Context: an optimization exercise on an open-source flow, tuned for small area and a short achievable clock period. The choices shown serve that exercise and are no tape-out recipe.
At most, simulation tests tie the RTL to the original design; equivalence was not proved.
Some runs may be left out. An edit can pass the tests and still lose a function that they never use.
The RTL of runs 2 to 6 was laid out without a check of its function.

[flow/design.v]
`timescale 1ns / 1ps
module getOmega(
   input clk,
   input sck,
   input mosi,
   input ssel,
   output reg [39:0] omega,
   output reg chg,
   output wire [39:0] prev
);
    reg [2:0] SCKr;
    reg [1:0] SSELr;
    reg [1:0] MOSIr;
    always @(posedge clk) begin
        SCKr  <= {SCKr[1:0], sck};
        SSELr <= {SSELr[0], ssel};
        MOSIr <= {MOSIr[0], mosi};
    end
    wire sck_rise = ~SCKr[2] & SCKr[1];
    wire idle = SSELr[1];
    reg [40:0] sr;
    always @(posedge clk)
        if (sck_rise)
            sr <= {sr[39:0], MOSIr[1]};
    always @(posedge clk) begin
        if (idle)
            omega <= sr[39:0];
        chg <= idle & (sr[39:0] != omega);
    end
    assign prev = chg ? sr[40:1] : omega;
endmodule
module pfx_add #(parameter W = 8, parameter L = 3) (a, b, ci, s, co);    
	input [W-1:0] a, b;
	input ci;
	output [W-1:0] s;
	output co;
	wire [W-1:0] p = a ^ b;
	wire [W-1:0] g = a & b;
	wire [(L+1)*W-1:0] gg, pp;
	assign gg[W-1:0] = g;
	assign pp[W-1:0] = p;
	genvar l, i;
	generate
		for (l = 0; l < L; l = l + 1) begin : lv
			for (i = 0; i < W; i = i + 1) begin : bt
				if ((i >> l) & 1) begin : join_
					localparam integer J = ((i >> l) << l) - 1;
					assign gg[(l+1)*W+i] = gg[l*W+i] | (pp[l*W+i] & gg[l*W+J]);
					assign pp[(l+1)*W+i] = pp[l*W+i] & pp[l*W+J];
				end else begin : pass_
					assign gg[(l+1)*W+i] = gg[l*W+i];
					assign pp[(l+1)*W+i] = pp[l*W+i];
				end
			end
		end
	endgenerate
	wire [W-1:0] c = gg[L*W +: W] | (pp[L*W +: W] & {W{ci}});    
	assign s = p ^ {c[W-2:0], ci};
	assign co = c[W-1];
endmodule
module capped_adder #(parameter RV1 = 0) (f, kl, kp, km, q1, nk, a1, a2, a3, a4, reset, out);
	input [39:0] f;
	input [15:0] kl;
	input [12:0] kp;
	input [13:0] km;
	input q1, nk, a1, a2, a3, a4;    
	input reset;
	output [39:0] out;
	wire [29:0] k;
	assign k[15:0] = ({16{q1}} & kl) | ({16{nk}} & ~kl);
	assign k[29:16] = ({14{a1}} & {1'b0, kp}) | ({14{a4}} & ~{1'b0, kp})
	                | ({14{a2}} & km) | ({14{a3}} & ~km);
	wire [29:0] t;
	wire c30;
	pfx_add #(.W(30), .L(5)) add(.a(f[29:0]), .b(k), .ci(nk), .s(t), .co(c30));
	wire [9:0] fh = f[39:30];
	wire [9:0] fh_inc = fh + 10'd1;
	wire [9:0] fh_dec = fh - 10'd1;
	wire [9:0] h1 = k[29] ? fh : fh_inc;
	wire [9:0] h0 = k[29] ? fh_dec : fh;
	wire [9:0] hi = ({10{c30}} & h1) | ({10{~c30}} & h0);
	wire up_ok = ~k[29] & (fh == 10'h1ff);
	wire dn_ok = k[29] & (fh == 10'h200);
	wire pos, neg;    
	generate
		if (RV1) begin : rv1
			assign pos = (c30 & up_ok) | reset;
			assign neg = ~c30 & dn_ok & ~reset;
		end else begin : rv0
			assign pos = c30 & up_ok;
			assign neg = (~c30 & dn_ok) | reset;
		end
	endgenerate
	wire [38:0] x = {hi[8:0], t};
	assign out[38:0] = (x | {39{pos}}) & ~{39{neg}};
	assign out[39] = ~reset & ((hi[9] & ~(c30 & up_ok)) | (~c30 & dn_ok));
endmodule
module sd2(clk, reset, en, sd_in, bs_out, bs_out_nx);
input clk, reset;
input en;
input [11:0] sd_in;
output bs_out;
output bs_out_nx;                
reg [13:0] sd_reg1;
reg [13:0] sd_reg2;
wire ns = ~sd_reg1[13];
assign bs_out = ns;
wire [11:0] v = {~sd_in[11], sd_in[10:0]};
wire [12:0] w = {~sd_in[11], sd_in[11:0]};
wire [13:0] s2;
wire c2_unused;
pfx_add #(.W(14), .L(4)) add2(.a(sd_reg2), .b({1'b0, ns, v}), .ci(ns), .s(s2), .co(c2_unused));
wire [13:0] nx2 = {s2[13] ^ ns, s2[12:0]};
wire [13:0] hs = sd_reg1 ^ sd_reg2 ^ {1'b0, w};
wire [12:0] hc = (sd_reg1[12:0] & sd_reg2[12:0]) | (sd_reg1[12:0] & w) | (sd_reg2[12:0] & w);
wire [13:0] s1;
wire c1_unused;
pfx_add #(.W(14), .L(4)) add1(.a(hs), .b({hc, ns}), .ci(ns), .s(s1), .co(c1_unused));
wire [13:0] nx1 = {s1[13] ^ ns, s1[12:0]};
wire [13:0] reg1_nx = reset ? 14'd0 : en ? nx1 : sd_reg1;
assign bs_out_nx = ~reg1_nx[13];
always @(posedge clk) begin
	sd_reg1 <= reg1_nx;
	sd_reg2 <= reset ? 14'd0 : en ? nx2 : sd_reg2;
end
endmodule
module sd_two_piece #(parameter [39:0] RESETVAL = 40'd0) (clk, reset, en, kl, kp, km, sel, sd_out, sd_out_nx);
input clk, reset;
input en;
input [15:0] kl;
input [12:0] kp;
input [13:0] km;
input [5:0] sel;              
output sd_out;
output sd_out_nx;             
	reg [39:0] feedback;
	wire [39:0] next;
	capped_adder #(.RV1(RESETVAL != 40'd0)) add(feedback, kl, kp, km,
		sel[5], sel[4], sel[3], sel[2], sel[1], sel[0], reset, next);
	always @(posedge clk)
		feedback <= next;    
	sd2 sd_one(
	.clk(clk),
	.reset(reset),
	.en(en),
	.sd_in(feedback[39:28]),
	.bs_out(sd_out),
	.bs_out_nx(sd_out_nx));
endmodule
module sigma_delta_twopiece(clk, reset, en, en_nx, kl, kp, km, sd_out);
input clk, reset;
input en, en_nx;
input [15:0] kl;
input [12:0] kp;
input [13:0] km;
output [1:0] sd_out;
	wire [1:0] nx;    
	function [5:0] selects(input e, input sk, input so);
		selects = {e & sk, e & ~sk, e & sk & so, e & sk & ~so, e & ~sk & so, e & ~sk & ~so};
	endfunction
	reg [5:0] sel0, sel1;
	always @(posedge clk) begin
		sel0 <= selects(en_nx, nx[1], nx[0]);
		sel1 <= selects(en_nx, ~nx[0], nx[1]);
	end
	sd_two_piece #(.RESETVAL(40'h7fffffffff))
	piece_0 (
		.clk(clk),
		.reset(reset),
		.en(en),
		.kl(kl), .kp(kp), .km(km),
		.sel(sel0),
		.sd_out(sd_out[0]),
		.sd_out_nx(nx[0]));
	sd_two_piece #(.RESETVAL(40'h0000000000))
	piece_1 (
		.clk(clk),
		.reset(reset),
		.en(en),
		.kl(kl), .kp(kp), .km(km),
		.sel(sel1),
		.sd_out(sd_out[1]),
		.sd_out_nx(nx[1]));
endmodule
`timescale 1ns / 1ps
module clkDivider(
    input inClk,
    input reset,
    input wire [3:0] od_nx,    
    output reg outEn,
    output wire outEn_nx       
    );
    reg [10:0] cnt;
    wire [10:0] cnt_nx = reset ? 11'd0 : cnt + 11'd1;
    wire [3:0] n = 4'd12 - od_nx;
    wire [3:0] neff = (n > 4'd11) ? 4'd11 : n;
    wire [11:0] t;
    genvar j;
    generate
        for (j = 0; j < 12; j = j + 1) begin : th
            assign t[j] = (j < neff);
        end
    endgenerate
    wire [10:0] ok = ~t[10:0] | ~(cnt_nx ^ t[11:1]);
    assign outEn_nx = &ok;
    always @(posedge inClk) begin
        cnt <= cnt_nx;
        outEn <= outEn_nx;
    end
endmodule
`timescale 1ns / 1ps
module main(
    input CLK67MHZ,
    input sckPort,
    input mosiPort,
    input sselPort,
    input resetPort,
    output upPort,
    output downPort
    );
    wire clk = CLK67MHZ;
    wire reset = resetPort;
    wire [39:0] data;
    wire        chg;
    wire [39:0] prev;
    getOmega omega(clk, sckPort, mosiPort, sselPort, data, chg, prev);
    wire [15:0] kl;
    wire [12:0] kp;
    wire [13:0] km;
    wire [3:0]  od, od_nx;
    bitShifter bs(clk, chg, prev, kl, kp, km, od, od_nx);
    wire en, en_nx;
    clkDivider getClk(clk, reset, od_nx, en, en_nx);
    wire [1:0] sdOut;
    sigma_delta_twopiece sigma_delta_twopiece(clk, reset, en, en_nx, kl, kp, km, sdOut);
    reg d1, up_r, dn_r;
    always @(posedge clk) begin
        d1   <= sdOut[0];
        up_r <= ~(d1 & sdOut[0]);
        dn_r <= ~(d1 | sdOut[0]);
    end
    assign upPort = up_r;
    assign downPort = dn_r;
endmodule
module bitShifter(clk, chg, prev, kl, kp, km, outdivider, outdivider_nx);
input clk;
input chg;                   
input [39:0] prev;           
output reg [15:0] kl;
output reg [12:0] kp;
output reg [13:0] km;
output reg [3:0] outdivider;
output [3:0] outdivider_nx;
reg [39:0] internal_reg;
reg [3:0] countshift;
reg enable, inreg;
wire finished = |internal_reg[39:28];
assign outdivider_nx = finished ? outdivider : countshift;
always @(posedge clk) begin
    if (chg) begin
        enable <= 1'b1;
        inreg <= 1'b1;
        countshift <= 4'd0;
    end else if (enable) begin
        inreg <= 1'b0;
        if (!inreg && finished)
            countshift <= countshift + 4'd1;
    end
    if (inreg)
        internal_reg <= prev;
    else if (finished)
        internal_reg <= internal_reg >> 1;
    if (!finished) begin
        kl <= internal_reg[15:0];
        kp <= {1'b0, internal_reg[27:16]} + 13'd1;
        km <= {2'b00, internal_reg[27:16]} - 14'd1;
        outdivider <= countshift;
    end
end
endmodule
[flow/flow/run.sh]
#!/bin/bash
set -euo pipefail
bash standard.sh SETUP_SLACK_MARGIN=7 finish > flow_standard.log 2>&1
[flow/standard.sh]
#!/bin/bash
# synth_recipe.tcl (not shown) runs the flow's synth.tcl, then flattens the netlist and writes it again
# the make line also repeats each setting of config.mk as NAME=value (left out here)
make -C /OpenROAD-flow-scripts/flow DESIGN_CONFIG=/design/flow/config.mk WORK_HOME=/design/flow/orfs CLKGATE_MAP_FILE= SYNTH_SCRIPT=/design/flow/synth_recipe.tcl "${@:-finish}"
[flow/config.mk]
export PLATFORM = sky130hd
export DESIGN_NAME = main
export DESIGN_NICKNAME = main
export VERILOG_FILES = /design/flow/design.v
export SDC_FILE = /design/flow/constraint.sdc
export NUM_CORES = 4
export LEC_CHECK = 0
export CAP_MARGIN = 20
export CORE_MARGIN = 2
export CORE_UTILIZATION = 40
export SLEW_MARGIN = 20
[flow/constraint.sdc]
create_clock -name core_clock -period 10.0 [get_ports {CLK67MHZ}]
set_input_delay 2.0000 -clock core_clock [delete_from_list [all_inputs] [get_ports {CLK67MHZ}]]
set_output_delay 2.0000 -clock core_clock [all_outputs]
set_load 0.01 [all_outputs]
==> tab_implementation.tex, run 1 <==
\begin{tabular}{lr}
\hline
Metric & Value \\
\hline
\multicolumn{2}{l}{\textbf{Logic synthesis}} \\
Cells after synthesis & $\sim$1800 \\
Ys async rst share & 0\% \\
Cell area after synthesis & about 19000 sq um \\
Sequential cell area fraction in the yosys report & 44.9\% \\
Dominant synthesized flop cell & sky130\_fd\_sc\_hd\_\_dfxtp\_1 \\
Synthesized area per cell & between 10 and 15 sq um \\
Total of warnings raised by yosys & 8 \\
Largest cells by area after synthesis & sky130\_fd\_sc\_hd\_\_edfxtp\_1 (26\%), sky130\_fd\_sc\_hd\_\_dfxtp\_1 (19\%), sky130\_fd\_sc\_hd\_\_ha\_1 (8.0\%) \\
Count of cell types in the netlist & 83 \\
Synthesized netlist net count & between 1500 and 2000 \\
\multicolumn{2}{l}{\textbf{Global route}} \\
Met3 usage & 2.47\% \\
Pin count of the biggest net entering global routing & 82 \\
Antenna violations before repair & 0 \\
\multicolumn{2}{l}{\textbf{Place}} \\
Input/output buffers & 6 \\
Final HPWL DP & approximately 26000 um \\
\multicolumn{2}{l}{\textbf{Timing}} \\
Final setup viols & 0 \\
Hold violation total from the final report & 0 \\
Number of max-slew violations in the final report & 0 \\
Headroom to the max-slew limit & between 20\% and 30\% \\
Share of the clock period used by the worst path after layout & about a third \\
\multicolumn{2}{l}{\textbf{Cells and area}} \\
Number of clock-tree buffers in the layout & 60 \\
Final cell area excluding filler cells & $\sim$24000 sq um \\
Multi-input combinational area share & a little under half \\
Finished Layout Cells & 2609 \\
Nonclk buf count & roughly 170 \\
Leading cell kind & multi-input combinational cells \\
Antenna diode count & 0 \\
Comb\_multi\_in & approximately 1400 \\
Clock network share of area & around 5.3\% \\
Area of the multi-input gates & about 11000 sq um \\
Leading cell types in the layout, fill and taps excluded & sky130\_fd\_sc\_hd\_\_edfxtp\_1 (162), sky130\_fd\_sc\_hd\_\_nor2\_1 (160), sky130\_fd\_sc\_hd\_\_dfxtp\_1 (150) \\
\multicolumn{2}{l}{\textbf{Clocking}} \\
CTS resizes & 224 \\
Clock Tree Root & sky130\_fd\_sc\_hd\_\_clkbuf\_16 \\
Total clock buffers created by CTS & 40 \\
Register clock-pin slew on the reported worst setup and hold paths & roughly 0.060 ns \\
H-tree depth reported by CTS & 2 \\
Buffer depth of the longest clock path & 3 \\
Post-CTS Hold Buffers & 0 \\
\multicolumn{2}{l}{\textbf{Route}} \\
WL met3 & 1410 um \\
Initial detailed-routing violation count & between 700 and 800 \\
Routed wire length on met2 & around 23000 um \\
Antenna-violating nets left & 0 \\
\multicolumn{2}{l}{\textbf{Critical path}} \\
CP Cell Sequence & clkinvlp\_4 -> o21ai\_1 -> ha\_1 -> a211oi\_1 -> o21bai\_1 -> nor3\_2 -> o21ai\_2 -> o211ai\_2 -> nand3\_2 -> nand2\_4 -> buf\_4 -> buf\_6 -> buf\_6 -> mux2\_4 -> and3\_4 -> nor3\_2 \\
Sort of element at the end of the critical path & register \\
Launching element type of the critical path & register \\
CP Class & reg2reg \\
\multicolumn{2}{l}{\textbf{Floorplanning}} \\
Number of I/O pins & 7 \\
\multicolumn{2}{l}{\textbf{Status}} \\
Run status & complete, no violations \\
\hline
\end{tabular}
[run 1: cell usage after synthesis (11+ instances only)]
master                     number
sky130_fd_sc_hd__xnor2_1       81
sky130_fd_sc_hd__nor2_1       174
sky130_fd_sc_hd__inv_1         49
sky130_fd_sc_hd__nand3_1       34
sky130_fd_sc_hd__o21a_1        19
sky130_fd_sc_hd__mux2i_1      139
sky130_fd_sc_hd__a211oi_1      12
sky130_fd_sc_hd__nor4_1        20
sky130_fd_sc_hd__nor3_1        34
sky130_fd_sc_hd__a21oi_1      160
sky130_fd_sc_hd__nor2b_1       22
sky130_fd_sc_hd__nand2_1      131
sky130_fd_sc_hd__and3_1        21
sky130_fd_sc_hd__nand4_1       12
sky130_fd_sc_hd__xor2_1       105
sky130_fd_sc_hd__ha_1         121
sky130_fd_sc_hd__a21o_1        31
sky130_fd_sc_hd__dfxtp_1      180
sky130_fd_sc_hd__edfxtp_1     162
sky130_fd_sc_hd__or3_1         12
sky130_fd_sc_hd__o21ai_0       70
sky130_fd_sc_hd__buf_2         11
sky130_fd_sc_hd__clkbuf_1      51
sky130_fd_sc_hd__fa_1          30
[run 1: worst max-delay path, delay by kind of cell, from the launching register on]
| kind | cells | cell delay [ns] |
|---|---|---|
| compound gates | 5 | 1.03 |
| fa+ha+maj | 1 | 0.33 |
| buf+inv | 4 | 0.41 |
| flops | 1 | 0.38 |
| mux | 1 | 0.29 |
| simple gates | 5 | 0.81 |
[run 1: cell families after synthesis]
| logic type | after synthesis | synth area share [%] |
|---|---|---|
| AO/OA/AOI/OAI | 366 | 11.9 |
| XOR/XNOR | 186 | 8.63 |
| adder cells (fa/ha/maj) | 151 | 11.2 |
| buffers and inverters | 124 | 2.56 |
| flip-flops | 342 | 44.9 |
| multiplexers | 145 | 7.78 |
| AND/OR/NAND/NOR | 515 | 13.0 |
[run 1: final timing paths]
kind / slack (ns) / cells after the start / end / startpoint
min reg2reg: 0.33 / 0 / omega.MOSIr[1] / omega.MOSIr[0]
max: 6.66 / 16 / sigma_delta_twopiece.piece_1.feedback[33] / sigma_delta_twopiece.sel1[4]
max reg2reg: 6.66 / 16 / sigma_delta_twopiece.piece_1.feedback[33] / sigma_delta_twopiece.sel1[4]
min: 0.33 / 0 / omega.MOSIr[1] / omega.MOSIr[0]
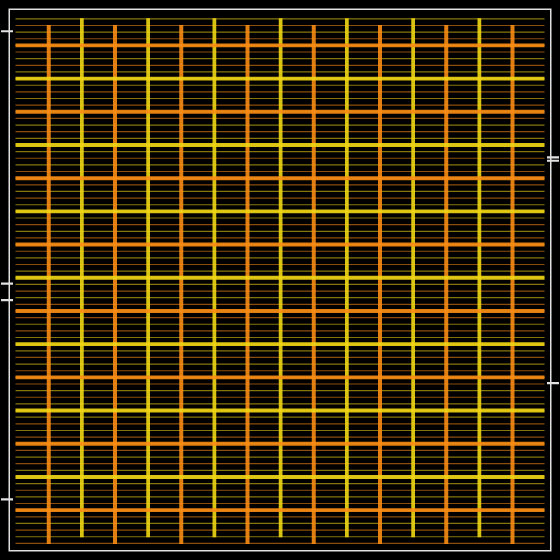
(run_1/floorplan.png)
Pins as bars on the die edge.
[VDD] yellow
[VSS] orange
met5 straps: 15
met4 straps: 15
met1 rails: 80
signal pins: 7
rows: 79
area inside the core boundary: 46600 sq um
vertical die dimension: 221 um
die extent in x: 221 um

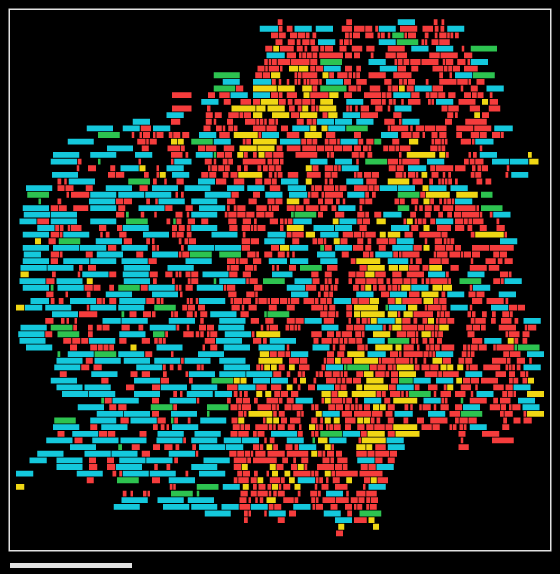
(run_1/class_map.png)
The bar under the picture is 50 um long.
[clock drivers and dummy loads] green | cells: 71 | share of their area: 5.4%
[remaining buffers and delay cells] yellow | cells: 174 | share of their area: 9.5%
[registers] cyan | cells: 342 | share of their area: 37%
[remaining logic cells] red | cells: 1415 | share of their area: 48%
share of the core filled with cells in the final layout: 51.3%
Cell Rows: 79
share of cell area taken by flip-flops and latches: 35.7%

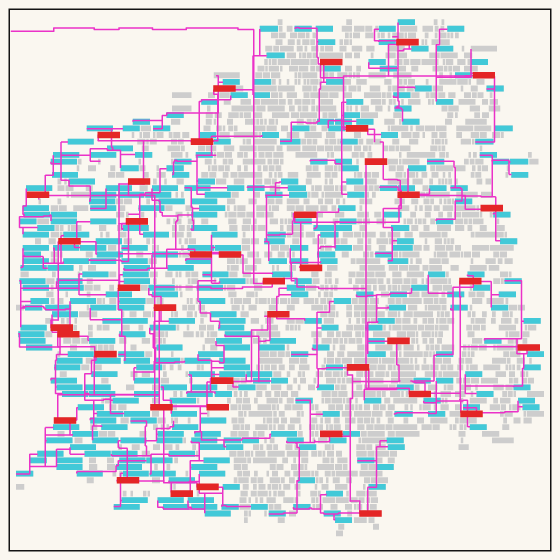
(run_1/clock_wires.png)
[clock-net drivers] red | count: 40
[flip-flops] cyan | count: 342
[clock wires] magenta | length: 4980 um
routed clock nets: 41
flops lie: widely spread
clock skew: 0.0204 ns
source-to-sink clock delay at the later pin of the worst-skew pair: 0.56 ns

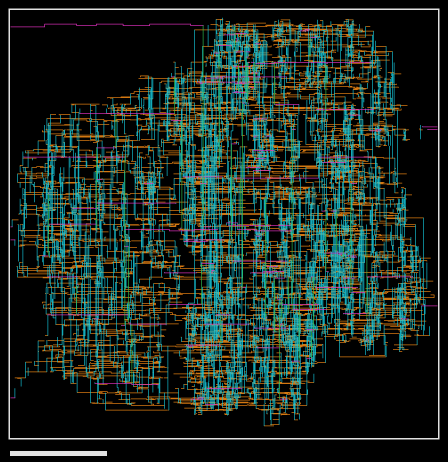
(run_1/layers.png)
The bar under the picture is 50 um long.
[M2] cyan | wire length: 22.5 mm
[M4] green | wire length: 1340 um
[M3] magenta | wire length: 1410 um
[M1] orange | wire length: 20.1 mm
final wirelength: 45400 um
Wirelength per Cell: 17.4 um
vias after detailed routing: 13900
Total Routing Usage GR: 17.7%

--- run 2 (diff from run 1) ---
--- a/flow/design.v
+++ b/flow/design.v
@@ -31,3 +31,3 @@
 endmodule
-module pfx_add #(parameter W = 8, parameter L = 3) (a, b, ci, s, co);    
+module pfx_add #(parameter W = 8) (a, b, ci, s, co);
 	input [W-1:0] a, b;
@@ -36,2 +36,3 @@
 	output co;
+	localparam L = $clog2(W);
 	wire [W-1:0] p = a ^ b;
@@ -74,3 +75,3 @@
 	wire c30;
-	pfx_add #(.W(30), .L(5)) add(.a(f[29:0]), .b(k), .ci(nk), .s(t), .co(c30));
+	pfx_add #(.W(30)) add(.a(f[29:0]), .b(k), .ci(nk), .s(t), .co(c30));
 	wire [9:0] fh = f[39:30];
@@ -111,3 +112,3 @@
 wire c2_unused;
-pfx_add #(.W(14), .L(4)) add2(.a(sd_reg2), .b({1'b0, ns, v}), .ci(ns), .s(s2), .co(c2_unused));
+pfx_add #(.W(14)) add2(.a(sd_reg2), .b({1'b0, ns, v}), .ci(ns), .s(s2), .co(c2_unused));
 wire [13:0] nx2 = {s2[13] ^ ns, s2[12:0]};
@@ -117,3 +118,3 @@
 wire c1_unused;
-pfx_add #(.W(14), .L(4)) add1(.a(hs), .b({hc, ns}), .ci(ns), .s(s1), .co(c1_unused));
+pfx_add #(.W(14)) add1(.a(hs), .b({hc, ns}), .ci(ns), .s(s1), .co(c1_unused));
 wire [13:0] nx1 = {s1[13] ^ ns, s1[12:0]};
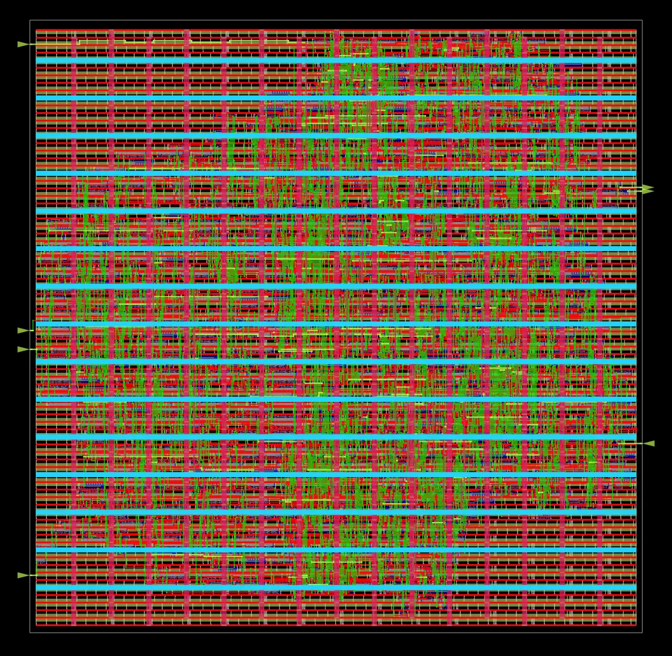
(run_2/top_view.png)
area of the die: 48900 sq um
final cell area excluding filler cells: 23900 sq um
number of I/O pins: 7

==> run 2 against run 1 <==
Synthesized cell count is the same; clock-buffer cell count is the same; area after synthesis is the same; maximum frequency is the same; die area is the same; final cell count is the same; register-to-register slack is essentially flat; critical path depth is the same; critical path type unchanged.
==> tab_implementation.tex, run 2 <==
\begin{tabular}{lr}
\hline
Metric & Value \\
\hline
\multicolumn{2}{l}{\textbf{Logic synthesis}} \\
Synthesized area per cell & 10.3 sq um (unchanged) \\
Ys async rst share & 0\% (unchanged) \\
Portion of synthesized cell area occupied by the leading cell type & roughly 26\% \\
Cell area after synthesis & 18900 sq um (unchanged) \\
Count of cell types in the netlist & 83 (unchanged) \\
Sequential cell area fraction in the yosys report & 44.9\% (unchanged) \\
Largest cells by area after synthesis & sky130\_fd\_sc\_hd\_\_edfxtp\_1 (26\%), sky130\_fd\_sc\_hd\_\_dfxtp\_1 (19\%), sky130\_fd\_sc\_hd\_\_ha\_1 (8.0\%) \\
Ranking of synthesized cells by instance count & sky130\_fd\_sc\_hd\_\_dfxtp\_1 (180), sky130\_fd\_sc\_hd\_\_nor2\_1 (174), sky130\_fd\_sc\_hd\_\_edfxtp\_1 (162) \\
Cells after synthesis & 1829 (unchanged) \\
Dominant synthesized flop cell & sky130\_fd\_sc\_hd\_\_dfxtp\_1 \\
Synthesized netlist net count & 1985 (unchanged) \\
Most frequent cell after synthesis & sky130\_fd\_sc\_hd\_\_dfxtp\_1 \\
EDFF count, synth & between 150 and 200 \\
Cell accounting for the most synthesized area & sky130\_fd\_sc\_hd\_\_edfxtp\_1 \\
Total of warnings raised by yosys & 8 (unchanged) \\
Number of storage elements in the synthesis netlist & roughly 340 \\
\multicolumn{2}{l}{\textbf{Place}} \\
Placed cell count & approximately 2400 \\
Input/output buffers & 6 (unchanged) \\
Routability congestion estimate from global placement & 0.820 \\
Total placed instance area & roughly 20000 sq um \\
Final HPWL DP & 26400 um (unchanged) \\
\multicolumn{2}{l}{\textbf{Clocking}} \\
Post-CTS Hold Buffers & 0 (unchanged) \\
Clock sink count & 342 \\
Buffer depth of the longest clock path & 3 (unchanged) \\
Clock Tree Root & sky130\_fd\_sc\_hd\_\_clkbuf\_16 \\
Register clock-pin slew on the reported worst setup and hold paths & 0.06 ns (about the same) \\
Setup Buffers After CTS & between 90 and 100 \\
CTS resizes & 224 (unchanged) \\
Source-to-sink clock delay at the later pin of the worst-skew pair & 0.56 ns (about the same) \\
H-tree depth reported by CTS & 2 (unchanged) \\
TritonCTS clock tree & yes \\
Total clock buffers created by CTS & 40 (unchanged) \\
\multicolumn{2}{l}{\textbf{Timing}} \\
Clock skew & 0.0204 ns (unchanged) \\
Sum of negative setup slack & 0 ns \\
Number of max-slew violations in the final report & 0 (unchanged) \\
Headroom to the max-slew limit & 28.2\% (unchanged) \\
Final setup viols & 0 (unchanged) \\
Share of the clock period used by the worst path after layout & 33.4\% (unchanged) \\
Final period demand of the worst path & approximately 3.3 ns \\
RSZ-0062 raised after global routing & true \\
Slew of the pin with the lowest slew margin & 1.08 ns \\
Hold violation total from the final report & 0 (unchanged) \\
Highest Clock Rate & around 300 MHz \\
\multicolumn{2}{l}{\textbf{Cells and area}} \\
Antenna diode count & 0 (unchanged) \\
FILL cells & approximately 4000 \\
Finished Layout Cells & 2609 (unchanged) \\
Flip-flop and latch area & $\sim$8500 sq um \\
Number of nets in the layout & around 2100 \\
Leading cell types in the layout, fill and taps excluded & sky130\_fd\_sc\_hd\_\_edfxtp\_1 (162), sky130\_fd\_sc\_hd\_\_nor2\_1 (160), sky130\_fd\_sc\_hd\_\_dfxtp\_1 (150) \\
Largest register by flop count & omega.sr \\
Layout area overhead & 26.4\% \\
Max reg flops & 41 \\
Area of the multi-input gates & 10900 sq um (unchanged) \\
Share of layout cells above drive strength 1 & 22.6\% \\
Commonest non-fill, non-tap cell in the layout & sky130\_fd\_sc\_hd\_\_edfxtp\_1 \\
\multicolumn{2}{l}{\textbf{Critical path}} \\
Depth of the worst register-to-register path & 16 (unchanged) \\
Launching element type of the critical path & register \\
Crit path DAT & 3.81 ns \\
Sort of element at the end of the critical path & register \\
Maximum fanout encountered on the critical timing path & 5 \\
Required time of the critical path & 10.47 ns \\
Peak per-stage delay on the critical path & 0.38 ns \\
Worst reg2reg endpoint & sigma\_delta\_twopiece.piece\_1.feedback[33] \\
CP Cell Sequence & clkinvlp\_4 -> o21ai\_1 -> ha\_1 -> a211oi\_1 -> o21bai\_1 -> nor3\_2 -> o21ai\_2 -> o211ai\_2 -> nand3\_2 -> nand2\_4 -> buf\_4 -> buf\_6 -> buf\_6 -> mux2\_4 -> and3\_4 -> nor3\_2 \\
CP Class & reg2reg \\
Setup slack of the most critical reg-to-reg path & 6.66 ns (about the same) \\
Slowest cell on the critical path & sky130\_fd\_sc\_hd\_\_dfxtp\_4 \\
Origin of the critical flop-to-flop path & sigma\_delta\_twopiece.sel1[4] \\
\multicolumn{2}{l}{\textbf{Flow run}} \\
Max-Cap Viols & 0 \\
\multicolumn{2}{l}{\textbf{Route}} \\
Antenna-violating nets left & 0 (unchanged) \\
Number of detailed-routing iterations run before antenna repair & 5 \\
Initial detailed-routing violation count & 725 (unchanged) \\
Remaining routing DRC violations & 0 \\
Final wirelength & 45400 um (unchanged) \\
Vias/cell & between 5 and 6 \\
Vias after detailed routing & 13900 (unchanged) \\
Wirelength per Cell & 17.4 um (unchanged) \\
\multicolumn{2}{l}{\textbf{Worst hold path}} \\
Hold wc startpoint & omega.MOSIr[0] \\
Sink of the worst hold path & omega.MOSIr[1] \\
WHS Path Cells & 0 (unchanged) \\
Path type of the worst min-delay path & reg2reg \\
\multicolumn{2}{l}{\textbf{Floorplanning}} \\
Vertical die dimension & 221 um (unchanged) \\
Die extent in x & 221 um (unchanged) \\
Cell Rows & 79 (unchanged) \\
Area inside the core boundary & 46600 sq um (unchanged) \\
Initial Util & between 40\% and 50\% \\
\multicolumn{2}{l}{\textbf{Global route}} \\
Pin count of the biggest net entering global routing & 82 (unchanged) \\
Total Routing Usage GR & 17.7\% (unchanged) \\
Global route overflow & 0 \\
Antenna violations before repair & 0 (unchanged) \\
Via count of the first global-routing pass & about 14000 \\
Wire length of the first global-routing pass & between 70000 and 80000 um \\
\multicolumn{2}{l}{\textbf{Status}} \\
Run status & complete, no violations \\
\hline
\end{tabular}
-- run 2: cell counts after synthesis --
Identical to the previous run, type by type.
-- run 2: how the worst max path moves through the flow --
stage	from	endpoint	slack, ns	cells past startpoint
after floorplan	resetPort	sigma_delta_twopiece.sel0[0]	6.71	9
after global placement	resetPort	sigma_delta_twopiece.sel0[0]	5.59	11
after detailed placement	resetPort	sigma_delta_twopiece.sel1[2]	5.54	11
after CTS	resetPort	sigma_delta_twopiece.sel1[2]	6.67	10
after global routing	sigma_delta_twopiece.sel1[4]	sigma_delta_twopiece.piece_1.feedback[33]	6.51	16
final	sigma_delta_twopiece.sel1[4]	sigma_delta_twopiece.piece_1.feedback[33]	6.66	16
-- run 2: cell families after synthesis --
logic type,synth area share (%)
compound gates,11.9
xor+xnor,8.63
fa+ha+maj,11.2
buf+inv,2.56
flops,44.9
mux,7.78
simple gates,13.0
-- run 2: routing by layer --
metal	vias to the layer above	share of wire, %	track usage, %
met2	223	50	30.8
li1	6874	-	-
met3	88	3.1	2.47
met5	-	0	0
met1	6757	44	22.6
met4	0	2.9	6.26
-- run 2: area by class of cell --
class                      count  share of cell area, %
clock buffer                  60                   4.68
tap                          607                   3.18
multi-input combinational   1363                   45.7
inverter                      51                  0.881
clock inverter                11                  0.587
timing repair buffer         174                   9.22
timing repair inverter         1                 0.0262
sequential                   342                   35.7
-- run 2: stage by stage --
step / utilization, % / setup WS, ns / hold slack, ns
2_1_floorplan: - / 6.71 / 0.310
3_3_place_gp: 42.0 / 5.59 / 0.315
3_5_place_dp: 42.0 / 5.54 / 0.315
4_1_cts: 49.4 / 6.67 / 0.330
5_1_grt: 51.3 / 6.51 / 0.331
6_report: 51.3 / 6.66 / 0.326
-- run 2: critical path: cells and delay by family (launching register included) --
family	cells	cell delay [ns]
multiplexers	1	0.29
adder cells (fa/ha/maj)	1	0.33
AO/OA/AOI/OAI	5	1.03
flip-flops	1	0.38
buffers and inverters	4	0.41
AND/OR/NAND/NOR	5	0.81
--- run 3 (diff from run 2) ---
==> flow/run.sh (new file) <==
#!/bin/bash
# synth_recipe.tcl (not shown) runs the flow's synth.tcl, then flattens the netlist and writes it again
# the make line also repeats each setting of config.mk as NAME=value (left out here)
make -C /OpenROAD-flow-scripts/flow DESIGN_CONFIG=/design/flow/config.mk WORK_HOME=/design/flow/orfs CLKGATE_MAP_FILE= SYNTH_SCRIPT=/design/flow/synth_recipe.tcl finish
--- a/flow/config.mk
+++ b/flow/config.mk
@@ -10,2 +10,3 @@
 export CORE_UTILIZATION = 40
+export SETUP_SLACK_MARGIN = 5
 export SLEW_MARGIN = 20
removed: flow/flow/run.sh
removed: flow/standard.sh
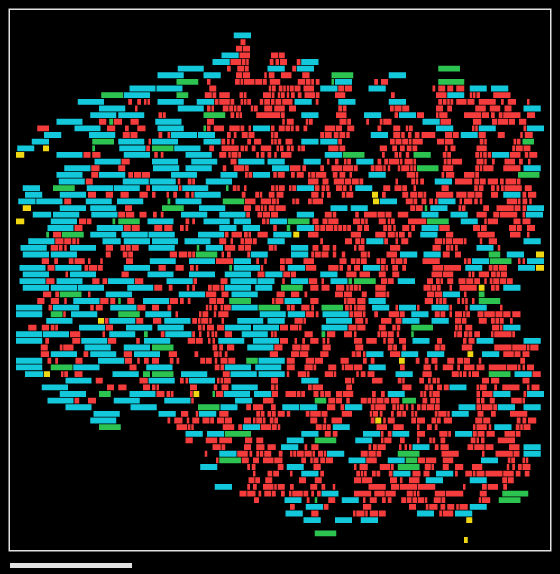
(run_3/class_map.png)
The bar under the picture is 50 um long.
[remaining buffers and delay cells] yellow | cells: 18 | share of their area: 0.72%
[clock drivers and dummy loads] green | cells: 74 | share of their area: 6.6%
[registers] cyan | cells: 342 | share of their area: 42%
[remaining logic cells] red | cells: 1414 | share of their area: 50%
share of cell area taken by flip-flops and latches: 40.7%
final cell area excluding filler cells: 20800 sq um

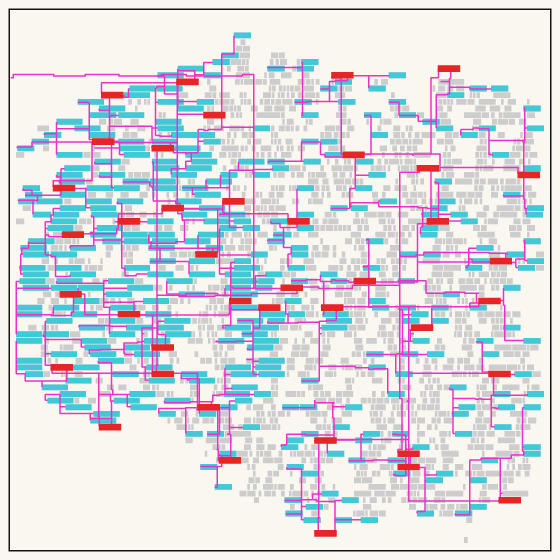
(run_3/clock_wires.png)
[flip-flops] cyan | count: 342
[clock wires] magenta | length: 4950 um
[clock-net drivers] red | count: 40
routed clock nets: 41
clock skew: 0.0206 ns

==> run 3 against run 2 <==
Still clean on timing, DRC and antenna; flip-flop and latch count stayed put; worst setup slack worse by 1.2 ns; area after synthesis stayed put; register-to-register slack worse by 1.2 ns; critical path depth is 1 lower; hold slack hardly changed; first-iteration DRC count is 3.6% higher; utilization is 6.5 points lower.
==> tab_implementation.tex, run 3 <==
\begin{tabular}{lr}
\hline
Metric & Value \\
\hline
\multicolumn{2}{l}{\textbf{Global route}} \\
Antenna violations before repair & 0 (unchanged) \\
Global route overflow & 0 (unchanged) \\
Via count of the first global-routing pass & 12800 (-8.0\%) \\
Pin count of the biggest net entering global routing & 82 (unchanged) \\
Total Routing Usage GR & 15.8\% (-1.9 points) \\
\multicolumn{2}{l}{\textbf{Clocking}} \\
CTS resizes & 0 (-100\%) \\
H-tree depth reported by CTS & 2 (unchanged) \\
Register clock-pin slew on the reported worst setup and hold paths & 0.06 ns (about the same) \\
TritonCTS clock tree & yes \\
Source-to-sink clock delay at the later pin of the worst-skew pair & 0.57 ns (about the same) \\
Clock sink count & 342 (unchanged) \\
Setup Buffers After CTS & 0 (-100\%) \\
Post-CTS Hold Buffers & 0 (unchanged) \\
\multicolumn{2}{l}{\textbf{Critical path}} \\
Worst reg2reg endpoint & sigma\_delta\_twopiece.piece\_0.feedback[37] \\
Maximum fanout encountered on the critical timing path & 24 (+19) \\
Launching element type of the critical path & register \\
Origin of the critical flop-to-flop path & sigma\_delta\_twopiece.sel0[4] \\
Depth of the worst register-to-register path & 15 (-1) \\
Slowest cell on the critical path & sky130\_fd\_sc\_hd\_\_nor4\_4 \\
Peak per-stage delay on the critical path & 0.81 ns (+0.43 ns) \\
CP Cell Sequence & inv\_1 -> o21a\_1 -> inv\_1 -> ha\_1 -> a211oi\_1 -> o21ai\_1 -> a2111oi\_4 -> o21ba\_2 -> a2bb2oi\_2 -> a21oi\_2 -> nor4\_4 -> buf\_4 -> nor2\_1 -> mux2i\_1 -> nand2\_1 \\
Critical Path Start & sigma\_delta\_twopiece.sel0[4] \\
CP Class & reg2reg \\
Crit path DAT & 4.98 ns (+1.17 ns) \\
Sort of element at the end of the critical path & register \\
Required time of the critical path & 10.45 ns (-0.02 ns) \\
\multicolumn{2}{l}{\textbf{Logic synthesis}} \\
Synthesized netlist net count & 1985 (unchanged) \\
Post-synthesis share of cell area spent on xor and xnor gates & 8.63\% (unchanged) \\
Ranking of synthesized cells by instance count & sky130\_fd\_sc\_hd\_\_dfxtp\_1 (180), sky130\_fd\_sc\_hd\_\_nor2\_1 (174), sky130\_fd\_sc\_hd\_\_edfxtp\_1 (162) \\
Synth Area in Simple Gates & 13.0\% (unchanged) \\
Ys async rst share & 0\% (unchanged) \\
Cell accounting for the most synthesized area & sky130\_fd\_sc\_hd\_\_edfxtp\_1 \\
Cell area after synthesis & 18900 sq um (unchanged) \\
Synthesized area per cell & 10.3 sq um (unchanged) \\
Compound-cell area share of the yosys netlist & 11.9\% (unchanged) \\
Main combinational cell family by area after synthesis & simple AND/OR/NAND/NOR gates \\
Most frequent cell after synthesis & sky130\_fd\_sc\_hd\_\_dfxtp\_1 \\
Number of storage elements in the synthesis netlist & 342 (unchanged) \\
Count of cell types in the netlist & 83 (unchanged) \\
Largest cells by area after synthesis & sky130\_fd\_sc\_hd\_\_edfxtp\_1 (26\%), sky130\_fd\_sc\_hd\_\_dfxtp\_1 (19\%), sky130\_fd\_sc\_hd\_\_ha\_1 (8.0\%) \\
Sequential cell area fraction in the yosys report & 44.9\% (unchanged) \\
\multicolumn{2}{l}{\textbf{Flow run}} \\
Max-Cap Viols & 0 (unchanged) \\
\multicolumn{2}{l}{\textbf{Cells and area}} \\
Leading cell types in the layout, fill and taps excluded & sky130\_fd\_sc\_hd\_\_dfxtp\_1 (176), sky130\_fd\_sc\_hd\_\_nor2\_1 (174), sky130\_fd\_sc\_hd\_\_edfxtp\_1 (162) \\
Number of nets in the layout & 1972 (-7.4\%) \\
Share of layout cells above drive strength 1 & 6.01\% (-17 points) \\
Max reg flops & 41 (unchanged) \\
Commonest non-fill, non-tap cell in the layout & sky130\_fd\_sc\_hd\_\_dfxtp\_1 \\
\multicolumn{2}{l}{\textbf{Route}} \\
Remaining routing DRC violations & 0 (unchanged) \\
Number of detailed-routing iterations run before antenna repair & 6 (+1) \\
Antenna-violating nets left & 0 (unchanged) \\
Final wirelength & 38800 um (-15\%) \\
Vias/cell & 5.24 (-1.9\%) \\
Initial detailed-routing violation count & 751 (+3.6\%) \\
Wirelength per Cell & 15.8 um (-9.2\%) \\
Vias after detailed routing & 12900 (-7.7\%) \\
\multicolumn{2}{l}{\textbf{Floorplanning}} \\
Area of the die & 48900 sq um (unchanged) \\
Area inside the core boundary & 46600 sq um (unchanged) \\
Die extent in x & 221 um (unchanged) \\
Number of I/O pins & 7 (unchanged) \\
Vertical die dimension & 221 um (unchanged) \\
\multicolumn{2}{l}{\textbf{Worst hold path}} \\
Sink of the worst hold path & omega.SCKr[1] \\
Hold wc startpoint & omega.SCKr[0] \\
WHS Path Cells & 0 (unchanged) \\
\multicolumn{2}{l}{\textbf{Timing}} \\
Sum of negative setup slack & 0 ns (unchanged) \\
Hold WS & 0.326 ns (-0.00000800 ns) \\
Hold violation total from the final report & 0 (unchanged) \\
RSZ-0062 raised after global routing & false \\
Final period demand of the worst path & 4.53 ns (+1.19 ns) \\
Highest Clock Rate & 221 MHz (-26\%) \\
Slew of the pin with the lowest slew margin & 1.05 ns (-0.0254 ns) \\
Share of the clock period used by the worst path after layout & 45.3\% (+12 points) \\
Headroom to the max-slew limit & 29.9\% (+1.7 points) \\
\multicolumn{2}{l}{\textbf{Place}} \\
Final HPWL DP & 26900 um (+1.8\%) \\
Input/output buffers & 6 (unchanged) \\
\multicolumn{2}{l}{\textbf{Status}} \\
Run status & complete, no violations \\
\hline
\end{tabular}
[run 3: cell counts after synthesis]
No cell type changed its count.
[run 3: area by class of cell]
class	instances	area, sq um
Timing Repair Buffer	18	145
Fill cell	4302	25700
Clock buffer	59	1150
Multi-Input combinational cell	1363	9940
Clock inverter	15	179
Sequential cell	342	8470
Tap cell	607	759
Inverter	51	191
[run 3: logic make-up after synthesis]
family / after synthesis
compound gates: 366
flops: 342
simple gates: 515
buf+inv: 124
mux: 145
xor+xnor: 186
fa+ha+maj: 151
[run 3: worst max path at each step]
stage	end	slack, ns	cells past startpoint
6_report	sigma_delta_twopiece.piece_0.feedback[37]	5.47	15
5_1_grt	sigma_delta_twopiece.piece_0.feedback[37]	5.05	15
4_1_cts	sigma_delta_twopiece.piece_0.feedback[37]	5.45	15
3_5_place_dp	sigma_delta_twopiece.piece_0.feedback[37]	5.49	15
3_3_place_gp	sigma_delta_twopiece.piece_0.feedback[37]	5.50	15
2_1_floorplan	sigma_delta_twopiece.sel0[0]	6.52	8
[run 3: through the flow]
stage / utilization, % / worst slack, ns / cells / instance area [sq um]
detailed placement: 41.9 / 5.49 / 2381 / 19500
CTS: 44.8 / 5.45 / 2455 / 20800
global placement: 41.9 / 5.50 / 2381 / 19500
floorplan: - / 6.52 / 1829 / 18900
finish: 44.8 / 5.47 / 2455 / 20800
global route: 44.8 / 5.05 / 2455 / 20800
[run 3: metal layers]
metal | track usage (%) | part of all wire, % | vias to the layer above | routed length (um)
met5 | 0 | 0 | - | 0
met4 | 4.63 | 1.8 | 0 | 715
met3 | 2.50 | 3.2 | 48 | 1250
met2 | 26.4 | 47 | 135 | 18300
met1 | 21.1 | 48 | 6147 | 18500
li1 | - | - | 6536 | -
[run 3: worst max-delay path: cells and delay by family (launching register included)]
kind / cells / cell delay [ns]
muxes: 1 / 0.15
and+or+nand+nor: 3 / 0.94
adders and majority gates: 1 / 0.30
AOI/OAI and AO/OA: 7 / 1.89
buffers and inverters: 3 / 0.81
DFF: 1 / 0.32
==> run_3/layers.png <==
The bar under the picture is 50 um long.
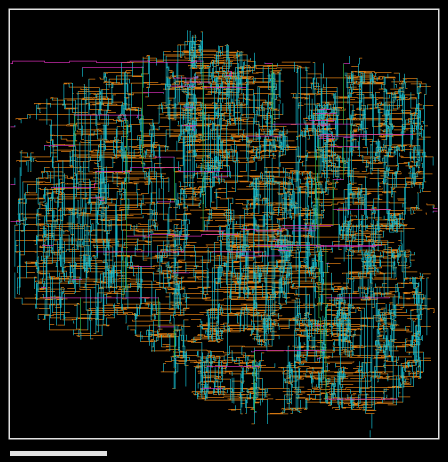

--- run 4 (diff from run 3) ---
--- a/flow/design.v
+++ b/flow/design.v
@@ -61,3 +61,3 @@
 endmodule
-module capped_adder #(parameter RV1 = 0) (f, kl, kp, km, q1, nk, a1, a2, a3, a4, reset, out);
+module capped_adder #(parameter RV1 = 0) (f, kl, kp, km, q1, nk, a1, a2, a3, a4, reset, raw, pos, neg);
 	input [39:0] f;
@@ -68,3 +68,4 @@
 	input reset;
-	output [39:0] out;
+	output [39:0] raw;
+	output pos, neg;
 	wire [29:0] k;
@@ -82,5 +83,5 @@
 	wire [9:0] hi = ({10{c30}} & h1) | ({10{~c30}} & h0);
+	assign raw = {hi, t};
 	wire up_ok = ~k[29] & (fh == 10'h1ff);
 	wire dn_ok = k[29] & (fh == 10'h200);
-	wire pos, neg;    
 	generate
@@ -90,3 +91,3 @@
 		end else begin : rv0
-			assign pos = c30 & up_ok;
+			assign pos = (c30 & up_ok) | reset;
 			assign neg = (~c30 & dn_ok) | reset;
@@ -94,5 +95,2 @@
 	endgenerate
-	wire [38:0] x = {hi[8:0], t};
-	assign out[38:0] = (x | {39{pos}}) & ~{39{neg}};
-	assign out[39] = ~reset & ((hi[9] & ~(c30 & up_ok)) | (~c30 & dn_ok));
 endmodule
@@ -136,8 +134,15 @@
 output sd_out_nx;             
-	reg [39:0] feedback;
-	wire [39:0] next;
+	reg [39:0] raw;
+	reg pos, neg;
+	wire [39:0] raw_nx;
+	wire pos_nx, neg_nx;
+	wire [39:0] feedback = {(raw[39] & ~pos) | (neg & ~pos),
+	                        (raw[38:0] | {39{pos & ~neg}}) & ~{39{neg}}};
 	capped_adder #(.RV1(RESETVAL != 40'd0)) add(feedback, kl, kp, km,
-		sel[5], sel[4], sel[3], sel[2], sel[1], sel[0], reset, next);
-	always @(posedge clk)
-		feedback <= next;    
+		sel[5], sel[4], sel[3], sel[2], sel[1], sel[0], reset, raw_nx, pos_nx, neg_nx);
+	always @(posedge clk) begin
+		raw <= raw_nx;
+		pos <= pos_nx;
+		neg <= neg_nx;
+	end
 	sd2 sd_one(
==> flow/flow/run.sh (new file) <==
#!/bin/bash
set -euo pipefail
bash standard.sh SETUP_SLACK_MARGIN=7 finish > flow_standard.log 2>&1
==> flow/standard.sh (new file) <==
#!/bin/bash
# synth_recipe.tcl (not shown) runs the flow's synth.tcl, then flattens the netlist and writes it again
# the make line also repeats each setting of config.mk as NAME=value (left out here)
make -C /OpenROAD-flow-scripts/flow DESIGN_CONFIG=/design/flow/config.mk WORK_HOME=/design/flow/orfs CLKGATE_MAP_FILE= SYNTH_SCRIPT=/design/flow/synth_recipe.tcl "${@:-finish}"
--- a/flow/config.mk
+++ b/flow/config.mk
@@ -10,3 +10,2 @@
 export CORE_UTILIZATION = 40
-export SETUP_SLACK_MARGIN = 5
 export SLEW_MARGIN = 20
removed: flow/run.sh
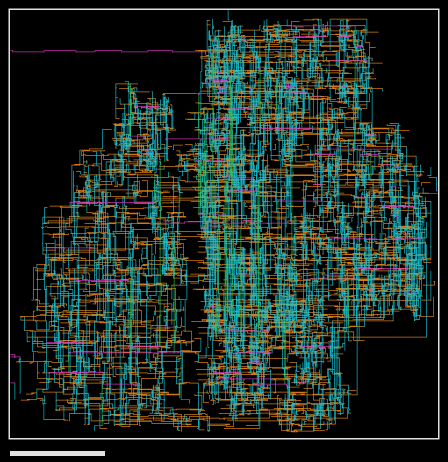
(run_4/layers.png)
The bar under the picture is 50 um long.
[M2] cyan | wire length: 22.8 mm
[M4] green | wire length: 1660 um
[M3] magenta | wire length: 1380 um
[M1] orange | wire length: 21.1 mm
Wirelength per Cell: 17.1 um
final wirelength: 46900 um
vias after detailed routing: 14400
Total Routing Usage GR: 18.0%

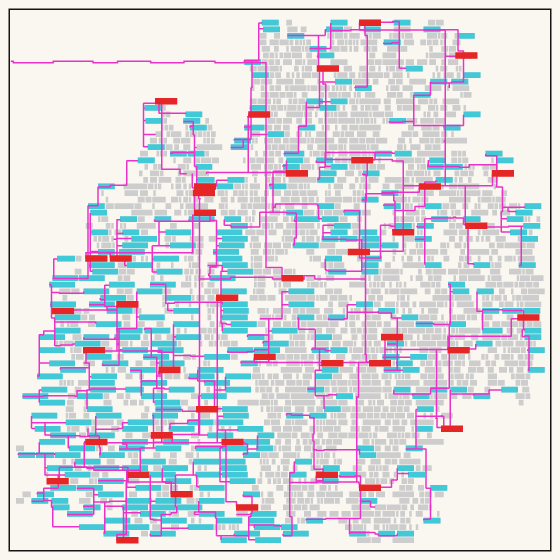
(run_4/clock_wires.png)
[flip-flops] cyan | count: 346
[clock-net drivers] red | count: 41
[clock wires] magenta | length: 5080 um
flops lie: widely spread
routed clock nets: 42
clock skew: 0.0435 ns

==> run 4 against run 3 <==
Still clean on timing, DRC and antenna; hold slack is essentially flat; clock-buffer cell count increased by 6; global-route usage is 2.2 points higher; routed wire length grew 21%; worst setup slack gained 1.2 ns.
==> tab_implementation.tex, run 4 <==
\begin{tabular}{lr}
\hline
Metric & Value \\
\hline
\multicolumn{2}{l}{\textbf{Clocking}} \\
Source-to-sink clock delay at the later pin of the worst-skew pair & 0.59 ns (+0.02 ns) \\
Total clock buffers created by CTS & 41 \\
H-tree depth reported by CTS & 2 (unchanged) \\
Register clock-pin slew on the reported worst setup and hold paths & 0.06 ns (about the same) \\
Buffer depth of the longest clock path & 3 \\
Clock sink count & 346 (+1.2\%) \\
Clock Tree Root & sky130\_fd\_sc\_hd\_\_clkbuf\_16 \\
Post-CTS Hold Buffers & 0 (unchanged) \\
TritonCTS clock tree & yes \\
\multicolumn{2}{l}{\textbf{Route}} \\
Number of detailed-routing iterations run before antenna repair & 5 (-1) \\
Initial detailed-routing violation count & 767 (+2.1\%) \\
Antenna-violating nets left & 0 (unchanged) \\
Remaining routing DRC violations & 0 (unchanged) \\
Vias/cell & 5.25 (+0.13\%) \\
\multicolumn{2}{l}{\textbf{Cells and area}} \\
Leading cell types in the layout, fill and taps excluded & sky130\_fd\_sc\_hd\_\_nor2\_1 (269), sky130\_fd\_sc\_hd\_\_dfxtp\_1 (172), sky130\_fd\_sc\_hd\_\_edfxtp\_1 (162) \\
Antenna diode count & 0 \\
Share of layout cells above drive strength 1 & 26.9\% (+21 points) \\
Max reg flops & 41 (unchanged) \\
Commonest non-fill, non-tap cell in the layout & sky130\_fd\_sc\_hd\_\_nor2\_1 \\
Largest register by flop count & omega.sr \\
Layout area overhead & 28.3\% \\
Number of nets in the layout & 2253 (+14\%) \\
\multicolumn{2}{l}{\textbf{Timing}} \\
RSZ-0062 raised after global routing & true \\
Share of the clock period used by the worst path after layout & 33.6\% (-12 points) \\
Slew of the pin with the lowest slew margin & 1.04 ns (-0.00862 ns) \\
Hold violation total from the final report & 0 (unchanged) \\
Headroom to the max-slew limit & 30.5\% (+0.57 points) \\
Worst Slack Setup Final & 6.64 ns (+1.17 ns) \\
Final period demand of the worst path & 3.36 ns (-1.17 ns) \\
Sum of negative setup slack & 0 ns (unchanged) \\
Number of max-slew violations in the final report & 0 \\
Highest Clock Rate & 297 MHz (+35\%) \\
Final setup viols & 0 \\
\multicolumn{2}{l}{\textbf{Logic synthesis}} \\
Cell accounting for the most synthesized area & sky130\_fd\_sc\_hd\_\_edfxtp\_1 \\
Most frequent cell after synthesis & sky130\_fd\_sc\_hd\_\_nor2\_1 \\
Ys async rst share & 0\% (unchanged) \\
Count of cell types in the netlist & 81 (-2.4\%) \\
EDFF count, synth & approximately 160 \\
Dominant synthesized flop cell & sky130\_fd\_sc\_hd\_\_dfxtp\_1 \\
Largest cells by area after synthesis & sky130\_fd\_sc\_hd\_\_edfxtp\_1 (25\%), sky130\_fd\_sc\_hd\_\_dfxtp\_1 (19\%), sky130\_fd\_sc\_hd\_\_ha\_1 (8.1\%) \\
Total of warnings raised by yosys & 8 \\
Cell area after synthesis & 19400 sq um (+2.8\%) \\
Synthesized area per cell & 10.1 sq um (-1.9\%) \\
Cells after synthesis & about 1900 \\
Number of storage elements in the synthesis netlist & 346 (+1.2\%) \\
Ranking of synthesized cells by instance count & sky130\_fd\_sc\_hd\_\_nor2\_1 (338), sky130\_fd\_sc\_hd\_\_dfxtp\_1 (184), sky130\_fd\_sc\_hd\_\_edfxtp\_1 (162) \\
Sequential cell area fraction in the yosys report & 44.1\% (-0.81 points) \\
Portion of synthesized cell area occupied by the leading cell type & around 25\% \\
Synthesized netlist net count & 2076 (+4.6\%) \\
\multicolumn{2}{l}{\textbf{Place}} \\
Routability congestion estimate from global placement & approximately 0.8 \\
Final HPWL DP & 26900 um (+0.13\%) \\
Pre-CTS worst setup slack & 5.52 ns (+0.0358 ns) \\
Input/output buffers & 6 (unchanged) \\
\multicolumn{2}{l}{\textbf{Floorplanning}} \\
Area inside the core boundary & 47800 sq um (+2.8\%) \\
Cell Rows & 80 \\
Vertical die dimension & 224 um (+1.4\%) \\
Die extent in x & 224 um (+1.4\%) \\
Initial Util & roughly 41\% \\
Number of I/O pins & 7 (unchanged) \\
Area of the die & 50300 sq um (+2.8\%) \\
\multicolumn{2}{l}{\textbf{Worst hold path}} \\
Path type of the worst min-delay path & reg2reg \\
Hold wc startpoint & omega.SSELr[0] \\
\multicolumn{2}{l}{\textbf{Global route}} \\
Pin count of the biggest net entering global routing & 83 (+1.2\%) \\
Antenna violations before repair & 0 (unchanged) \\
Global route overflow & 0 (unchanged) \\
Wire length of the first global-routing pass & between 70000 and 80000 um \\
Via count of the first global-routing pass & 14300 (+12\%) \\
\multicolumn{2}{l}{\textbf{Critical path}} \\
Category of cells accounting for the largest share of critical-path delay & buffers and inverters \\
CP Cell Sequence & buf\_8 -> buf\_8 -> buf\_12 -> buf\_12 -> nor2\_4 -> nor2\_2 -> ha\_2 -> nand4\_1 -> nor2\_4 -> nand4\_1 -> o211ai\_1 -> a41oi\_4 -> o31ai\_4 -> buf\_12 -> buf\_12 -> mux2i\_2 -> xor2\_1 \\
Required time of the critical path & 10.50 ns (+0.05 ns) \\
CP dominant cell by count & sky130\_fd\_sc\_hd\_\_buf\_12 \\
Launching element type of the critical path & register \\
Slowest cell on the critical path & sky130\_fd\_sc\_hd\_\_dfxtp\_4 \\
Sum of buffers and inverters on the critical path & 6 (+3) \\
Origin of the critical flop-to-flop path & sigma\_delta\_twopiece.piece\_0.pos \\
Maximum fanout encountered on the critical timing path & 8 (-67\%) \\
Sort of element at the end of the critical path & register \\
Critical Path Start & sigma\_delta\_twopiece.piece\_0.pos \\
Peak per-stage delay on the critical path & 0.39 ns (-0.42 ns) \\
Crit path DAT & 3.86 ns (-1.12 ns) \\
CP Class & reg2reg \\
\multicolumn{2}{l}{\textbf{Flow run}} \\
Max-Cap Viols & 0 (unchanged) \\
\multicolumn{2}{l}{\textbf{Status}} \\
Run status & complete, no violations \\
\hline
\end{tabular}
==> run 4: metrics by stage <==
| stage | hold slack [ns] | cell area (sq um) | instances | util [%] |
|---|---|---|---|---|
| CTS | 0.326 | 23800 | 2688 | 49.7 |
| finish | 0.326 | 24900 | 2741 | 52.0 |
| global placement | 0.313 | 20200 | 2473 | 42.2 |
| global route | 0.329 | 24900 | 2741 | 52.0 |
| detailed placement | 0.312 | 20200 | 2473 | 42.2 |
| floorplan | 0.310 | 19700 | 1916 | - |
==> run 4: area by class of cell <==
class                      count  area [sq um]
multi-input combinational   1426         11700
tap                          615           769
inverter                      68           278
clock buffer                  65          1240
timing repair buffer         210          2190
fill                        4077         23000
clock inverter                11           161
sequential                   346          8570
==> run 4: logic make-up (layout without fill, tap and decap cells) <==
group                    count (synthesis)  count (layout)  share of synthesized area (%)
flip-flops                             346             346                           44.1
buffers and inverters                  144             354                           2.97
multiplexers                           164             164                           8.76
XOR/XNOR                               184             184                           8.44
adder cells (fa/ha/maj)                157             157                           11.3
AND/OR/NAND/NOR                        638             638                           15.0
AO/OA/AOI/OAI                          283             283                           9.47
==> run 4: layer usage <==
layer / vias to the layer above / part of all wire, % / track usage (%)
met5: - / 0 / 0
met4: 0 / 3.5 / 7.82
met3: 84 / 2.9 / 2.63
met2: 228 / 49 / 30.3
met1: 6970 / 45 / 23.1
li1: 7102 / - / -
==> run 4: path summary, 6_finish.rpt <==
| path | end | slack (ns) | depth (start not counted) |
|---|---|---|---|
| setup / recovery | sigma_delta_twopiece.piece_0.raw[34] | 6.64 | 17 |
| hold / removal | omega.SSELr[1] | 0.33 | 0 |
| setup reg to reg | sigma_delta_twopiece.piece_0.raw[34] | 6.64 | 17 |
| hold reg to reg | omega.SSELr[1] | 0.33 | 0 |
==> run 4: repair_timing <==
item                                    CTS  global route
buffers inserted                        129            52
resized for setup                       239           157
endpoints found under the setup margin  114            91
cloned                                   10             1
pin swaps                               113           122
==> run_4/floorplan.png <==
Pins as bars on the die edge.
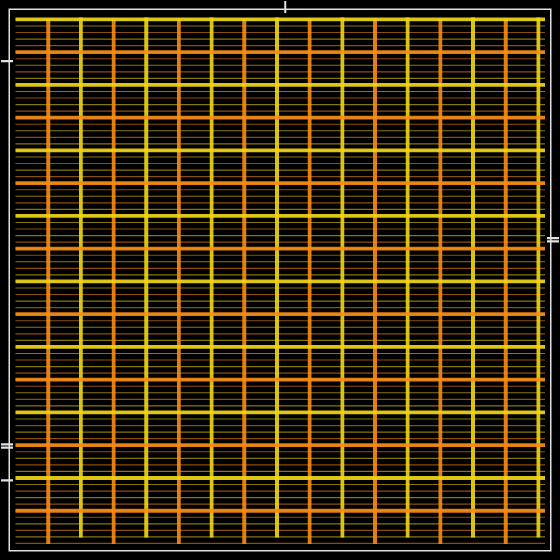

--- run 5 (diff from run 4) ---
--- a/flow/design.v
+++ b/flow/design.v
@@ -31,3 +31,3 @@
 endmodule
-module pfx_add #(parameter W = 8) (a, b, ci, s, co);
+module pfx_add #(parameter W = 8, parameter L = 3) (a, b, ci, s, co);    
 	input [W-1:0] a, b;
@@ -36,3 +36,2 @@
 	output co;
-	localparam L = $clog2(W);
 	wire [W-1:0] p = a ^ b;
@@ -61,3 +60,3 @@
 endmodule
-module capped_adder #(parameter RV1 = 0) (f, kl, kp, km, q1, nk, a1, a2, a3, a4, reset, raw, pos, neg);
+module capped_adder #(parameter RV1 = 0) (f, kl, kp, km, q1, nk, a1, a2, a3, a4, reset, hi, lo, pos, neg);
 	input [39:0] f;
@@ -68,3 +67,4 @@
 	input reset;
-	output [39:0] raw;
+	output [9:0] hi;
+	output [29:0] lo;
 	output pos, neg;
@@ -74,14 +74,13 @@
 	                | ({14{a2}} & km) | ({14{a3}} & ~km);
-	wire [29:0] t;
 	wire c30;
-	pfx_add #(.W(30)) add(.a(f[29:0]), .b(k), .ci(nk), .s(t), .co(c30));
+	pfx_add #(.W(30), .L(5)) add(.a(f[29:0]), .b(k), .ci(nk), .s(lo), .co(c30));
 	wire [9:0] fh = f[39:30];
+	wire up_ok = ~k[29] & (fh == 10'h1ff);
+	wire dn_ok = k[29] & (fh == 10'h200);
 	wire [9:0] fh_inc = fh + 10'd1;
 	wire [9:0] fh_dec = fh - 10'd1;
-	wire [9:0] h1 = k[29] ? fh : fh_inc;
-	wire [9:0] h0 = k[29] ? fh_dec : fh;
-	wire [9:0] hi = ({10{c30}} & h1) | ({10{~c30}} & h0);
-	assign raw = {hi, t};
-	wire up_ok = ~k[29] & (fh == 10'h1ff);
-	wire dn_ok = k[29] & (fh == 10'h200);
+	wire [9:0] rv = RV1 ? 10'h1ff : 10'h000;
+	wire [9:0] h1 = reset ? rv : up_ok ? 10'h1ff : k[29] ? fh : fh_inc;
+	wire [9:0] h0 = reset ? rv : dn_ok ? 10'h200 : k[29] ? fh_dec : fh;
+	assign hi = ({10{c30}} & h1) | ({10{~c30}} & h0);
 	generate
@@ -110,3 +109,3 @@
 wire c2_unused;
-pfx_add #(.W(14)) add2(.a(sd_reg2), .b({1'b0, ns, v}), .ci(ns), .s(s2), .co(c2_unused));
+pfx_add #(.W(14), .L(4)) add2(.a(sd_reg2), .b({1'b0, ns, v}), .ci(ns), .s(s2), .co(c2_unused));
 wire [13:0] nx2 = {s2[13] ^ ns, s2[12:0]};
@@ -116,3 +115,3 @@
 wire c1_unused;
-pfx_add #(.W(14)) add1(.a(hs), .b({hc, ns}), .ci(ns), .s(s1), .co(c1_unused));
+pfx_add #(.W(14), .L(4)) add1(.a(hs), .b({hc, ns}), .ci(ns), .s(s1), .co(c1_unused));
 wire [13:0] nx1 = {s1[13] ^ ns, s1[12:0]};
@@ -134,12 +133,14 @@
 output sd_out_nx;             
-	reg [39:0] raw;
+	reg [9:0] hi;
+	reg [29:0] lo;
 	reg pos, neg;
-	wire [39:0] raw_nx;
+	wire [9:0] hi_nx;
+	wire [29:0] lo_nx;
 	wire pos_nx, neg_nx;
-	wire [39:0] feedback = {(raw[39] & ~pos) | (neg & ~pos),
-	                        (raw[38:0] | {39{pos & ~neg}}) & ~{39{neg}}};
+	wire [39:0] feedback = {hi, (lo | {30{pos}}) & ~{30{neg}}};
 	capped_adder #(.RV1(RESETVAL != 40'd0)) add(feedback, kl, kp, km,
-		sel[5], sel[4], sel[3], sel[2], sel[1], sel[0], reset, raw_nx, pos_nx, neg_nx);
+		sel[5], sel[4], sel[3], sel[2], sel[1], sel[0], reset, hi_nx, lo_nx, pos_nx, neg_nx);
 	always @(posedge clk) begin
-		raw <= raw_nx;
+		hi <= hi_nx;
+		lo <= lo_nx;
 		pos <= pos_nx;
@@ -199,12 +200,20 @@
     reg [10:0] cnt;
-    wire [10:0] cnt_nx = reset ? 11'd0 : cnt + 11'd1;
-    wire [3:0] n = 4'd12 - od_nx;
-    wire [3:0] neff = (n > 4'd11) ? 4'd11 : n;
-    wire [11:0] t;
+    wire [11:0] c;
+    assign c[0] = 1'b1;
     genvar j;
     generate
-        for (j = 0; j < 12; j = j + 1) begin : th
-            assign t[j] = (j < neff);
+        for (j = 0; j < 11; j = j + 1) begin : inc
+            assign c[j+1] = c[j] & cnt[j];
         end
     endgenerate
+    wire [10:0] cnt_inc = cnt ^ c[10:0];
+    wire [10:0] cnt_nx = reset ? 11'd0 : cnt_inc;
+    wire big = (od_nx <= 4'd1) | (od_nx >= 4'd13);
+    wire [11:0] t;
+    generate
+        for (j = 0; j < 11; j = j + 1) begin : th
+            assign t[j] = big | (od_nx <= 11 - j);
+        end
+    endgenerate
+    assign t[11] = 1'b0;
     wire [10:0] ok = ~t[10:0] | ~(cnt_nx ^ t[11:1]);
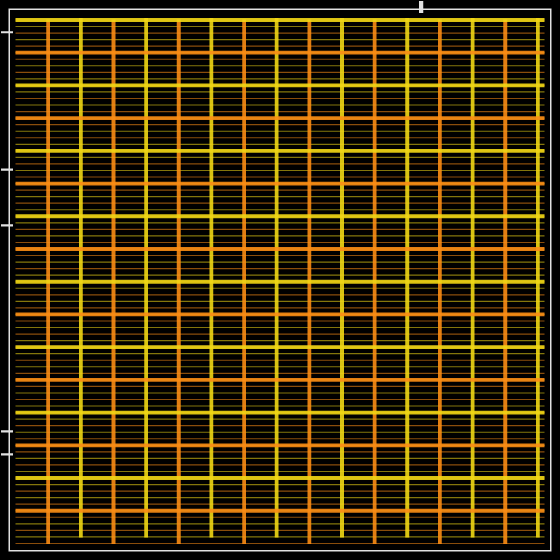
(run_5/floorplan.png)
Pins as bars on the die edge.
area inside the core boundary: 47800 sq um
die extent in x: 224 um
vertical die dimension: 224 um

==> run 5 against run 4 <==
Still clean; sequential share of layout area is 2.2 points higher; flip-flop and latch count unchanged; routed wire length decreased by 6.1%; via count down 1.0%; worst setup slack worse by 0.24 ns; synthesized cell count rose by 2.1%; hold slack lost 0.0075 ns; utilization shrank 3.1 points; die area is 0.20% higher; critical path type unchanged; highest routed layer unchanged.
==> tab_implementation.tex, run 5 <==
\begin{tabular}{lr}
\hline
Metric & Value \\
\hline
\multicolumn{2}{l}{\textbf{Status}} \\
Run status & complete, no violations \\
\multicolumn{2}{l}{\textbf{Flow run}} \\
Max-Cap Viols & 0 (unchanged) \\
\multicolumn{2}{l}{\textbf{Logic synthesis}} \\
Cells after synthesis & 1956 (+2.1\%) \\
Post-synthesis share of cell area spent on xor and xnor gates & 7.34\% (-1.1 points) \\
Main combinational cell family by area after synthesis & simple AND/OR/NAND/NOR gates \\
Count of cell types in the netlist & 84 (+3.7\%) \\
Most frequent cell after synthesis & sky130\_fd\_sc\_hd\_\_nor2\_1 \\
Synthesized netlist net count & 2119 (+2.1\%) \\
Synth Area in Simple Gates & 15.9\% (+0.88 points) \\
Cell area after synthesis & 19400 sq um (+0.21\%) \\
Number of storage elements in the synthesis netlist & 346 (unchanged) \\
Share of cell area taken by muxes after synthesis & 7.17\% (-1.6 points) \\
EDFF count, synth & 162 (unchanged) \\
Portion of synthesized cell area occupied by the leading cell type & 25.0\% (-0.052 points) \\
Ys async rst share & 0\% (unchanged) \\
Sequential cell area fraction in the yosys report & 44.0\% (-0.091 points) \\
Dominant synthesized flop cell & sky130\_fd\_sc\_hd\_\_dfxtp\_1 \\
Cell accounting for the most synthesized area & sky130\_fd\_sc\_hd\_\_edfxtp\_1 \\
Compound-cell area share of the yosys netlist & 11.3\% (+1.9 points) \\
Synthesized area per cell & 9.94 sq um (-1.8\%) \\
Total of warnings raised by yosys & 8 (unchanged) \\
\multicolumn{2}{l}{\textbf{Route}} \\
Vias/cell & 5.32 (+1.3\%) \\
Remaining routing DRC violations & 0 (unchanged) \\
Final wirelength & 44100 um (-6.1\%) \\
Antenna-violating nets left & 0 (unchanged) \\
Vias after detailed routing & 14200 (-1.0\%) \\
Number of detailed-routing iterations run before antenna repair & 7 (+2) \\
Wirelength per Cell & 16.5 um (-3.8\%) \\
\multicolumn{2}{l}{\textbf{Global route}} \\
Pin count of the biggest net entering global routing & 82 (-1.2\%) \\
Total Routing Usage GR & 17.5\% (-0.47 points) \\
Wire length of the first global-routing pass & 71800 um (-2.0\%) \\
Global route overflow & 0 (unchanged) \\
Via count of the first global-routing pass & 13900 (-2.5\%) \\
Antenna violations before repair & 0 (unchanged) \\
\multicolumn{2}{l}{\textbf{Worst hold path}} \\
Path type of the worst min-delay path & reg2reg \\
\multicolumn{2}{l}{\textbf{Cells and area}} \\
Commonest non-fill, non-tap cell in the layout & sky130\_fd\_sc\_hd\_\_nor2\_1 \\
FILL cells & 4312 (+5.8\%) \\
Number of flip-flops and latches & 346 (unchanged) \\
Comb\_multi\_in & 1462 (+2.5\%) \\
Number of clock-tree buffers in the layout & 49 (-25\%) \\
Nonclk buf count & 109 (-48\%) \\
Leading cell types in the layout, fill and taps excluded & sky130\_fd\_sc\_hd\_\_nor2\_1 (291), sky130\_fd\_sc\_hd\_\_dfxtp\_1 (167), sky130\_fd\_sc\_hd\_\_edfxtp\_1 (162) \\
Antenna diode count & 0 (unchanged) \\
Layout area overhead & 20.5\% \\
Area of the multi-input gates & 11400 sq um (-2.3\%) \\
Share of layout cells above drive strength 1 & 19.0\% (-7.9 points) \\
Number of nets in the layout & 2194 (-2.6\%) \\
Flip-flop and latch area & 8580 sq um (about the same) \\
\multicolumn{2}{l}{\textbf{Timing}} \\
Final setup viols & 0 (unchanged) \\
RSZ-0062 raised after global routing & true \\
Highest Clock Rate & 278 MHz (-6.5\%) \\
Clock skew & 0.0204 ns (-0.0230 ns) \\
Final period demand of the worst path & 3.60 ns (+0.236 ns) \\
Number of max-slew violations in the final report & 0 (unchanged) \\
Hold violation total from the final report & 0 (unchanged) \\
Hold WS & 0.318 ns (-0.00751 ns) \\
Share of the clock period used by the worst path after layout & 36.0\% (+2.4 points) \\
\multicolumn{2}{l}{\textbf{Critical path}} \\
Crit path DAT & 4.06 ns (+0.20 ns) \\
Launching element type of the critical path & register \\
CP dominant cell by count & sky130\_fd\_sc\_hd\_\_inv\_2 \\
Slowest cell on the critical path & sky130\_fd\_sc\_hd\_\_fa\_1 \\
CP Class & reg2reg \\
Sum of buffers and inverters on the critical path & 4 (-2) \\
Maximum fanout encountered on the critical timing path & 5 (-3) \\
Required time of the critical path & 10.46 ns (-0.04 ns) \\
Sort of element at the end of the critical path & register \\
Category of cells accounting for the largest share of critical-path delay & compound AO/OA/AOI/OAI gates \\
\multicolumn{2}{l}{\textbf{Place}} \\
Routability congestion estimate from global placement & 0.820 (+1.8\%) \\
Final HPWL DP & 27600 um (+2.3\%) \\
Input/output buffers & 6 (unchanged) \\
\multicolumn{2}{l}{\textbf{Clocking}} \\
Post-CTS Hold Buffers & 0 (unchanged) \\
Clock sink count & 346 (unchanged) \\
Total clock buffers created by CTS & 40 (-2.4\%) \\
Setup Buffers After CTS & 55 (-57\%) \\
Clock Tree Root & sky130\_fd\_sc\_hd\_\_clkbuf\_16 \\
Buffer depth of the longest clock path & 3 (unchanged) \\
Register clock-pin slew on the reported worst setup and hold paths & 0.06 ns (about the same) \\
Source-to-sink clock delay at the later pin of the worst-skew pair & 0.57 ns (-0.02 ns) \\
CTS resizes & 136 (-43\%) \\
TritonCTS clock tree & yes \\
\multicolumn{2}{l}{\textbf{Floorplanning}} \\
Initial Util & 40.6\% (+0.084 points) \\
Tap Count & 615 (unchanged) \\
Number of I/O pins & 7 (unchanged) \\
Area of the die & 50400 sq um (+0.20\%) \\
\hline
\end{tabular}
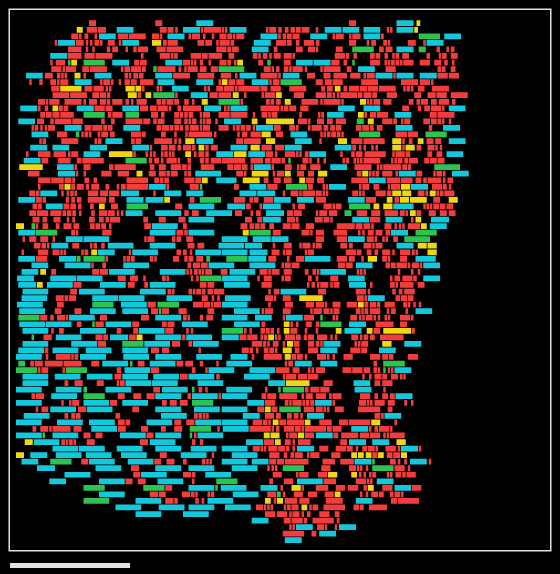
(run_5/class_map.png)
The bar under the picture is 50 um long.
final cell area excluding filler cells: 23400 sq um
share of cell area taken by flip-flops and latches: 36.6%
share of the core filled with cells in the final layout: 49.0%
Cell Rows: 80

-- run 5: cell count changes after synthesis, sizes merged, moves of 11 or more --
cell and change:
nand2 +21, buf -16, and3 +14, nor2 -17
o21ai +12, mux2i -30, xnor2 -15, o211ai +11
clkbuf +18
-- run 5: final timing paths --
kind	startpoint	to	slack (ns)	depth (start not counted)
setup / recovery	sigma_delta_twopiece.piece_0.neg	sigma_delta_twopiece.sel0[1]	6.40	16
hold / removal	omega.SCKr[0]	omega.SCKr[1]	0.32	0
setup reg to reg	sigma_delta_twopiece.piece_0.neg	sigma_delta_twopiece.sel0[1]	6.40	16
hold reg to reg	omega.SCKr[0]	omega.SCKr[1]	0.32	0
-- run 5: worst register-to-register path, stage by stage, from the launching register on --
cell	delay, ns
sky130_fd_sc_hd__dfxtp_4	0.35
sky130_fd_sc_hd__buf_12	0.12
sky130_fd_sc_hd__nor2_4	0.11
sky130_fd_sc_hd__inv_2	0.05
sky130_fd_sc_hd__fa_1	0.50
sky130_fd_sc_hd__inv_2	0.05
sky130_fd_sc_hd__ha_4	0.20
sky130_fd_sc_hd__nor2b_4	0.12
sky130_fd_sc_hd__o21a_1	0.21
sky130_fd_sc_hd__o21ai_2	0.16
sky130_fd_sc_hd__nand3b_1	0.14
sky130_fd_sc_hd__a221o_1	0.38
sky130_fd_sc_hd__a211oi_4	0.36
sky130_fd_sc_hd__a21oi_2	0.11
sky130_fd_sc_hd__o32a_4	0.35
sky130_fd_sc_hd__buf_6	0.14
sky130_fd_sc_hd__and2_1	0.13
-- run 5: logic make-up after synthesis --
| group | Yosys count |
|---|---|
| AOI/OAI and AO/OA | 334 |
| and+or+nand+nor | 670 |
| muxes | 135 |
| adders and majority gates | 158 |
| buffers and inverters | 150 |
| DFF | 346 |
| xor gates and xnor gates | 163 |
-- run 5: layer usage --
metal	vias up	share of wire, %	global-route usage, %
li1	7114	-	-
met1	6870	47	23.7
met2	199	48	29.5
met3	54	3.0	2.42
met4	0	1.6	4.57
met5	-	0	0
-- run 5: through the flow --
| step | instances | area (sq um) | setup slack (ns) |
|---|---|---|---|
| floorplan | 1956 | 19700 | 6.29 |
| global placement | 2509 | 20300 | 5.51 |
| detailed placement | 2509 | 20300 | 5.48 |
| CTS | 2643 | 22600 | 6.29 |
| global route | 2677 | 23400 | 6.20 |
| finish | 2677 | 23400 | 6.40 |
==> run_5/clock_wires.png <==
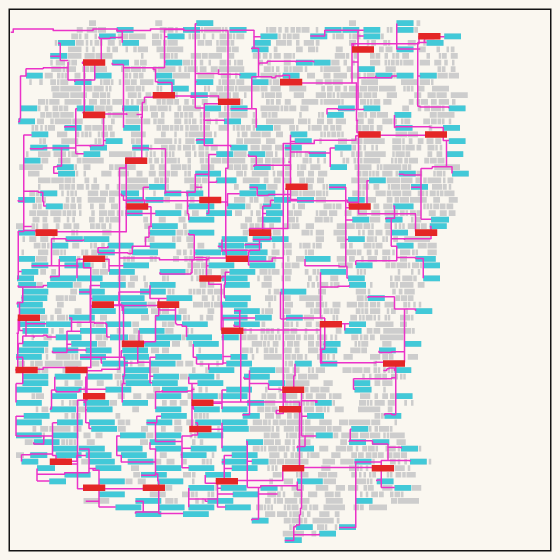

--- run 6 (diff from run 5) ---
--- a/flow/design.v
+++ b/flow/design.v
@@ -60,3 +60,3 @@
 endmodule
-module capped_adder #(parameter RV1 = 0) (f, kl, kp, km, q1, nk, a1, a2, a3, a4, reset, hi, lo, pos, neg);
+module capped_adder #(parameter RV1 = 0) (f, kl, kp, km, q1, nk, a1, a2, a3, a4, reset, hi, mid, lo, pos, neg);
 	input [39:0] f;
@@ -68,3 +68,4 @@
 	output [9:0] hi;
-	output [29:0] lo;
+	output [1:0] mid;
+	output [27:0] lo;
 	output pos, neg;
@@ -74,4 +75,6 @@
 	                | ({14{a2}} & km) | ({14{a3}} & ~km);
+	wire [29:0] t;
 	wire c30;
-	pfx_add #(.W(30), .L(5)) add(.a(f[29:0]), .b(k), .ci(nk), .s(lo), .co(c30));
+	pfx_add #(.W(30), .L(5)) add(.a(f[29:0]), .b(k), .ci(nk), .s(t), .co(c30));
+	assign lo = t[27:0];
 	wire [9:0] fh = f[39:30];
@@ -85,2 +88,3 @@
 	assign hi = ({10{c30}} & h1) | ({10{~c30}} & h0);
+	assign mid = (t[29:28] | {2{pos}}) & ~{2{neg}};
 	generate
@@ -134,12 +138,15 @@
 	reg [9:0] hi;
-	reg [29:0] lo;
+	reg [1:0] mid;
+	reg [27:0] lo;
 	reg pos, neg;
 	wire [9:0] hi_nx;
-	wire [29:0] lo_nx;
+	wire [1:0] mid_nx;
+	wire [27:0] lo_nx;
 	wire pos_nx, neg_nx;
-	wire [39:0] feedback = {hi, (lo | {30{pos}}) & ~{30{neg}}};
+	wire [39:0] feedback = {hi, mid, (lo | {28{pos}}) & ~{28{neg}}};
 	capped_adder #(.RV1(RESETVAL != 40'd0)) add(feedback, kl, kp, km,
-		sel[5], sel[4], sel[3], sel[2], sel[1], sel[0], reset, hi_nx, lo_nx, pos_nx, neg_nx);
+		sel[5], sel[4], sel[3], sel[2], sel[1], sel[0], reset, hi_nx, mid_nx, lo_nx, pos_nx, neg_nx);
 	always @(posedge clk) begin
 		hi <= hi_nx;
+		mid <= mid_nx;
 		lo <= lo_nx;
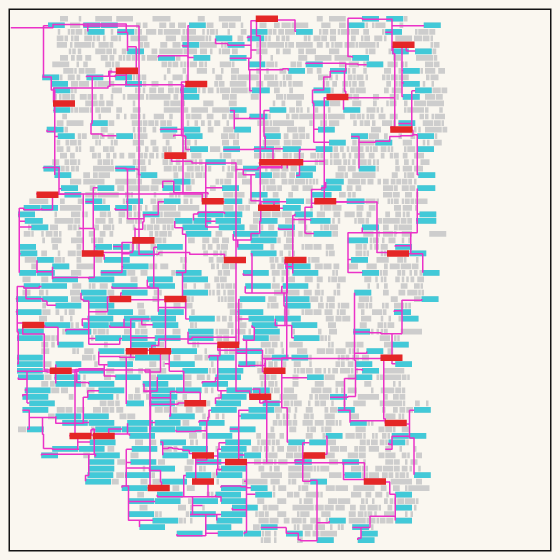
(run_6/clock_wires.png)
[clock-net drivers] red | count: 39
[clock wires] magenta | length: 4700 um
[flip-flops] cyan | count: 346
routed clock nets: 40
clock skew: 0.0205 ns

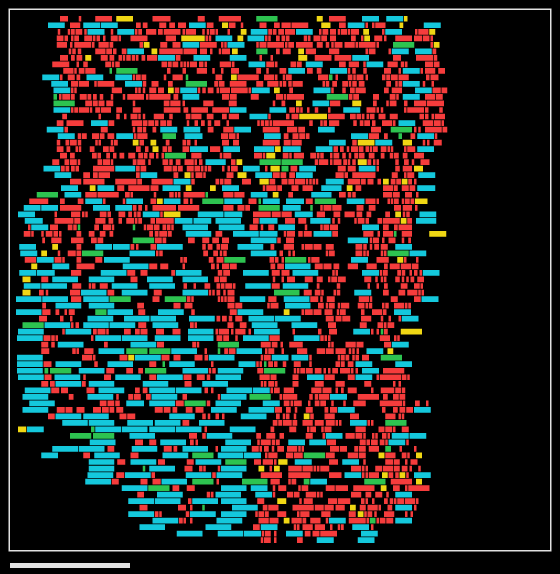
(run_6/class_map.png)
The bar under the picture is 50 um long.
[clock drivers and dummy loads] green | cells: 68 | share of their area: 5.5%
[remaining buffers and delay cells] yellow | cells: 77 | share of their area: 3.4%
[registers] cyan | cells: 346 | share of their area: 39%
[remaining logic cells] red | cells: 1519 | share of their area: 52%
area inside the core boundary: 48600 sq um
share of cell area taken by flip-flops and latches: 37.8%
final cell area excluding filler cells: 22800 sq um
share of the core filled with cells in the final layout: 46.8%
Cell Rows: 81

==> run 6 against run 5 <==
Still clean on timing, DRC and antenna; register-to-register slack worse by 0.03 ns; first-iteration DRC count up 24%; maximum frequency down 0.75%; via count down 0.38%; die area up 0.77%; global-route usage down 0.41 points; utilization down 2.2 points; critical path depth up 2; non-clock buffer count down 32; critical path type unchanged; critical endpoint is now sigma_delta_twopiece.sel1[2]; largest cell class unchanged.
==> tab_implementation.tex, run 6 <==
\begin{tabular}{lr}
\hline
Metric & Value \\
\hline
\multicolumn{2}{l}{\textbf{Status}} \\
Run status & complete, no violations \\
\multicolumn{2}{l}{\textbf{Timing}} \\
Number of max-slew violations in the final report & 0 (unchanged) \\
Headroom to the max-slew limit & 29.0\% \\
Share of the clock period used by the worst path after layout & 36.3\% (+0.27 points) \\
Slew of the pin with the lowest slew margin & around 1.1 ns \\
Final setup viols & 0 (unchanged) \\
Final period demand of the worst path & 3.63 ns (+0.0274 ns) \\
Highest Clock Rate & 276 MHz (-0.75\%) \\
Hold violation total from the final report & 0 (unchanged) \\
RSZ-0062 raised after global routing & true \\
\multicolumn{2}{l}{\textbf{Worst hold path}} \\
Path type of the worst min-delay path & reg2reg \\
\multicolumn{2}{l}{\textbf{Route}} \\
Wirelength per Cell & 16.5 um (+0.34\%) \\
Remaining routing DRC violations & 0 (unchanged) \\
Antenna-violating nets left & 0 (unchanged) \\
Vias/cell & 5.39 (+1.3\%) \\
Number of detailed-routing iterations run before antenna repair & 5 (-2) \\
Final wirelength & 43500 um (-1.3\%) \\
Vias after detailed routing & 14200 (-0.38\%) \\
\multicolumn{2}{l}{\textbf{Cells and area}} \\
Leading cell types in the layout, fill and taps excluded & sky130\_fd\_sc\_hd\_\_nor2\_1 (280), sky130\_fd\_sc\_hd\_\_edfxtp\_1 (162), sky130\_fd\_sc\_hd\_\_dfxtp\_1 (154) \\
Number of clock-tree buffers in the layout & 53 (+8.2\%) \\
Finished Layout Cells & 2632 (-1.7\%) \\
Comb\_multi\_in & 1447 (-1.0\%) \\
Commonest non-fill, non-tap cell in the layout & sky130\_fd\_sc\_hd\_\_nor2\_1 \\
Share of layout cells above drive strength 1 & 15.5\% (-3.5 points) \\
Number of nets in the layout & 2146 (-2.2\%) \\
Antenna diode count & 0 (unchanged) \\
Number of flip-flops and latches & 346 (unchanged) \\
Flip-flop and latch area & 8610 sq um (+0.34\%) \\
FILL cells & 4495 (+4.2\%) \\
\multicolumn{2}{l}{\textbf{Logic synthesis}} \\
Compound-cell area share of the yosys netlist & 12.0\% (+0.67 points) \\
Cells after synthesis & 1947 (-0.46\%) \\
Main combinational cell family by area after synthesis & simple AND/OR/NAND/NOR gates \\
Post-synthesis share of cell area spent on xor and xnor gates & 7.06\% (-0.28 points) \\
Number of storage elements in the synthesis netlist & 346 (unchanged) \\
Cell accounting for the most synthesized area & sky130\_fd\_sc\_hd\_\_edfxtp\_1 \\
Cell area after synthesis & 19600 sq um (+0.78\%) \\
Sequential cell area fraction in the yosys report & 43.6\% (-0.34 points) \\
Total of warnings raised by yosys & 8 (unchanged) \\
Synthesized netlist net count & 2110 (-0.42\%) \\
Count of cell types in the netlist & 88 (+4.8\%) \\
Synthesized area per cell & 10.1 sq um (+1.2\%) \\
Dominant synthesized flop cell & sky130\_fd\_sc\_hd\_\_dfxtp\_1 \\
Ys async rst share & 0\% (unchanged) \\
Synth Area in Simple Gates & 15.5\% (-0.44 points) \\
Share of cell area taken by muxes after synthesis & 7.35\% (+0.18 points) \\
\multicolumn{2}{l}{\textbf{Critical path}} \\
Setup slack of the most critical reg-to-reg path & 6.37 ns (-0.03 ns) \\
Slowest cell on the critical path & sky130\_fd\_sc\_hd\_\_a221o\_1 \\
Maximum fanout encountered on the critical timing path & 7 (+2) \\
Launching element type of the critical path & register \\
Crit path DAT & 4.10 ns (+0.04 ns) \\
CP dominant cell by count & sky130\_fd\_sc\_hd\_\_ha\_4 \\
CP Class & reg2reg \\
\multicolumn{2}{l}{\textbf{Global route}} \\
Pin count of the biggest net entering global routing & 81 (-1.2\%) \\
Total Routing Usage GR & 17.1\% (-0.41 points) \\
Via count of the first global-routing pass & 14000 (+0.55\%) \\
Wire length of the first global-routing pass & 71200 um (-0.78\%) \\
Global route overflow & 0 (unchanged) \\
Antenna violations before repair & 0 (unchanged) \\
\multicolumn{2}{l}{\textbf{Clocking}} \\
Source-to-sink clock delay at the later pin of the worst-skew pair & 0.54 ns (-0.03 ns) \\
Register clock-pin slew on the reported worst setup and hold paths & 0.06 ns (about the same) \\
Total clock buffers created by CTS & 39 (-2.5\%) \\
Clock Tree Root & sky130\_fd\_sc\_hd\_\_clkbuf\_16 \\
TritonCTS clock tree & yes \\
Buffer depth of the longest clock path & 3 (unchanged) \\
Clock sink count & 346 (unchanged) \\
\multicolumn{2}{l}{\textbf{Place}} \\
Placed cell count & 2504 (-0.20\%) \\
Final HPWL DP & 28400 um (+3.1\%) \\
Input/output buffers & 6 (unchanged) \\
Routability congestion estimate from global placement & 0.842 (+2.8\%) \\
\multicolumn{2}{l}{\textbf{Floorplanning}} \\
Tap Count & 622 (+1.1\%) \\
Initial Util & 40.3\% (-0.36 points) \\
Number of I/O pins & 7 (unchanged) \\
Area of the die & 50800 sq um (+0.77\%) \\
\multicolumn{2}{l}{\textbf{Flow run}} \\
Max-Cap Viols & 0 (unchanged) \\
\hline
\end{tabular}
-- run 6: repair_timing --
action                                  4_1_cts  5_1_grt
resized for setup                           123       56
setup buffers                                31       22
cloned                                        6        1
pin swaps                                    39       36
hold buffers                                  0        0
endpoints found under the setup margin       92       63
-- run 6: logic make-up after synthesis --
| logic type | count (synthesis) |
|---|---|
| flip-flops | 346 |
| AO/OA/AOI/OAI | 353 |
| AND/OR/NAND/NOR | 637 |
| multiplexers | 137 |
| adder cells (fa/ha/maj) | 159 |
| XOR/XNOR | 158 |
| buffers and inverters | 157 |
-- run 6: routing by layer --
layer  share of wire (%)  track usage, %  routed length (um)  vias to the layer above
li1                    -               -                   -                     7062
met1                  47            23.6               20600                     6860
met2                  47            28.6               20600                      207
met3                 3.5            2.06                1530                       54
met4                 1.7            4.23                 758                        0
met5                   0               0                   0                        -
-- run 6: worst paths after layout --
check                      start                      endpoint  cells after the start
setup / recovery   getClk.cnt[1]  sigma_delta_twopiece.sel1[2]                     18
hold / removal    omega.SSELr[0]                omega.SSELr[1]                      0
setup reg to reg   getClk.cnt[1]  sigma_delta_twopiece.sel1[2]                     18
hold reg to reg   omega.SSELr[0]                omega.SSELr[1]                      0
-- run 6: stage by stage --
stage	cell area [sq um]	worst slack [ns]
2_1_floorplan	19800	6.43
3_3_place_gp	20300	4.86
3_5_place_dp	20300	4.75
4_1_cts	22300	6.29
5_1_grt	22800	6.24
6_report	22800	6.37
-- run 6: critical path: cells and delay by family, from the launching register on --
kind                     cells  cell delay, ns
buffers and inverters        1            0.19
AND/OR/NAND/NOR              4            0.70
flip-flops                   1            0.33
AO/OA/AOI/OAI                4            0.89
adder cells (fa/ha/maj)      9            1.46
==> run_6/floorplan.png <==
Pins as bars on the die edge.
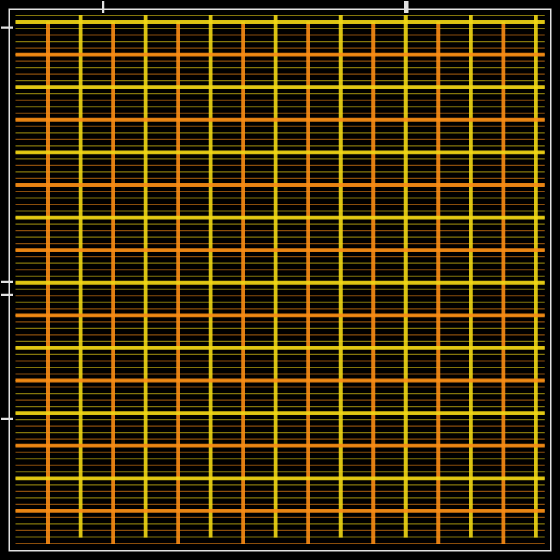

--- run 7 (diff from run 6) ---
--- a/flow/design.v
+++ b/flow/design.v
@@ -225,4 +225,5 @@
     assign t[11] = 1'b0;
-    wire [10:0] ok = ~t[10:0] | ~(cnt_nx ^ t[11:1]);
-    assign outEn_nx = &ok;
+    wire [10:0] r = {t[11:2], t[0] & ~t[1]};
+    wire [10:0] ok = ~t[10:0] | ~(cnt ^ r);
+    assign outEn_nx = reset ? ~t[1] : &ok;
     always @(posedge inClk) begin
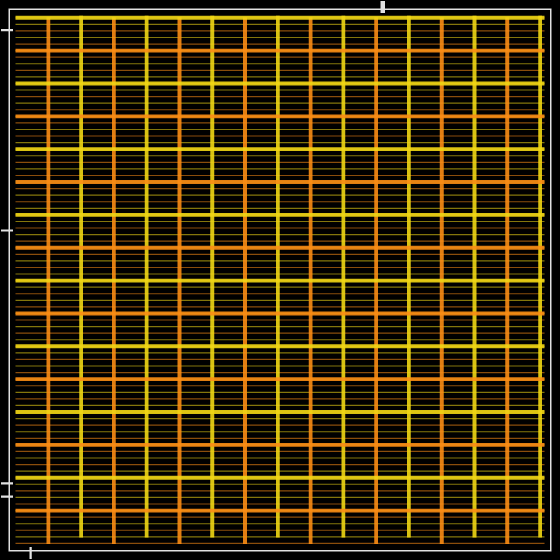
(run_7/floorplan.png)
Pins as bars on the die edge.
[VDD] yellow
[VSS] orange
rows: 80
signal pins: 7
vertical die dimension: 224 um
die extent in x: 224 um
area inside the core boundary: 47600 sq um

==> run 7 against run 6 <==
Still clean; flip-flop and latch count did not move; via count fell by 2.6%; register-to-register slack barely moved; final cell count fell by 0.46%; non-clock buffer count rose by 26; maximum frequency rose by 0.32%; area after synthesis fell by 1.6%; utilization rose by 2.2 points; largest cell class unchanged.
==> tab_implementation.tex, run 7 <==
\begin{tabular}{lr}
\hline
Metric & Value \\
\hline
\multicolumn{2}{l}{\textbf{Status}} \\
Run status & complete, no violations \\
\multicolumn{2}{l}{\textbf{Timing}} \\
Share of the clock period used by the worst path after layout & 36.1\% (-0.11 points) \\
Clock skew & 0.0168 ns (-0.00375 ns) \\
Highest Clock Rate & 277 MHz (+0.32\%) \\
Slew of the pin with the lowest slew margin & 1.02 ns (-0.0486 ns) \\
RSZ-0062 raised after global routing & true \\
Number of max-slew violations in the final report & 0 (unchanged) \\
Hold violation total from the final report & 0 (unchanged) \\
\multicolumn{2}{l}{\textbf{Route}} \\
Routed wire length on met2 & 19800 um (-3.5\%) \\
WL met3 & 1450 um (-5.2\%) \\
Total routed wire length on the met1 layer & 20500 um (-0.54\%) \\
Remaining routing DRC violations & 0 (unchanged) \\
Vias after detailed routing & 13800 (-2.6\%) \\
Antenna-violating nets left & 0 (unchanged) \\
Final wirelength & 42700 um (-1.8\%) \\
Wirelength per Cell & 16.3 um (-1.4\%) \\
\multicolumn{2}{l}{\textbf{Floorplanning}} \\
Number of I/O pins & 7 (unchanged) \\
Initial Util & 40.5\% (+0.18 points) \\
\multicolumn{2}{l}{\textbf{Logic synthesis}} \\
Total of warnings raised by yosys & 8 (unchanged) \\
Synthesized netlist net count & 2068 (-2.0\%) \\
Ys async rst share & 0\% (unchanged) \\
Dominant synthesized flop cell & sky130\_fd\_sc\_hd\_\_dfxtp\_1 \\
Compound-cell area share of the yosys netlist & 10.1\% (-1.9 points) \\
Number of storage elements in the synthesis netlist & 346 (unchanged) \\
Sequential cell area fraction in the yosys report & 44.3\% (+0.71 points) \\
Cells after synthesis & 1905 (-2.2\%) \\
Synthesized area per cell & 10.1 sq um (+0.56\%) \\
Cell area after synthesis & 19300 sq um (-1.6\%) \\
Synth Area in Simple Gates & 15.4\% (-0.045 points) \\
\multicolumn{2}{l}{\textbf{Cells and area}} \\
Leading cell types in the layout, fill and taps excluded & sky130\_fd\_sc\_hd\_\_nor2\_1 (280), sky130\_fd\_sc\_hd\_\_edfxtp\_1 (162), sky130\_fd\_sc\_hd\_\_dfxtp\_1 (158) \\
Share of layout cells above drive strength 1 & 19.4\% (+3.9 points) \\
Antenna diode count & 0 (unchanged) \\
Number of nets in the layout & 2136 (-0.47\%) \\
FILL cells & 4271 (-5.0\%) \\
Commonest non-fill, non-tap cell in the layout & sky130\_fd\_sc\_hd\_\_nor2\_1 \\
\multicolumn{2}{l}{\textbf{Clocking}} \\
Setup Buffers After CTS & 51 (+65\%) \\
Post-CTS Hold Buffers & 0 (unchanged) \\
Buffer depth of the longest clock path & 3 (unchanged) \\
Total clock buffers created by CTS & 40 (+2.6\%) \\
CTS resizes & 180 (+46\%) \\
Register clock-pin slew on the reported worst setup and hold paths & 0.06 ns (about the same) \\
Clock sink count & 346 (unchanged) \\
Source-to-sink clock delay at the later pin of the worst-skew pair & 0.57 ns (+0.03 ns) \\
TritonCTS clock tree & yes \\
\multicolumn{2}{l}{\textbf{Place}} \\
Input/output buffers & 6 (unchanged) \\
Routability congestion estimate from global placement & 0.771 (-8.5\%) \\
Final HPWL DP & 27000 um (-5.1\%) \\
\multicolumn{2}{l}{\textbf{Critical path}} \\
Maximum fanout encountered on the critical timing path & 4 (-3) \\
Slowest cell on the critical path & sky130\_fd\_sc\_hd\_\_or4\_1 \\
Launching element type of the critical path & register \\
Sum of buffers and inverters on the critical path & 1 (unchanged) \\
Category of cells accounting for the largest share of critical-path delay & compound AO/OA/AOI/OAI gates \\
\multicolumn{2}{l}{\textbf{Global route}} \\
Met1 routing resource usage after global routing & 23.5\% (-0.081 points) \\
Global Route met2 Usage & 27.8\% (-0.80 points) \\
Wire length of the first global-routing pass & 70400 um (-1.2\%) \\
Antenna violations before repair & 0 (unchanged) \\
Pin count of the biggest net entering global routing & 82 (+1.2\%) \\
\hline
\end{tabular}
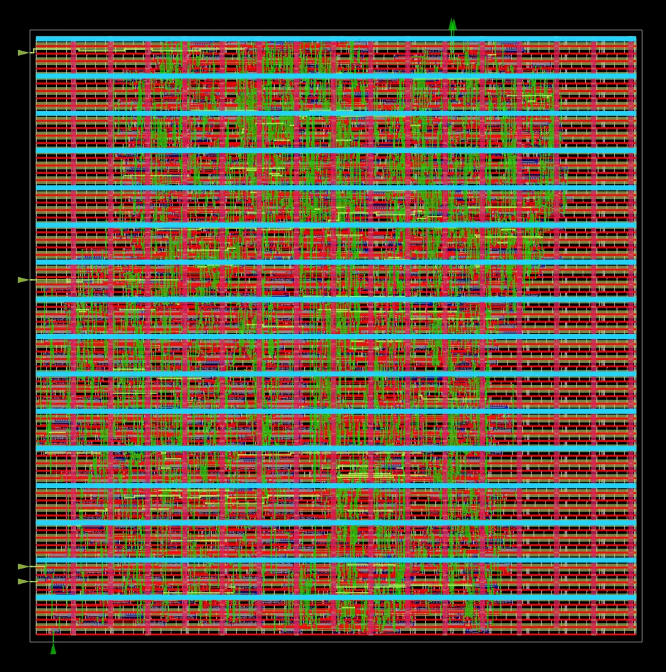
(run_7/top_view.png)
Cell Rows: 80
final cell area excluding filler cells: 23300 sq um
area of the die: 50000 sq um

## run 7: layout make-up
class	count	area [sq um]	area share, %
Multi-Input combinational cell	1429	11200	48.1
Tap cell	615	769	3.30
Inverter	52	206	0.885
Clock buffer	52	1080	4.61
Clock inverter	22	315	1.35
Timing Repair inverter	1	5.00	0.0215
Timing Repair Buffer	103	1130	4.83
Sequential cell	346	8610	36.9
## run 7: path summary, 6_finish.rpt
kind / start / endpoint / slack (ns) / cells past startpoint
worst min-delay path: omega.SSELr[0] / omega.SSELr[1] / 0.32 / 0
worst min register to register: omega.SSELr[0] / omega.SSELr[1] / 0.32 / 0
worst max-delay path: bs.kl[6] / sigma_delta_twopiece.piece_1.hi[8] / 6.39 / 13
worst max register to register: bs.kl[6] / sigma_delta_twopiece.piece_1.hi[8] / 6.39 / 13
## run 7: cells by family (layout without fill, tap and decap cells)
| logic type | count (synthesis) | in the layout |
|---|---|---|
| fa+ha+maj | 158 | 158 |
| flops | 346 | 346 |
| buf+inv | 131 | 230 |
| compound gates | 304 | 304 |
| simple gates | 642 | 643 |
| xor+xnor | 161 | 161 |
| mux | 163 | 163 |
## run 7: worst register-to-register path: stages (launching register included)
cell                       delay [ns]
sky130_fd_sc_hd__edfxtp_1        0.45
sky130_fd_sc_hd__mux2_4          0.35
sky130_fd_sc_hd__ha_4            0.24
sky130_fd_sc_hd__and3_4          0.17
sky130_fd_sc_hd__a221o_1         0.32
sky130_fd_sc_hd__a211o_1         0.31
sky130_fd_sc_hd__a2111o_1        0.44
sky130_fd_sc_hd__nand3_2         0.12
sky130_fd_sc_hd__o21ai_4         0.09
sky130_fd_sc_hd__buf_6           0.15
sky130_fd_sc_hd__nor4_4          0.17
sky130_fd_sc_hd__nor2_4          0.10
sky130_fd_sc_hd__or4_1           0.48
sky130_fd_sc_hd__a31oi_1         0.17
## run 7: metrics by stage
stage	instances	instance area [sq um]	setup WS, ns	util, %
finish	2620	23300	6.39	48.9
floorplan	1905	19600	6.32	-
global route	2620	23300	6.23	48.9
global placement	2458	20100	5.21	42.2
CTS	2592	22800	6.24	47.9
detailed placement	2458	20100	5.11	42.2
==> run_7/layers.png <==
The bar under the picture is 50 um long.
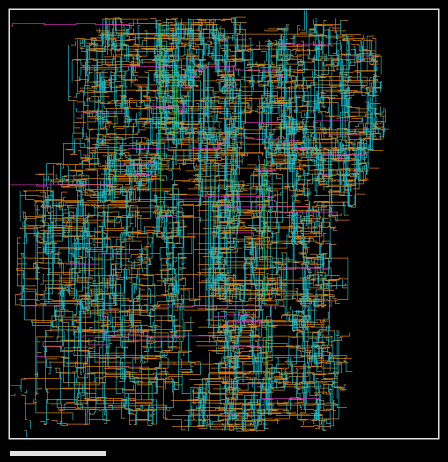

--- run 8 (diff from run 7) ---
==> flow/flow/run.sh (replaced) <==
#!/bin/bash
set -euo pipefail
bash standard.sh SETUP_SLACK_MARGIN=6.6 finish > flow_standard.log 2>&1
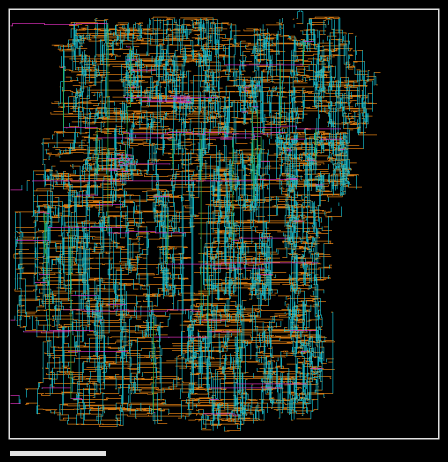
(run_8/layers.png)
The bar under the picture is 50 um long.
[M3] magenta | wire length: 1410 um
[M2] cyan | wire length: 19200 um
[M1] orange | wire length: 19800 um
[M4] green | wire length: 899 um
Total Routing Usage GR: 16.7%
Wirelength per Cell: 15.9 um
final wirelength: 41400 um
vias after detailed routing: 13700

==> run 8 against run 7 <==
Clock-buffer cell count fell by 5; non-clock buffer count down 19; worst setup slack improved by 0.013 ns; largest cell class unchanged; routed wire length is 3.1% lower; maximum frequency rose by 0.36%; still clean on timing, DRC and antenna; highest routed layer unchanged; final cell count decreased by 0.88%; die area stayed put; global-route usage fell by 0.39 points.
==> tab_implementation.tex, run 8 <==
\begin{tabular}{lr}
\hline
Metric & Value \\
\hline
\multicolumn{2}{l}{\textbf{Floorplanning}} \\
Cell Rows & 80 (unchanged) \\
Initial Util & 40.5\% (unchanged) \\
Area inside the core boundary & 47600 sq um (unchanged) \\
Vertical die dimension & 224 um (unchanged) \\
Area of the die & 50000 sq um (unchanged) \\
Die extent in x & 224 um (unchanged) \\
Number of I/O pins & 7 (unchanged) \\
\multicolumn{2}{l}{\textbf{Logic synthesis}} \\
Ys async rst share & 0\% (unchanged) \\
Synthesized netlist net count & 2068 (unchanged) \\
Sequential cell area fraction in the yosys report & 44.3\% (unchanged) \\
Cell area after synthesis & 19300 sq um (unchanged) \\
Total of warnings raised by yosys & 8 (unchanged) \\
EDFF count, synth & 162 \\
Count of cell types in the netlist & 73 \\
Synthesized area per cell & 10.1 sq um (unchanged) \\
Number of storage elements in the synthesis netlist & 346 (unchanged) \\
Dominant synthesized flop cell & sky130\_fd\_sc\_hd\_\_dfxtp\_1 \\
Cells after synthesis & 1905 (unchanged) \\
\multicolumn{2}{l}{\textbf{Timing}} \\
Slew of the pin with the lowest slew margin & 1.02 ns (+0.00128 ns) \\
Number of max-slew violations in the final report & 0 (unchanged) \\
Worst Slack Setup Final & 6.40 ns (+0.0130 ns) \\
Highest Clock Rate & 278 MHz (+0.36\%) \\
RSZ-0062 raised after global routing & true \\
Share of the clock period used by the worst path after layout & 36.0\% (-0.13 points) \\
Hold violation total from the final report & 0 (unchanged) \\
Final period demand of the worst path & roughly 3.6 ns \\
\multicolumn{2}{l}{\textbf{Cells and area}} \\
Final cell area excluding filler cells & 22600 sq um (-3.0\%) \\
FILL cells & 4365 (+2.2\%) \\
Number of nets in the layout & 2115 (-0.98\%) \\
Leading cell types in the layout, fill and taps excluded & sky130\_fd\_sc\_hd\_\_nor2\_1 (278), sky130\_fd\_sc\_hd\_\_edfxtp\_1 (162), sky130\_fd\_sc\_hd\_\_dfxtp\_1 (156) \\
Antenna diode count & 0 (unchanged) \\
Commonest non-fill, non-tap cell in the layout & sky130\_fd\_sc\_hd\_\_nor2\_1 \\
Share of layout cells above drive strength 1 & 16.0\% (-3.4 points) \\
\multicolumn{2}{l}{\textbf{Critical path}} \\
Crit path DAT & 4.07 ns \\
Required time of the critical path & about 10 ns \\
Launching element type of the critical path & register \\
Maximum fanout encountered on the critical timing path & 5 (+1) \\
Critical Path Start & bs.kl[5] \\
Origin of the critical flop-to-flop path & bs.kl[5] \\
\multicolumn{2}{l}{\textbf{Clocking}} \\
Clock sink count & 346 (unchanged) \\
Buffer depth of the longest clock path & 3 (unchanged) \\
Register clock-pin slew on the reported worst setup and hold paths & 0.06 ns (about the same) \\
Total clock buffers created by CTS & 39 (-2.5\%) \\
Post-CTS Hold Buffers & 0 (unchanged) \\
TritonCTS clock tree & yes \\
\multicolumn{2}{l}{\textbf{Flow run}} \\
Max-Cap Viols & 0 \\
\multicolumn{2}{l}{\textbf{Global route}} \\
Met1 routing resource usage after global routing & 22.5\% (-0.95 points) \\
Wire length of the first global-routing pass & 69100 um (-1.8\%) \\
Antenna violations before repair & 0 (unchanged) \\
Global Route met2 Usage & 27.7\% (-0.13 points) \\
Pin count of the biggest net entering global routing & 81 (-1.2\%) \\
\multicolumn{2}{l}{\textbf{Place}} \\
Final HPWL DP & 27300 um (+1.2\%) \\
Input/output buffers & 6 (unchanged) \\
Routability congestion estimate from global placement & 0.795 (+3.0\%) \\
Total placed instance area & 19900 sq um (-0.94\%) \\
Pre-CTS worst setup slack & 5.57 ns (+0.452 ns) \\
\multicolumn{2}{l}{\textbf{Route}} \\
Remaining routing DRC violations & 0 (unchanged) \\
Total routed wire length on the met1 layer & 19800 um (-3.4\%) \\
Antenna-violating nets left & 0 (unchanged) \\
WL met3 & 1410 um (-2.5\%) \\
Routed wire length on met2 & 19200 um (-3.1\%) \\
Vias/cell & 5.27 \\
\multicolumn{2}{l}{\textbf{Worst hold path}} \\
Path type of the worst min-delay path & reg2reg \\
Hold wc startpoint & omega.MOSIr[0] \\
\multicolumn{2}{l}{\textbf{Status}} \\
Run status & complete, no violations \\
\hline
\end{tabular}
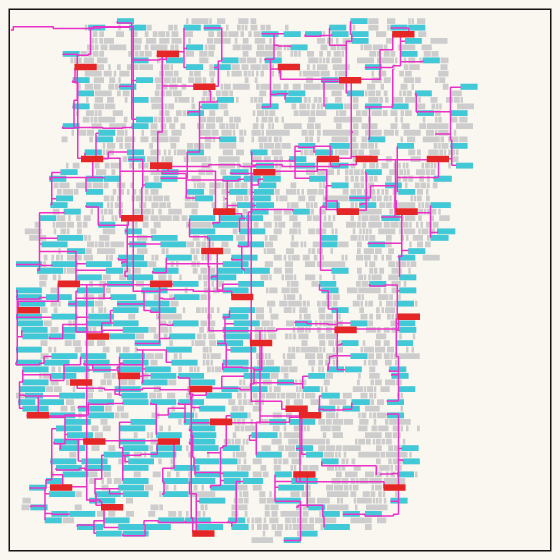
(run_8/clock_wires.png)
[clock wires] magenta | length: 4760 um
[flip-flops] cyan | count: 346
[clock-net drivers] red | count: 39
flops lie: widely spread
clock skew: 0.0313 ns
source-to-sink clock delay at the later pin of the worst-skew pair: 0.57 ns

[run 8: final cells by class]
type / count / area [sq um] / area share, %
Clock buffer: 47 / 1020 / 4.49
Clock inverter: 24 / 288 / 1.27
Inverter: 52 / 205 / 0.907
Multi-Input combinational cell: 1429 / 10900 / 48.3
Sequential cell: 346 / 8600 / 38.0
Tap cell: 615 / 769 / 3.40
Timing Repair Buffer: 84 / 815 / 3.60
[run 8: logic make-up after synthesis]
group	Yosys count	share of synthesized area [%]
simple gates	642	15.4
compound gates	304	10.1
mux	163	8.68
flops	346	44.3
fa+ha+maj	158	11.4
xor+xnor	161	7.31
buf+inv	131	2.69
[run 8: per-stage QoR]
stage / cells / util (%)
after CTS: 2577 / 46.5
after global placement: 2459 / 41.8
after floorplan: 1905 / -
after global routing: 2597 / 47.5
after detailed placement: 2459 / 41.8
final: 2597 / 47.5
[run 8: timing repair]
item	in CTS	in global routing
cloned	5	0
setup endpoints to repair	52	55
setup buffers	42	20
gates resized for setup	117	83
pin swaps	51	41
[run 8: worst paths after layout]
check / depth (start not counted) / slack [ns] / to
max reg2reg: 13 / 6.40 / sigma_delta_twopiece.piece_1.hi[8]
min reg2reg: 0 / 0.33 / omega.MOSIr[1]
min: 0 / 0.33 / omega.MOSIr[1]
max: 13 / 6.40 / sigma_delta_twopiece.piece_1.hi[8]
[run 8: critical path, cell delays in order, from the launching register on]
cell and delay (ns):
sky130_fd_sc_hd__edfxtp_1 0.36, sky130_fd_sc_hd__mux2_2 0.37, sky130_fd_sc_hd__ha_4 0.24, sky130_fd_sc_hd__a21o_1 0.16
sky130_fd_sc_hd__a221o_1 0.36, sky130_fd_sc_hd__a211o_1 0.34, sky130_fd_sc_hd__a2111o_1 0.45, sky130_fd_sc_hd__nand3_2 0.12
sky130_fd_sc_hd__o21ai_4 0.10, sky130_fd_sc_hd__buf_6 0.14, sky130_fd_sc_hd__nor4_4 0.19, sky130_fd_sc_hd__nor2_4 0.09
sky130_fd_sc_hd__or4_1 0.41, sky130_fd_sc_hd__a31oi_1 0.17
==> run_8/top_view.png <==
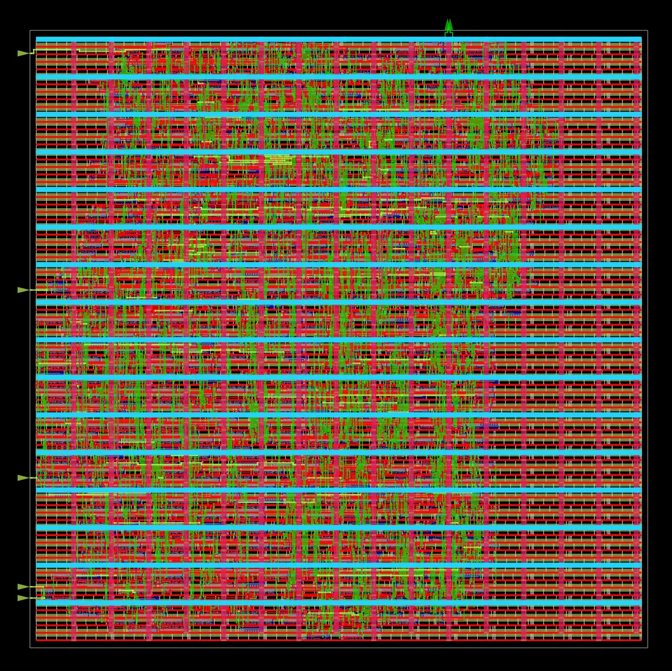

--- run 9 (diff from run 8) ---
--- a/flow/config.mk
+++ b/flow/config.mk
@@ -7,2 +7,3 @@
 export LEC_CHECK = 0
+export ABC_AREA = 1
 export CAP_MARGIN = 20
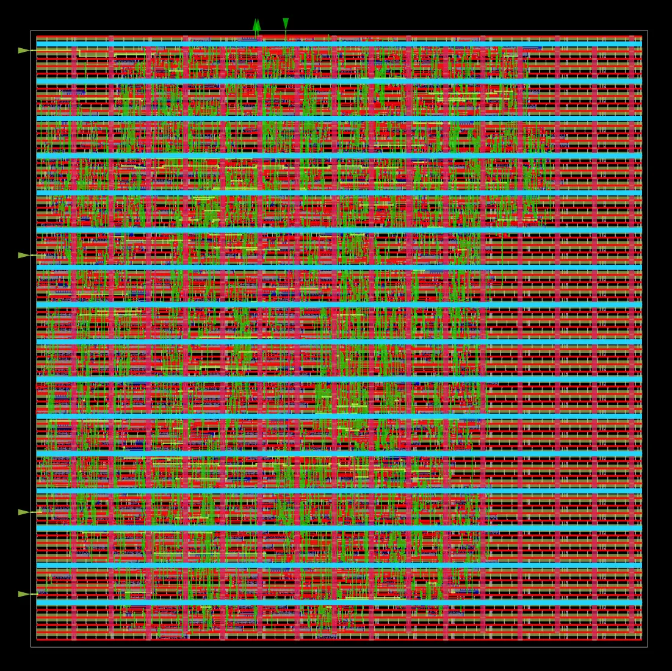
(run_9/top_view.png)
Cell Rows: 81
area of the die: 50700 sq um
die extent in x: 225 um

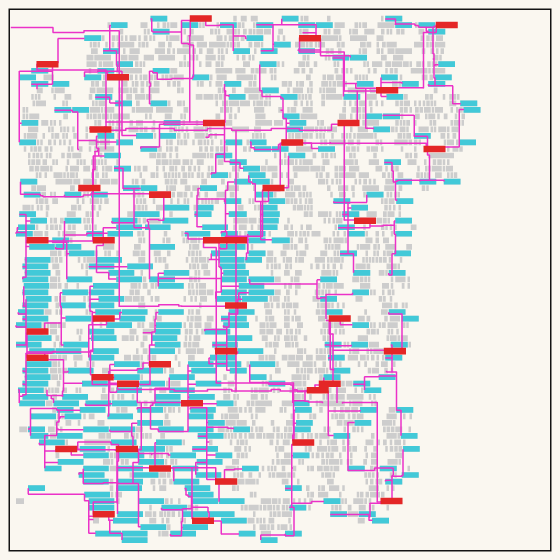
(run_9/clock_wires.png)
source-to-sink clock delay at the later pin of the worst-skew pair: 0.58 ns
clock skew: 0.0226 ns

==> run 9 against run 8 <==
Critical path depth fell by 12; die area rose by 1.5%; largest cell class unchanged; final area down 3.7%; still clean; worst setup slack improved by 0.42 ns; hold slack lost 0.0021 ns; clock-buffer cell count is 3 higher; global-route usage fell by 0.27 points; maximum frequency is 13% higher; synthesized cell count increased by 20%.
==> tab_implementation.tex, run 9 <==
\begin{tabular}{lr}
\hline
Metric & Value \\
\hline
\multicolumn{2}{l}{\textbf{Status}} \\
Run status & complete, no violations \\
\multicolumn{2}{l}{\textbf{Route}} \\
Vias after detailed routing & 14800 (+8.2\%) \\
Remaining routing DRC violations & 0 (unchanged) \\
Wirelength per Cell & 14.0 um (-12\%) \\
Antenna-violating nets left & 0 (unchanged) \\
\multicolumn{2}{l}{\textbf{Logic synthesis}} \\
Total of warnings raised by yosys & 8 (unchanged) \\
Synthesized area per cell & 8.55 sq um (-16\%) \\
EDFF count, synth & 162 (unchanged) \\
Synthesized netlist net count & 2453 (+19\%) \\
Cell area after synthesis & 19600 sq um (+1.6\%) \\
\multicolumn{2}{l}{\textbf{Floorplanning}} \\
Number of I/O pins & 7 (unchanged) \\
Initial Util & 40.3\% (-0.21 points) \\
\multicolumn{2}{l}{\textbf{Critical path}} \\
Maximum fanout encountered on the critical timing path & 1 (-4) \\
Launching element type of the critical path & register \\
Peak per-stage delay on the critical path & 0.32 ns (-0.13 ns) \\
Category of cells accounting for the largest share of critical-path delay & flip-flops \\
Slowest cell on the critical path & sky130\_fd\_sc\_hd\_\_dfxtp\_1 \\
Setup slack of the most critical reg-to-reg path & 6.90 ns (+0.50 ns) \\
Crit path DAT & 1.18 ns (-2.89 ns) \\
\multicolumn{2}{l}{\textbf{Global route}} \\
Antenna violations before repair & 0 (unchanged) \\
Pin count of the biggest net entering global routing & 82 (+1.2\%) \\
Met1 routing resource usage after global routing & 21.9\% (-0.59 points) \\
Total Routing Usage GR & 16.4\% (-0.27 points) \\
Wire length of the first global-routing pass & 68700 um (-0.55\%) \\
\multicolumn{2}{l}{\textbf{Timing}} \\
Highest Clock Rate & 315 MHz (+13\%) \\
Hold violation total from the final report & 0 (unchanged) \\
Slew of the pin with the lowest slew margin & 1.01 ns (-0.00493 ns) \\
Final period demand of the worst path & 3.18 ns (-0.423 ns) \\
Number of max-slew violations in the final report & 0 (unchanged) \\
Share of the clock period used by the worst path after layout & 31.8\% (-4.2 points) \\
\multicolumn{2}{l}{\textbf{Worst hold path}} \\
Path type of the worst min-delay path & reg2reg \\
\multicolumn{2}{l}{\textbf{Place}} \\
Input/output buffers & 6 (unchanged) \\
Final HPWL DP & 29100 um (+6.5\%) \\
Routability congestion estimate from global placement & 0.849 (+6.8\%) \\
\multicolumn{2}{l}{\textbf{Cells and area}} \\
Share of layout cells above drive strength 1 & 6.89\% (-9.2 points) \\
Leading cell types in the layout, fill and taps excluded & sky130\_fd\_sc\_hd\_\_nor2\_1 (350), sky130\_fd\_sc\_hd\_\_nand2\_1 (325), sky130\_fd\_sc\_hd\_\_inv\_1 (219) \\
Number of nets in the layout & 2453 (+16\%) \\
Antenna diode count & 0 (unchanged) \\
\multicolumn{2}{l}{\textbf{Flow run}} \\
Max-Cap Viols & 0 (unchanged) \\
\multicolumn{2}{l}{\textbf{Clocking}} \\
Post-CTS Hold Buffers & 0 (unchanged) \\
Register clock-pin slew on the reported worst setup and hold paths & 0.06 ns (about the same) \\
Clock sink count & 346 (unchanged) \\
\hline
\end{tabular}
run 9: cell types whose count changed after synthesis, sizes merged, moves of 23 or more:
| cell | delta |
|---|---|
| xor2 | +43 |
| nand2 | +240 |
| nand3 | +45 |
| nor2 | +68 |
| mux2 | -33 |
| a21o | -23 |
| and3 | -24 |
| mux2i | -130 |
| nor2b | -32 |
| or3 | -25 |
| xnor2 | -38 |
| o21ai | +159 |
| inv | +177 |
run 9: final timing paths:
path | startpoint | end | depth (start not counted)
worst min register to register | omega.MOSIr[0] | omega.MOSIr[1] | 0
worst max register to register | sigma_delta_twopiece.sel1[0] | sigma_delta_twopiece.piece_1.hi[4] | 14
worst max-delay path | dn_r | downPort | 1
worst min-delay path | omega.MOSIr[0] | omega.MOSIr[1] | 0
run 9: cell type report:
class | instances | area, sq um
inverters | 232 | 896
repair buffers | 27 | 214
clock buffers | 50 | 1070
clock inverters | 24 | 269
flip-flops and latches | 346 | 8560
fillers | 4718 | 26900
well taps | 622 | 778
multi-input cells | 1643 | 10000
run 9: metal layers:
metal  share of wire, %  up-vias
met3                3.2       62
met5                  0        -
met4                2.1        0
li1                   -     7702
met1                 48     6877
met2                 47      166
run 9: cell families (layout without fill, tap and decap cells):
group | after synthesis | count (layout) | synth area share (%)
buffers and inverters | 301 | 333 | 5.81
adders and majority gates | 158 | 158 | 11.2
AOI/OAI and AO/OA | 436 | 436 | 12.5
and+or+nand+nor | 883 | 883 | 19.4
xor gates and xnor gates | 166 | 166 | 7.42
DFF | 346 | 346 | 43.7
run 9: through the flow:
stage,area [sq um],hold slack (ns),setup WS (ns),std cells,utilization [%]
after floorplan,19600,0.310,6.67,2290,-
after global placement,20200,0.314,5.81,2861,41.6
after detailed placement,20200,0.314,5.72,2861,41.6
after CTS,21600,0.333,6.59,2935,44.4
after global routing,21800,0.339,6.58,2944,44.8
final,21800,0.326,6.82,2944,44.8
run 9: timing repair:
| item | 4_1_cts | 5_1_grt |
|---|---|---|
| endpoints found under the setup margin | 40 | 38 |
| gates resized for setup | 11 | 25 |
| setup buffers | 0 | 9 |
| pin swaps | 0 | 2 |

==> notes/layouts.md <==
Pictures saved along the way, in no particular order.

Final layout.
shot_01.png
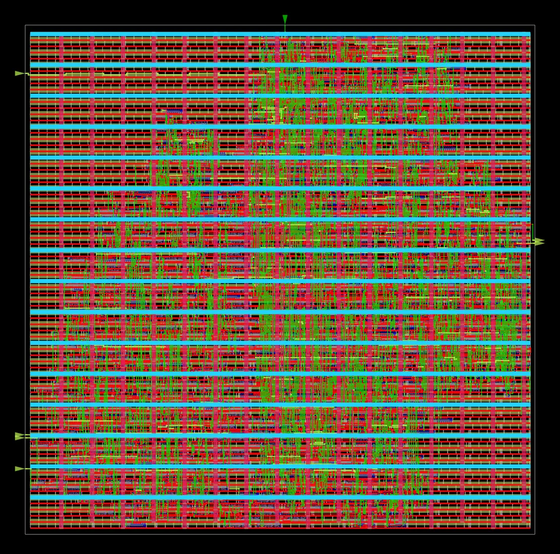
shot_02.png
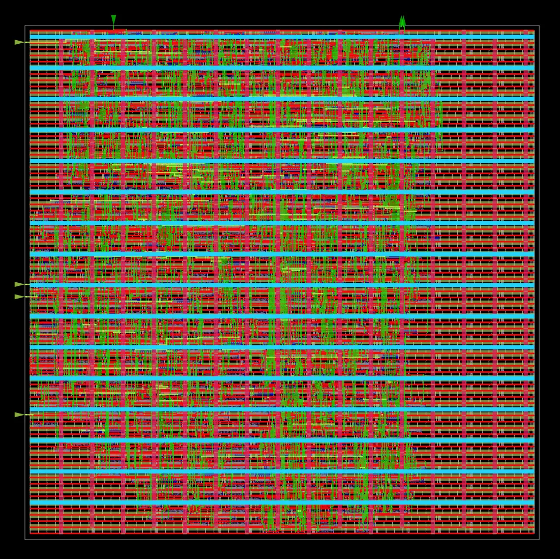
shot_03.png
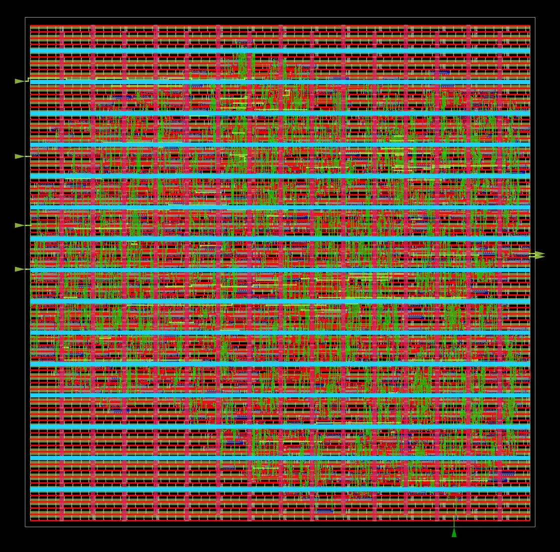
| picture | from |
|---|---|
| shot_03.png | run 3 |
| shot_01.png | run 4 |
| shot_02.png | run 6 |

==> separate check: timing with driven ports <==
Ports are ideal in the flow. The routed layouts listed here were re-timed in OpenROAD.
Step 1 assumes that a clkbuf_16 drives the clock port and a buf_2 every other input.
Step 2, shift: input delay + t, output delay - t, t = (earliest + latest rising clock arrival at the registers) / 2. This alone moves slack from input paths to output paths.
Slacks: ideal / step 1 / step 2; pairs: ideal / step 1.
| run | t (ns) | slack for setup (ns) | clock arrival spread, ns | slew at the worst register clock pin (ns) | pins driven straight from the clock port |
|---|---|---|---|---|---|
| run 1 | 0.611 | 6.655 / 6.655 / 6.195 | 0.022 / 0.021 | 0.06 / 0.06 | 1 |
| run 2 | 0.611 | 6.655 / 6.655 / 6.195 | 0.022 / 0.021 | 0.06 / 0.06 | 1 |
| run 3 | 0.619 | 5.467 / 5.467 / 5.467 | 0.021 / 0.021 | 0.06 / 0.06 | 1 |
| run 4 | 0.625 | 6.638 / 6.638 / 6.112 | 0.048 / 0.049 | 0.06 / 0.06 | 1 |
| run 5 | 0.611 | 6.402 / 6.402 / 6.156 | 0.021 / 0.021 | 0.06 / 0.06 | 1 |
| run 6 | 0.585 | 6.375 / 6.375 / 5.822 | 0.021 / 0.021 | 0.06 / 0.06 | 1 |
| run 7 | 0.617 | 6.386 / 6.386 / 5.903 | 0.018 / 0.018 | 0.06 / 0.06 | 1 |
| run 8 | 0.605 | 6.399 / 6.399 / 5.902 | 0.031 / 0.031 | 0.06 / 0.06 | 1 |
| run 9 | 0.626 | 6.822 / 6.767 / 6.263 | 0.025 / 0.024 | 0.06 / 0.06 | 1 |
After both steps setup and hold are still met in every run listed. For run 9, which loses most, drivers alone change the setup slack by -0.055 ns; drivers and shift together by -0.559 ns.
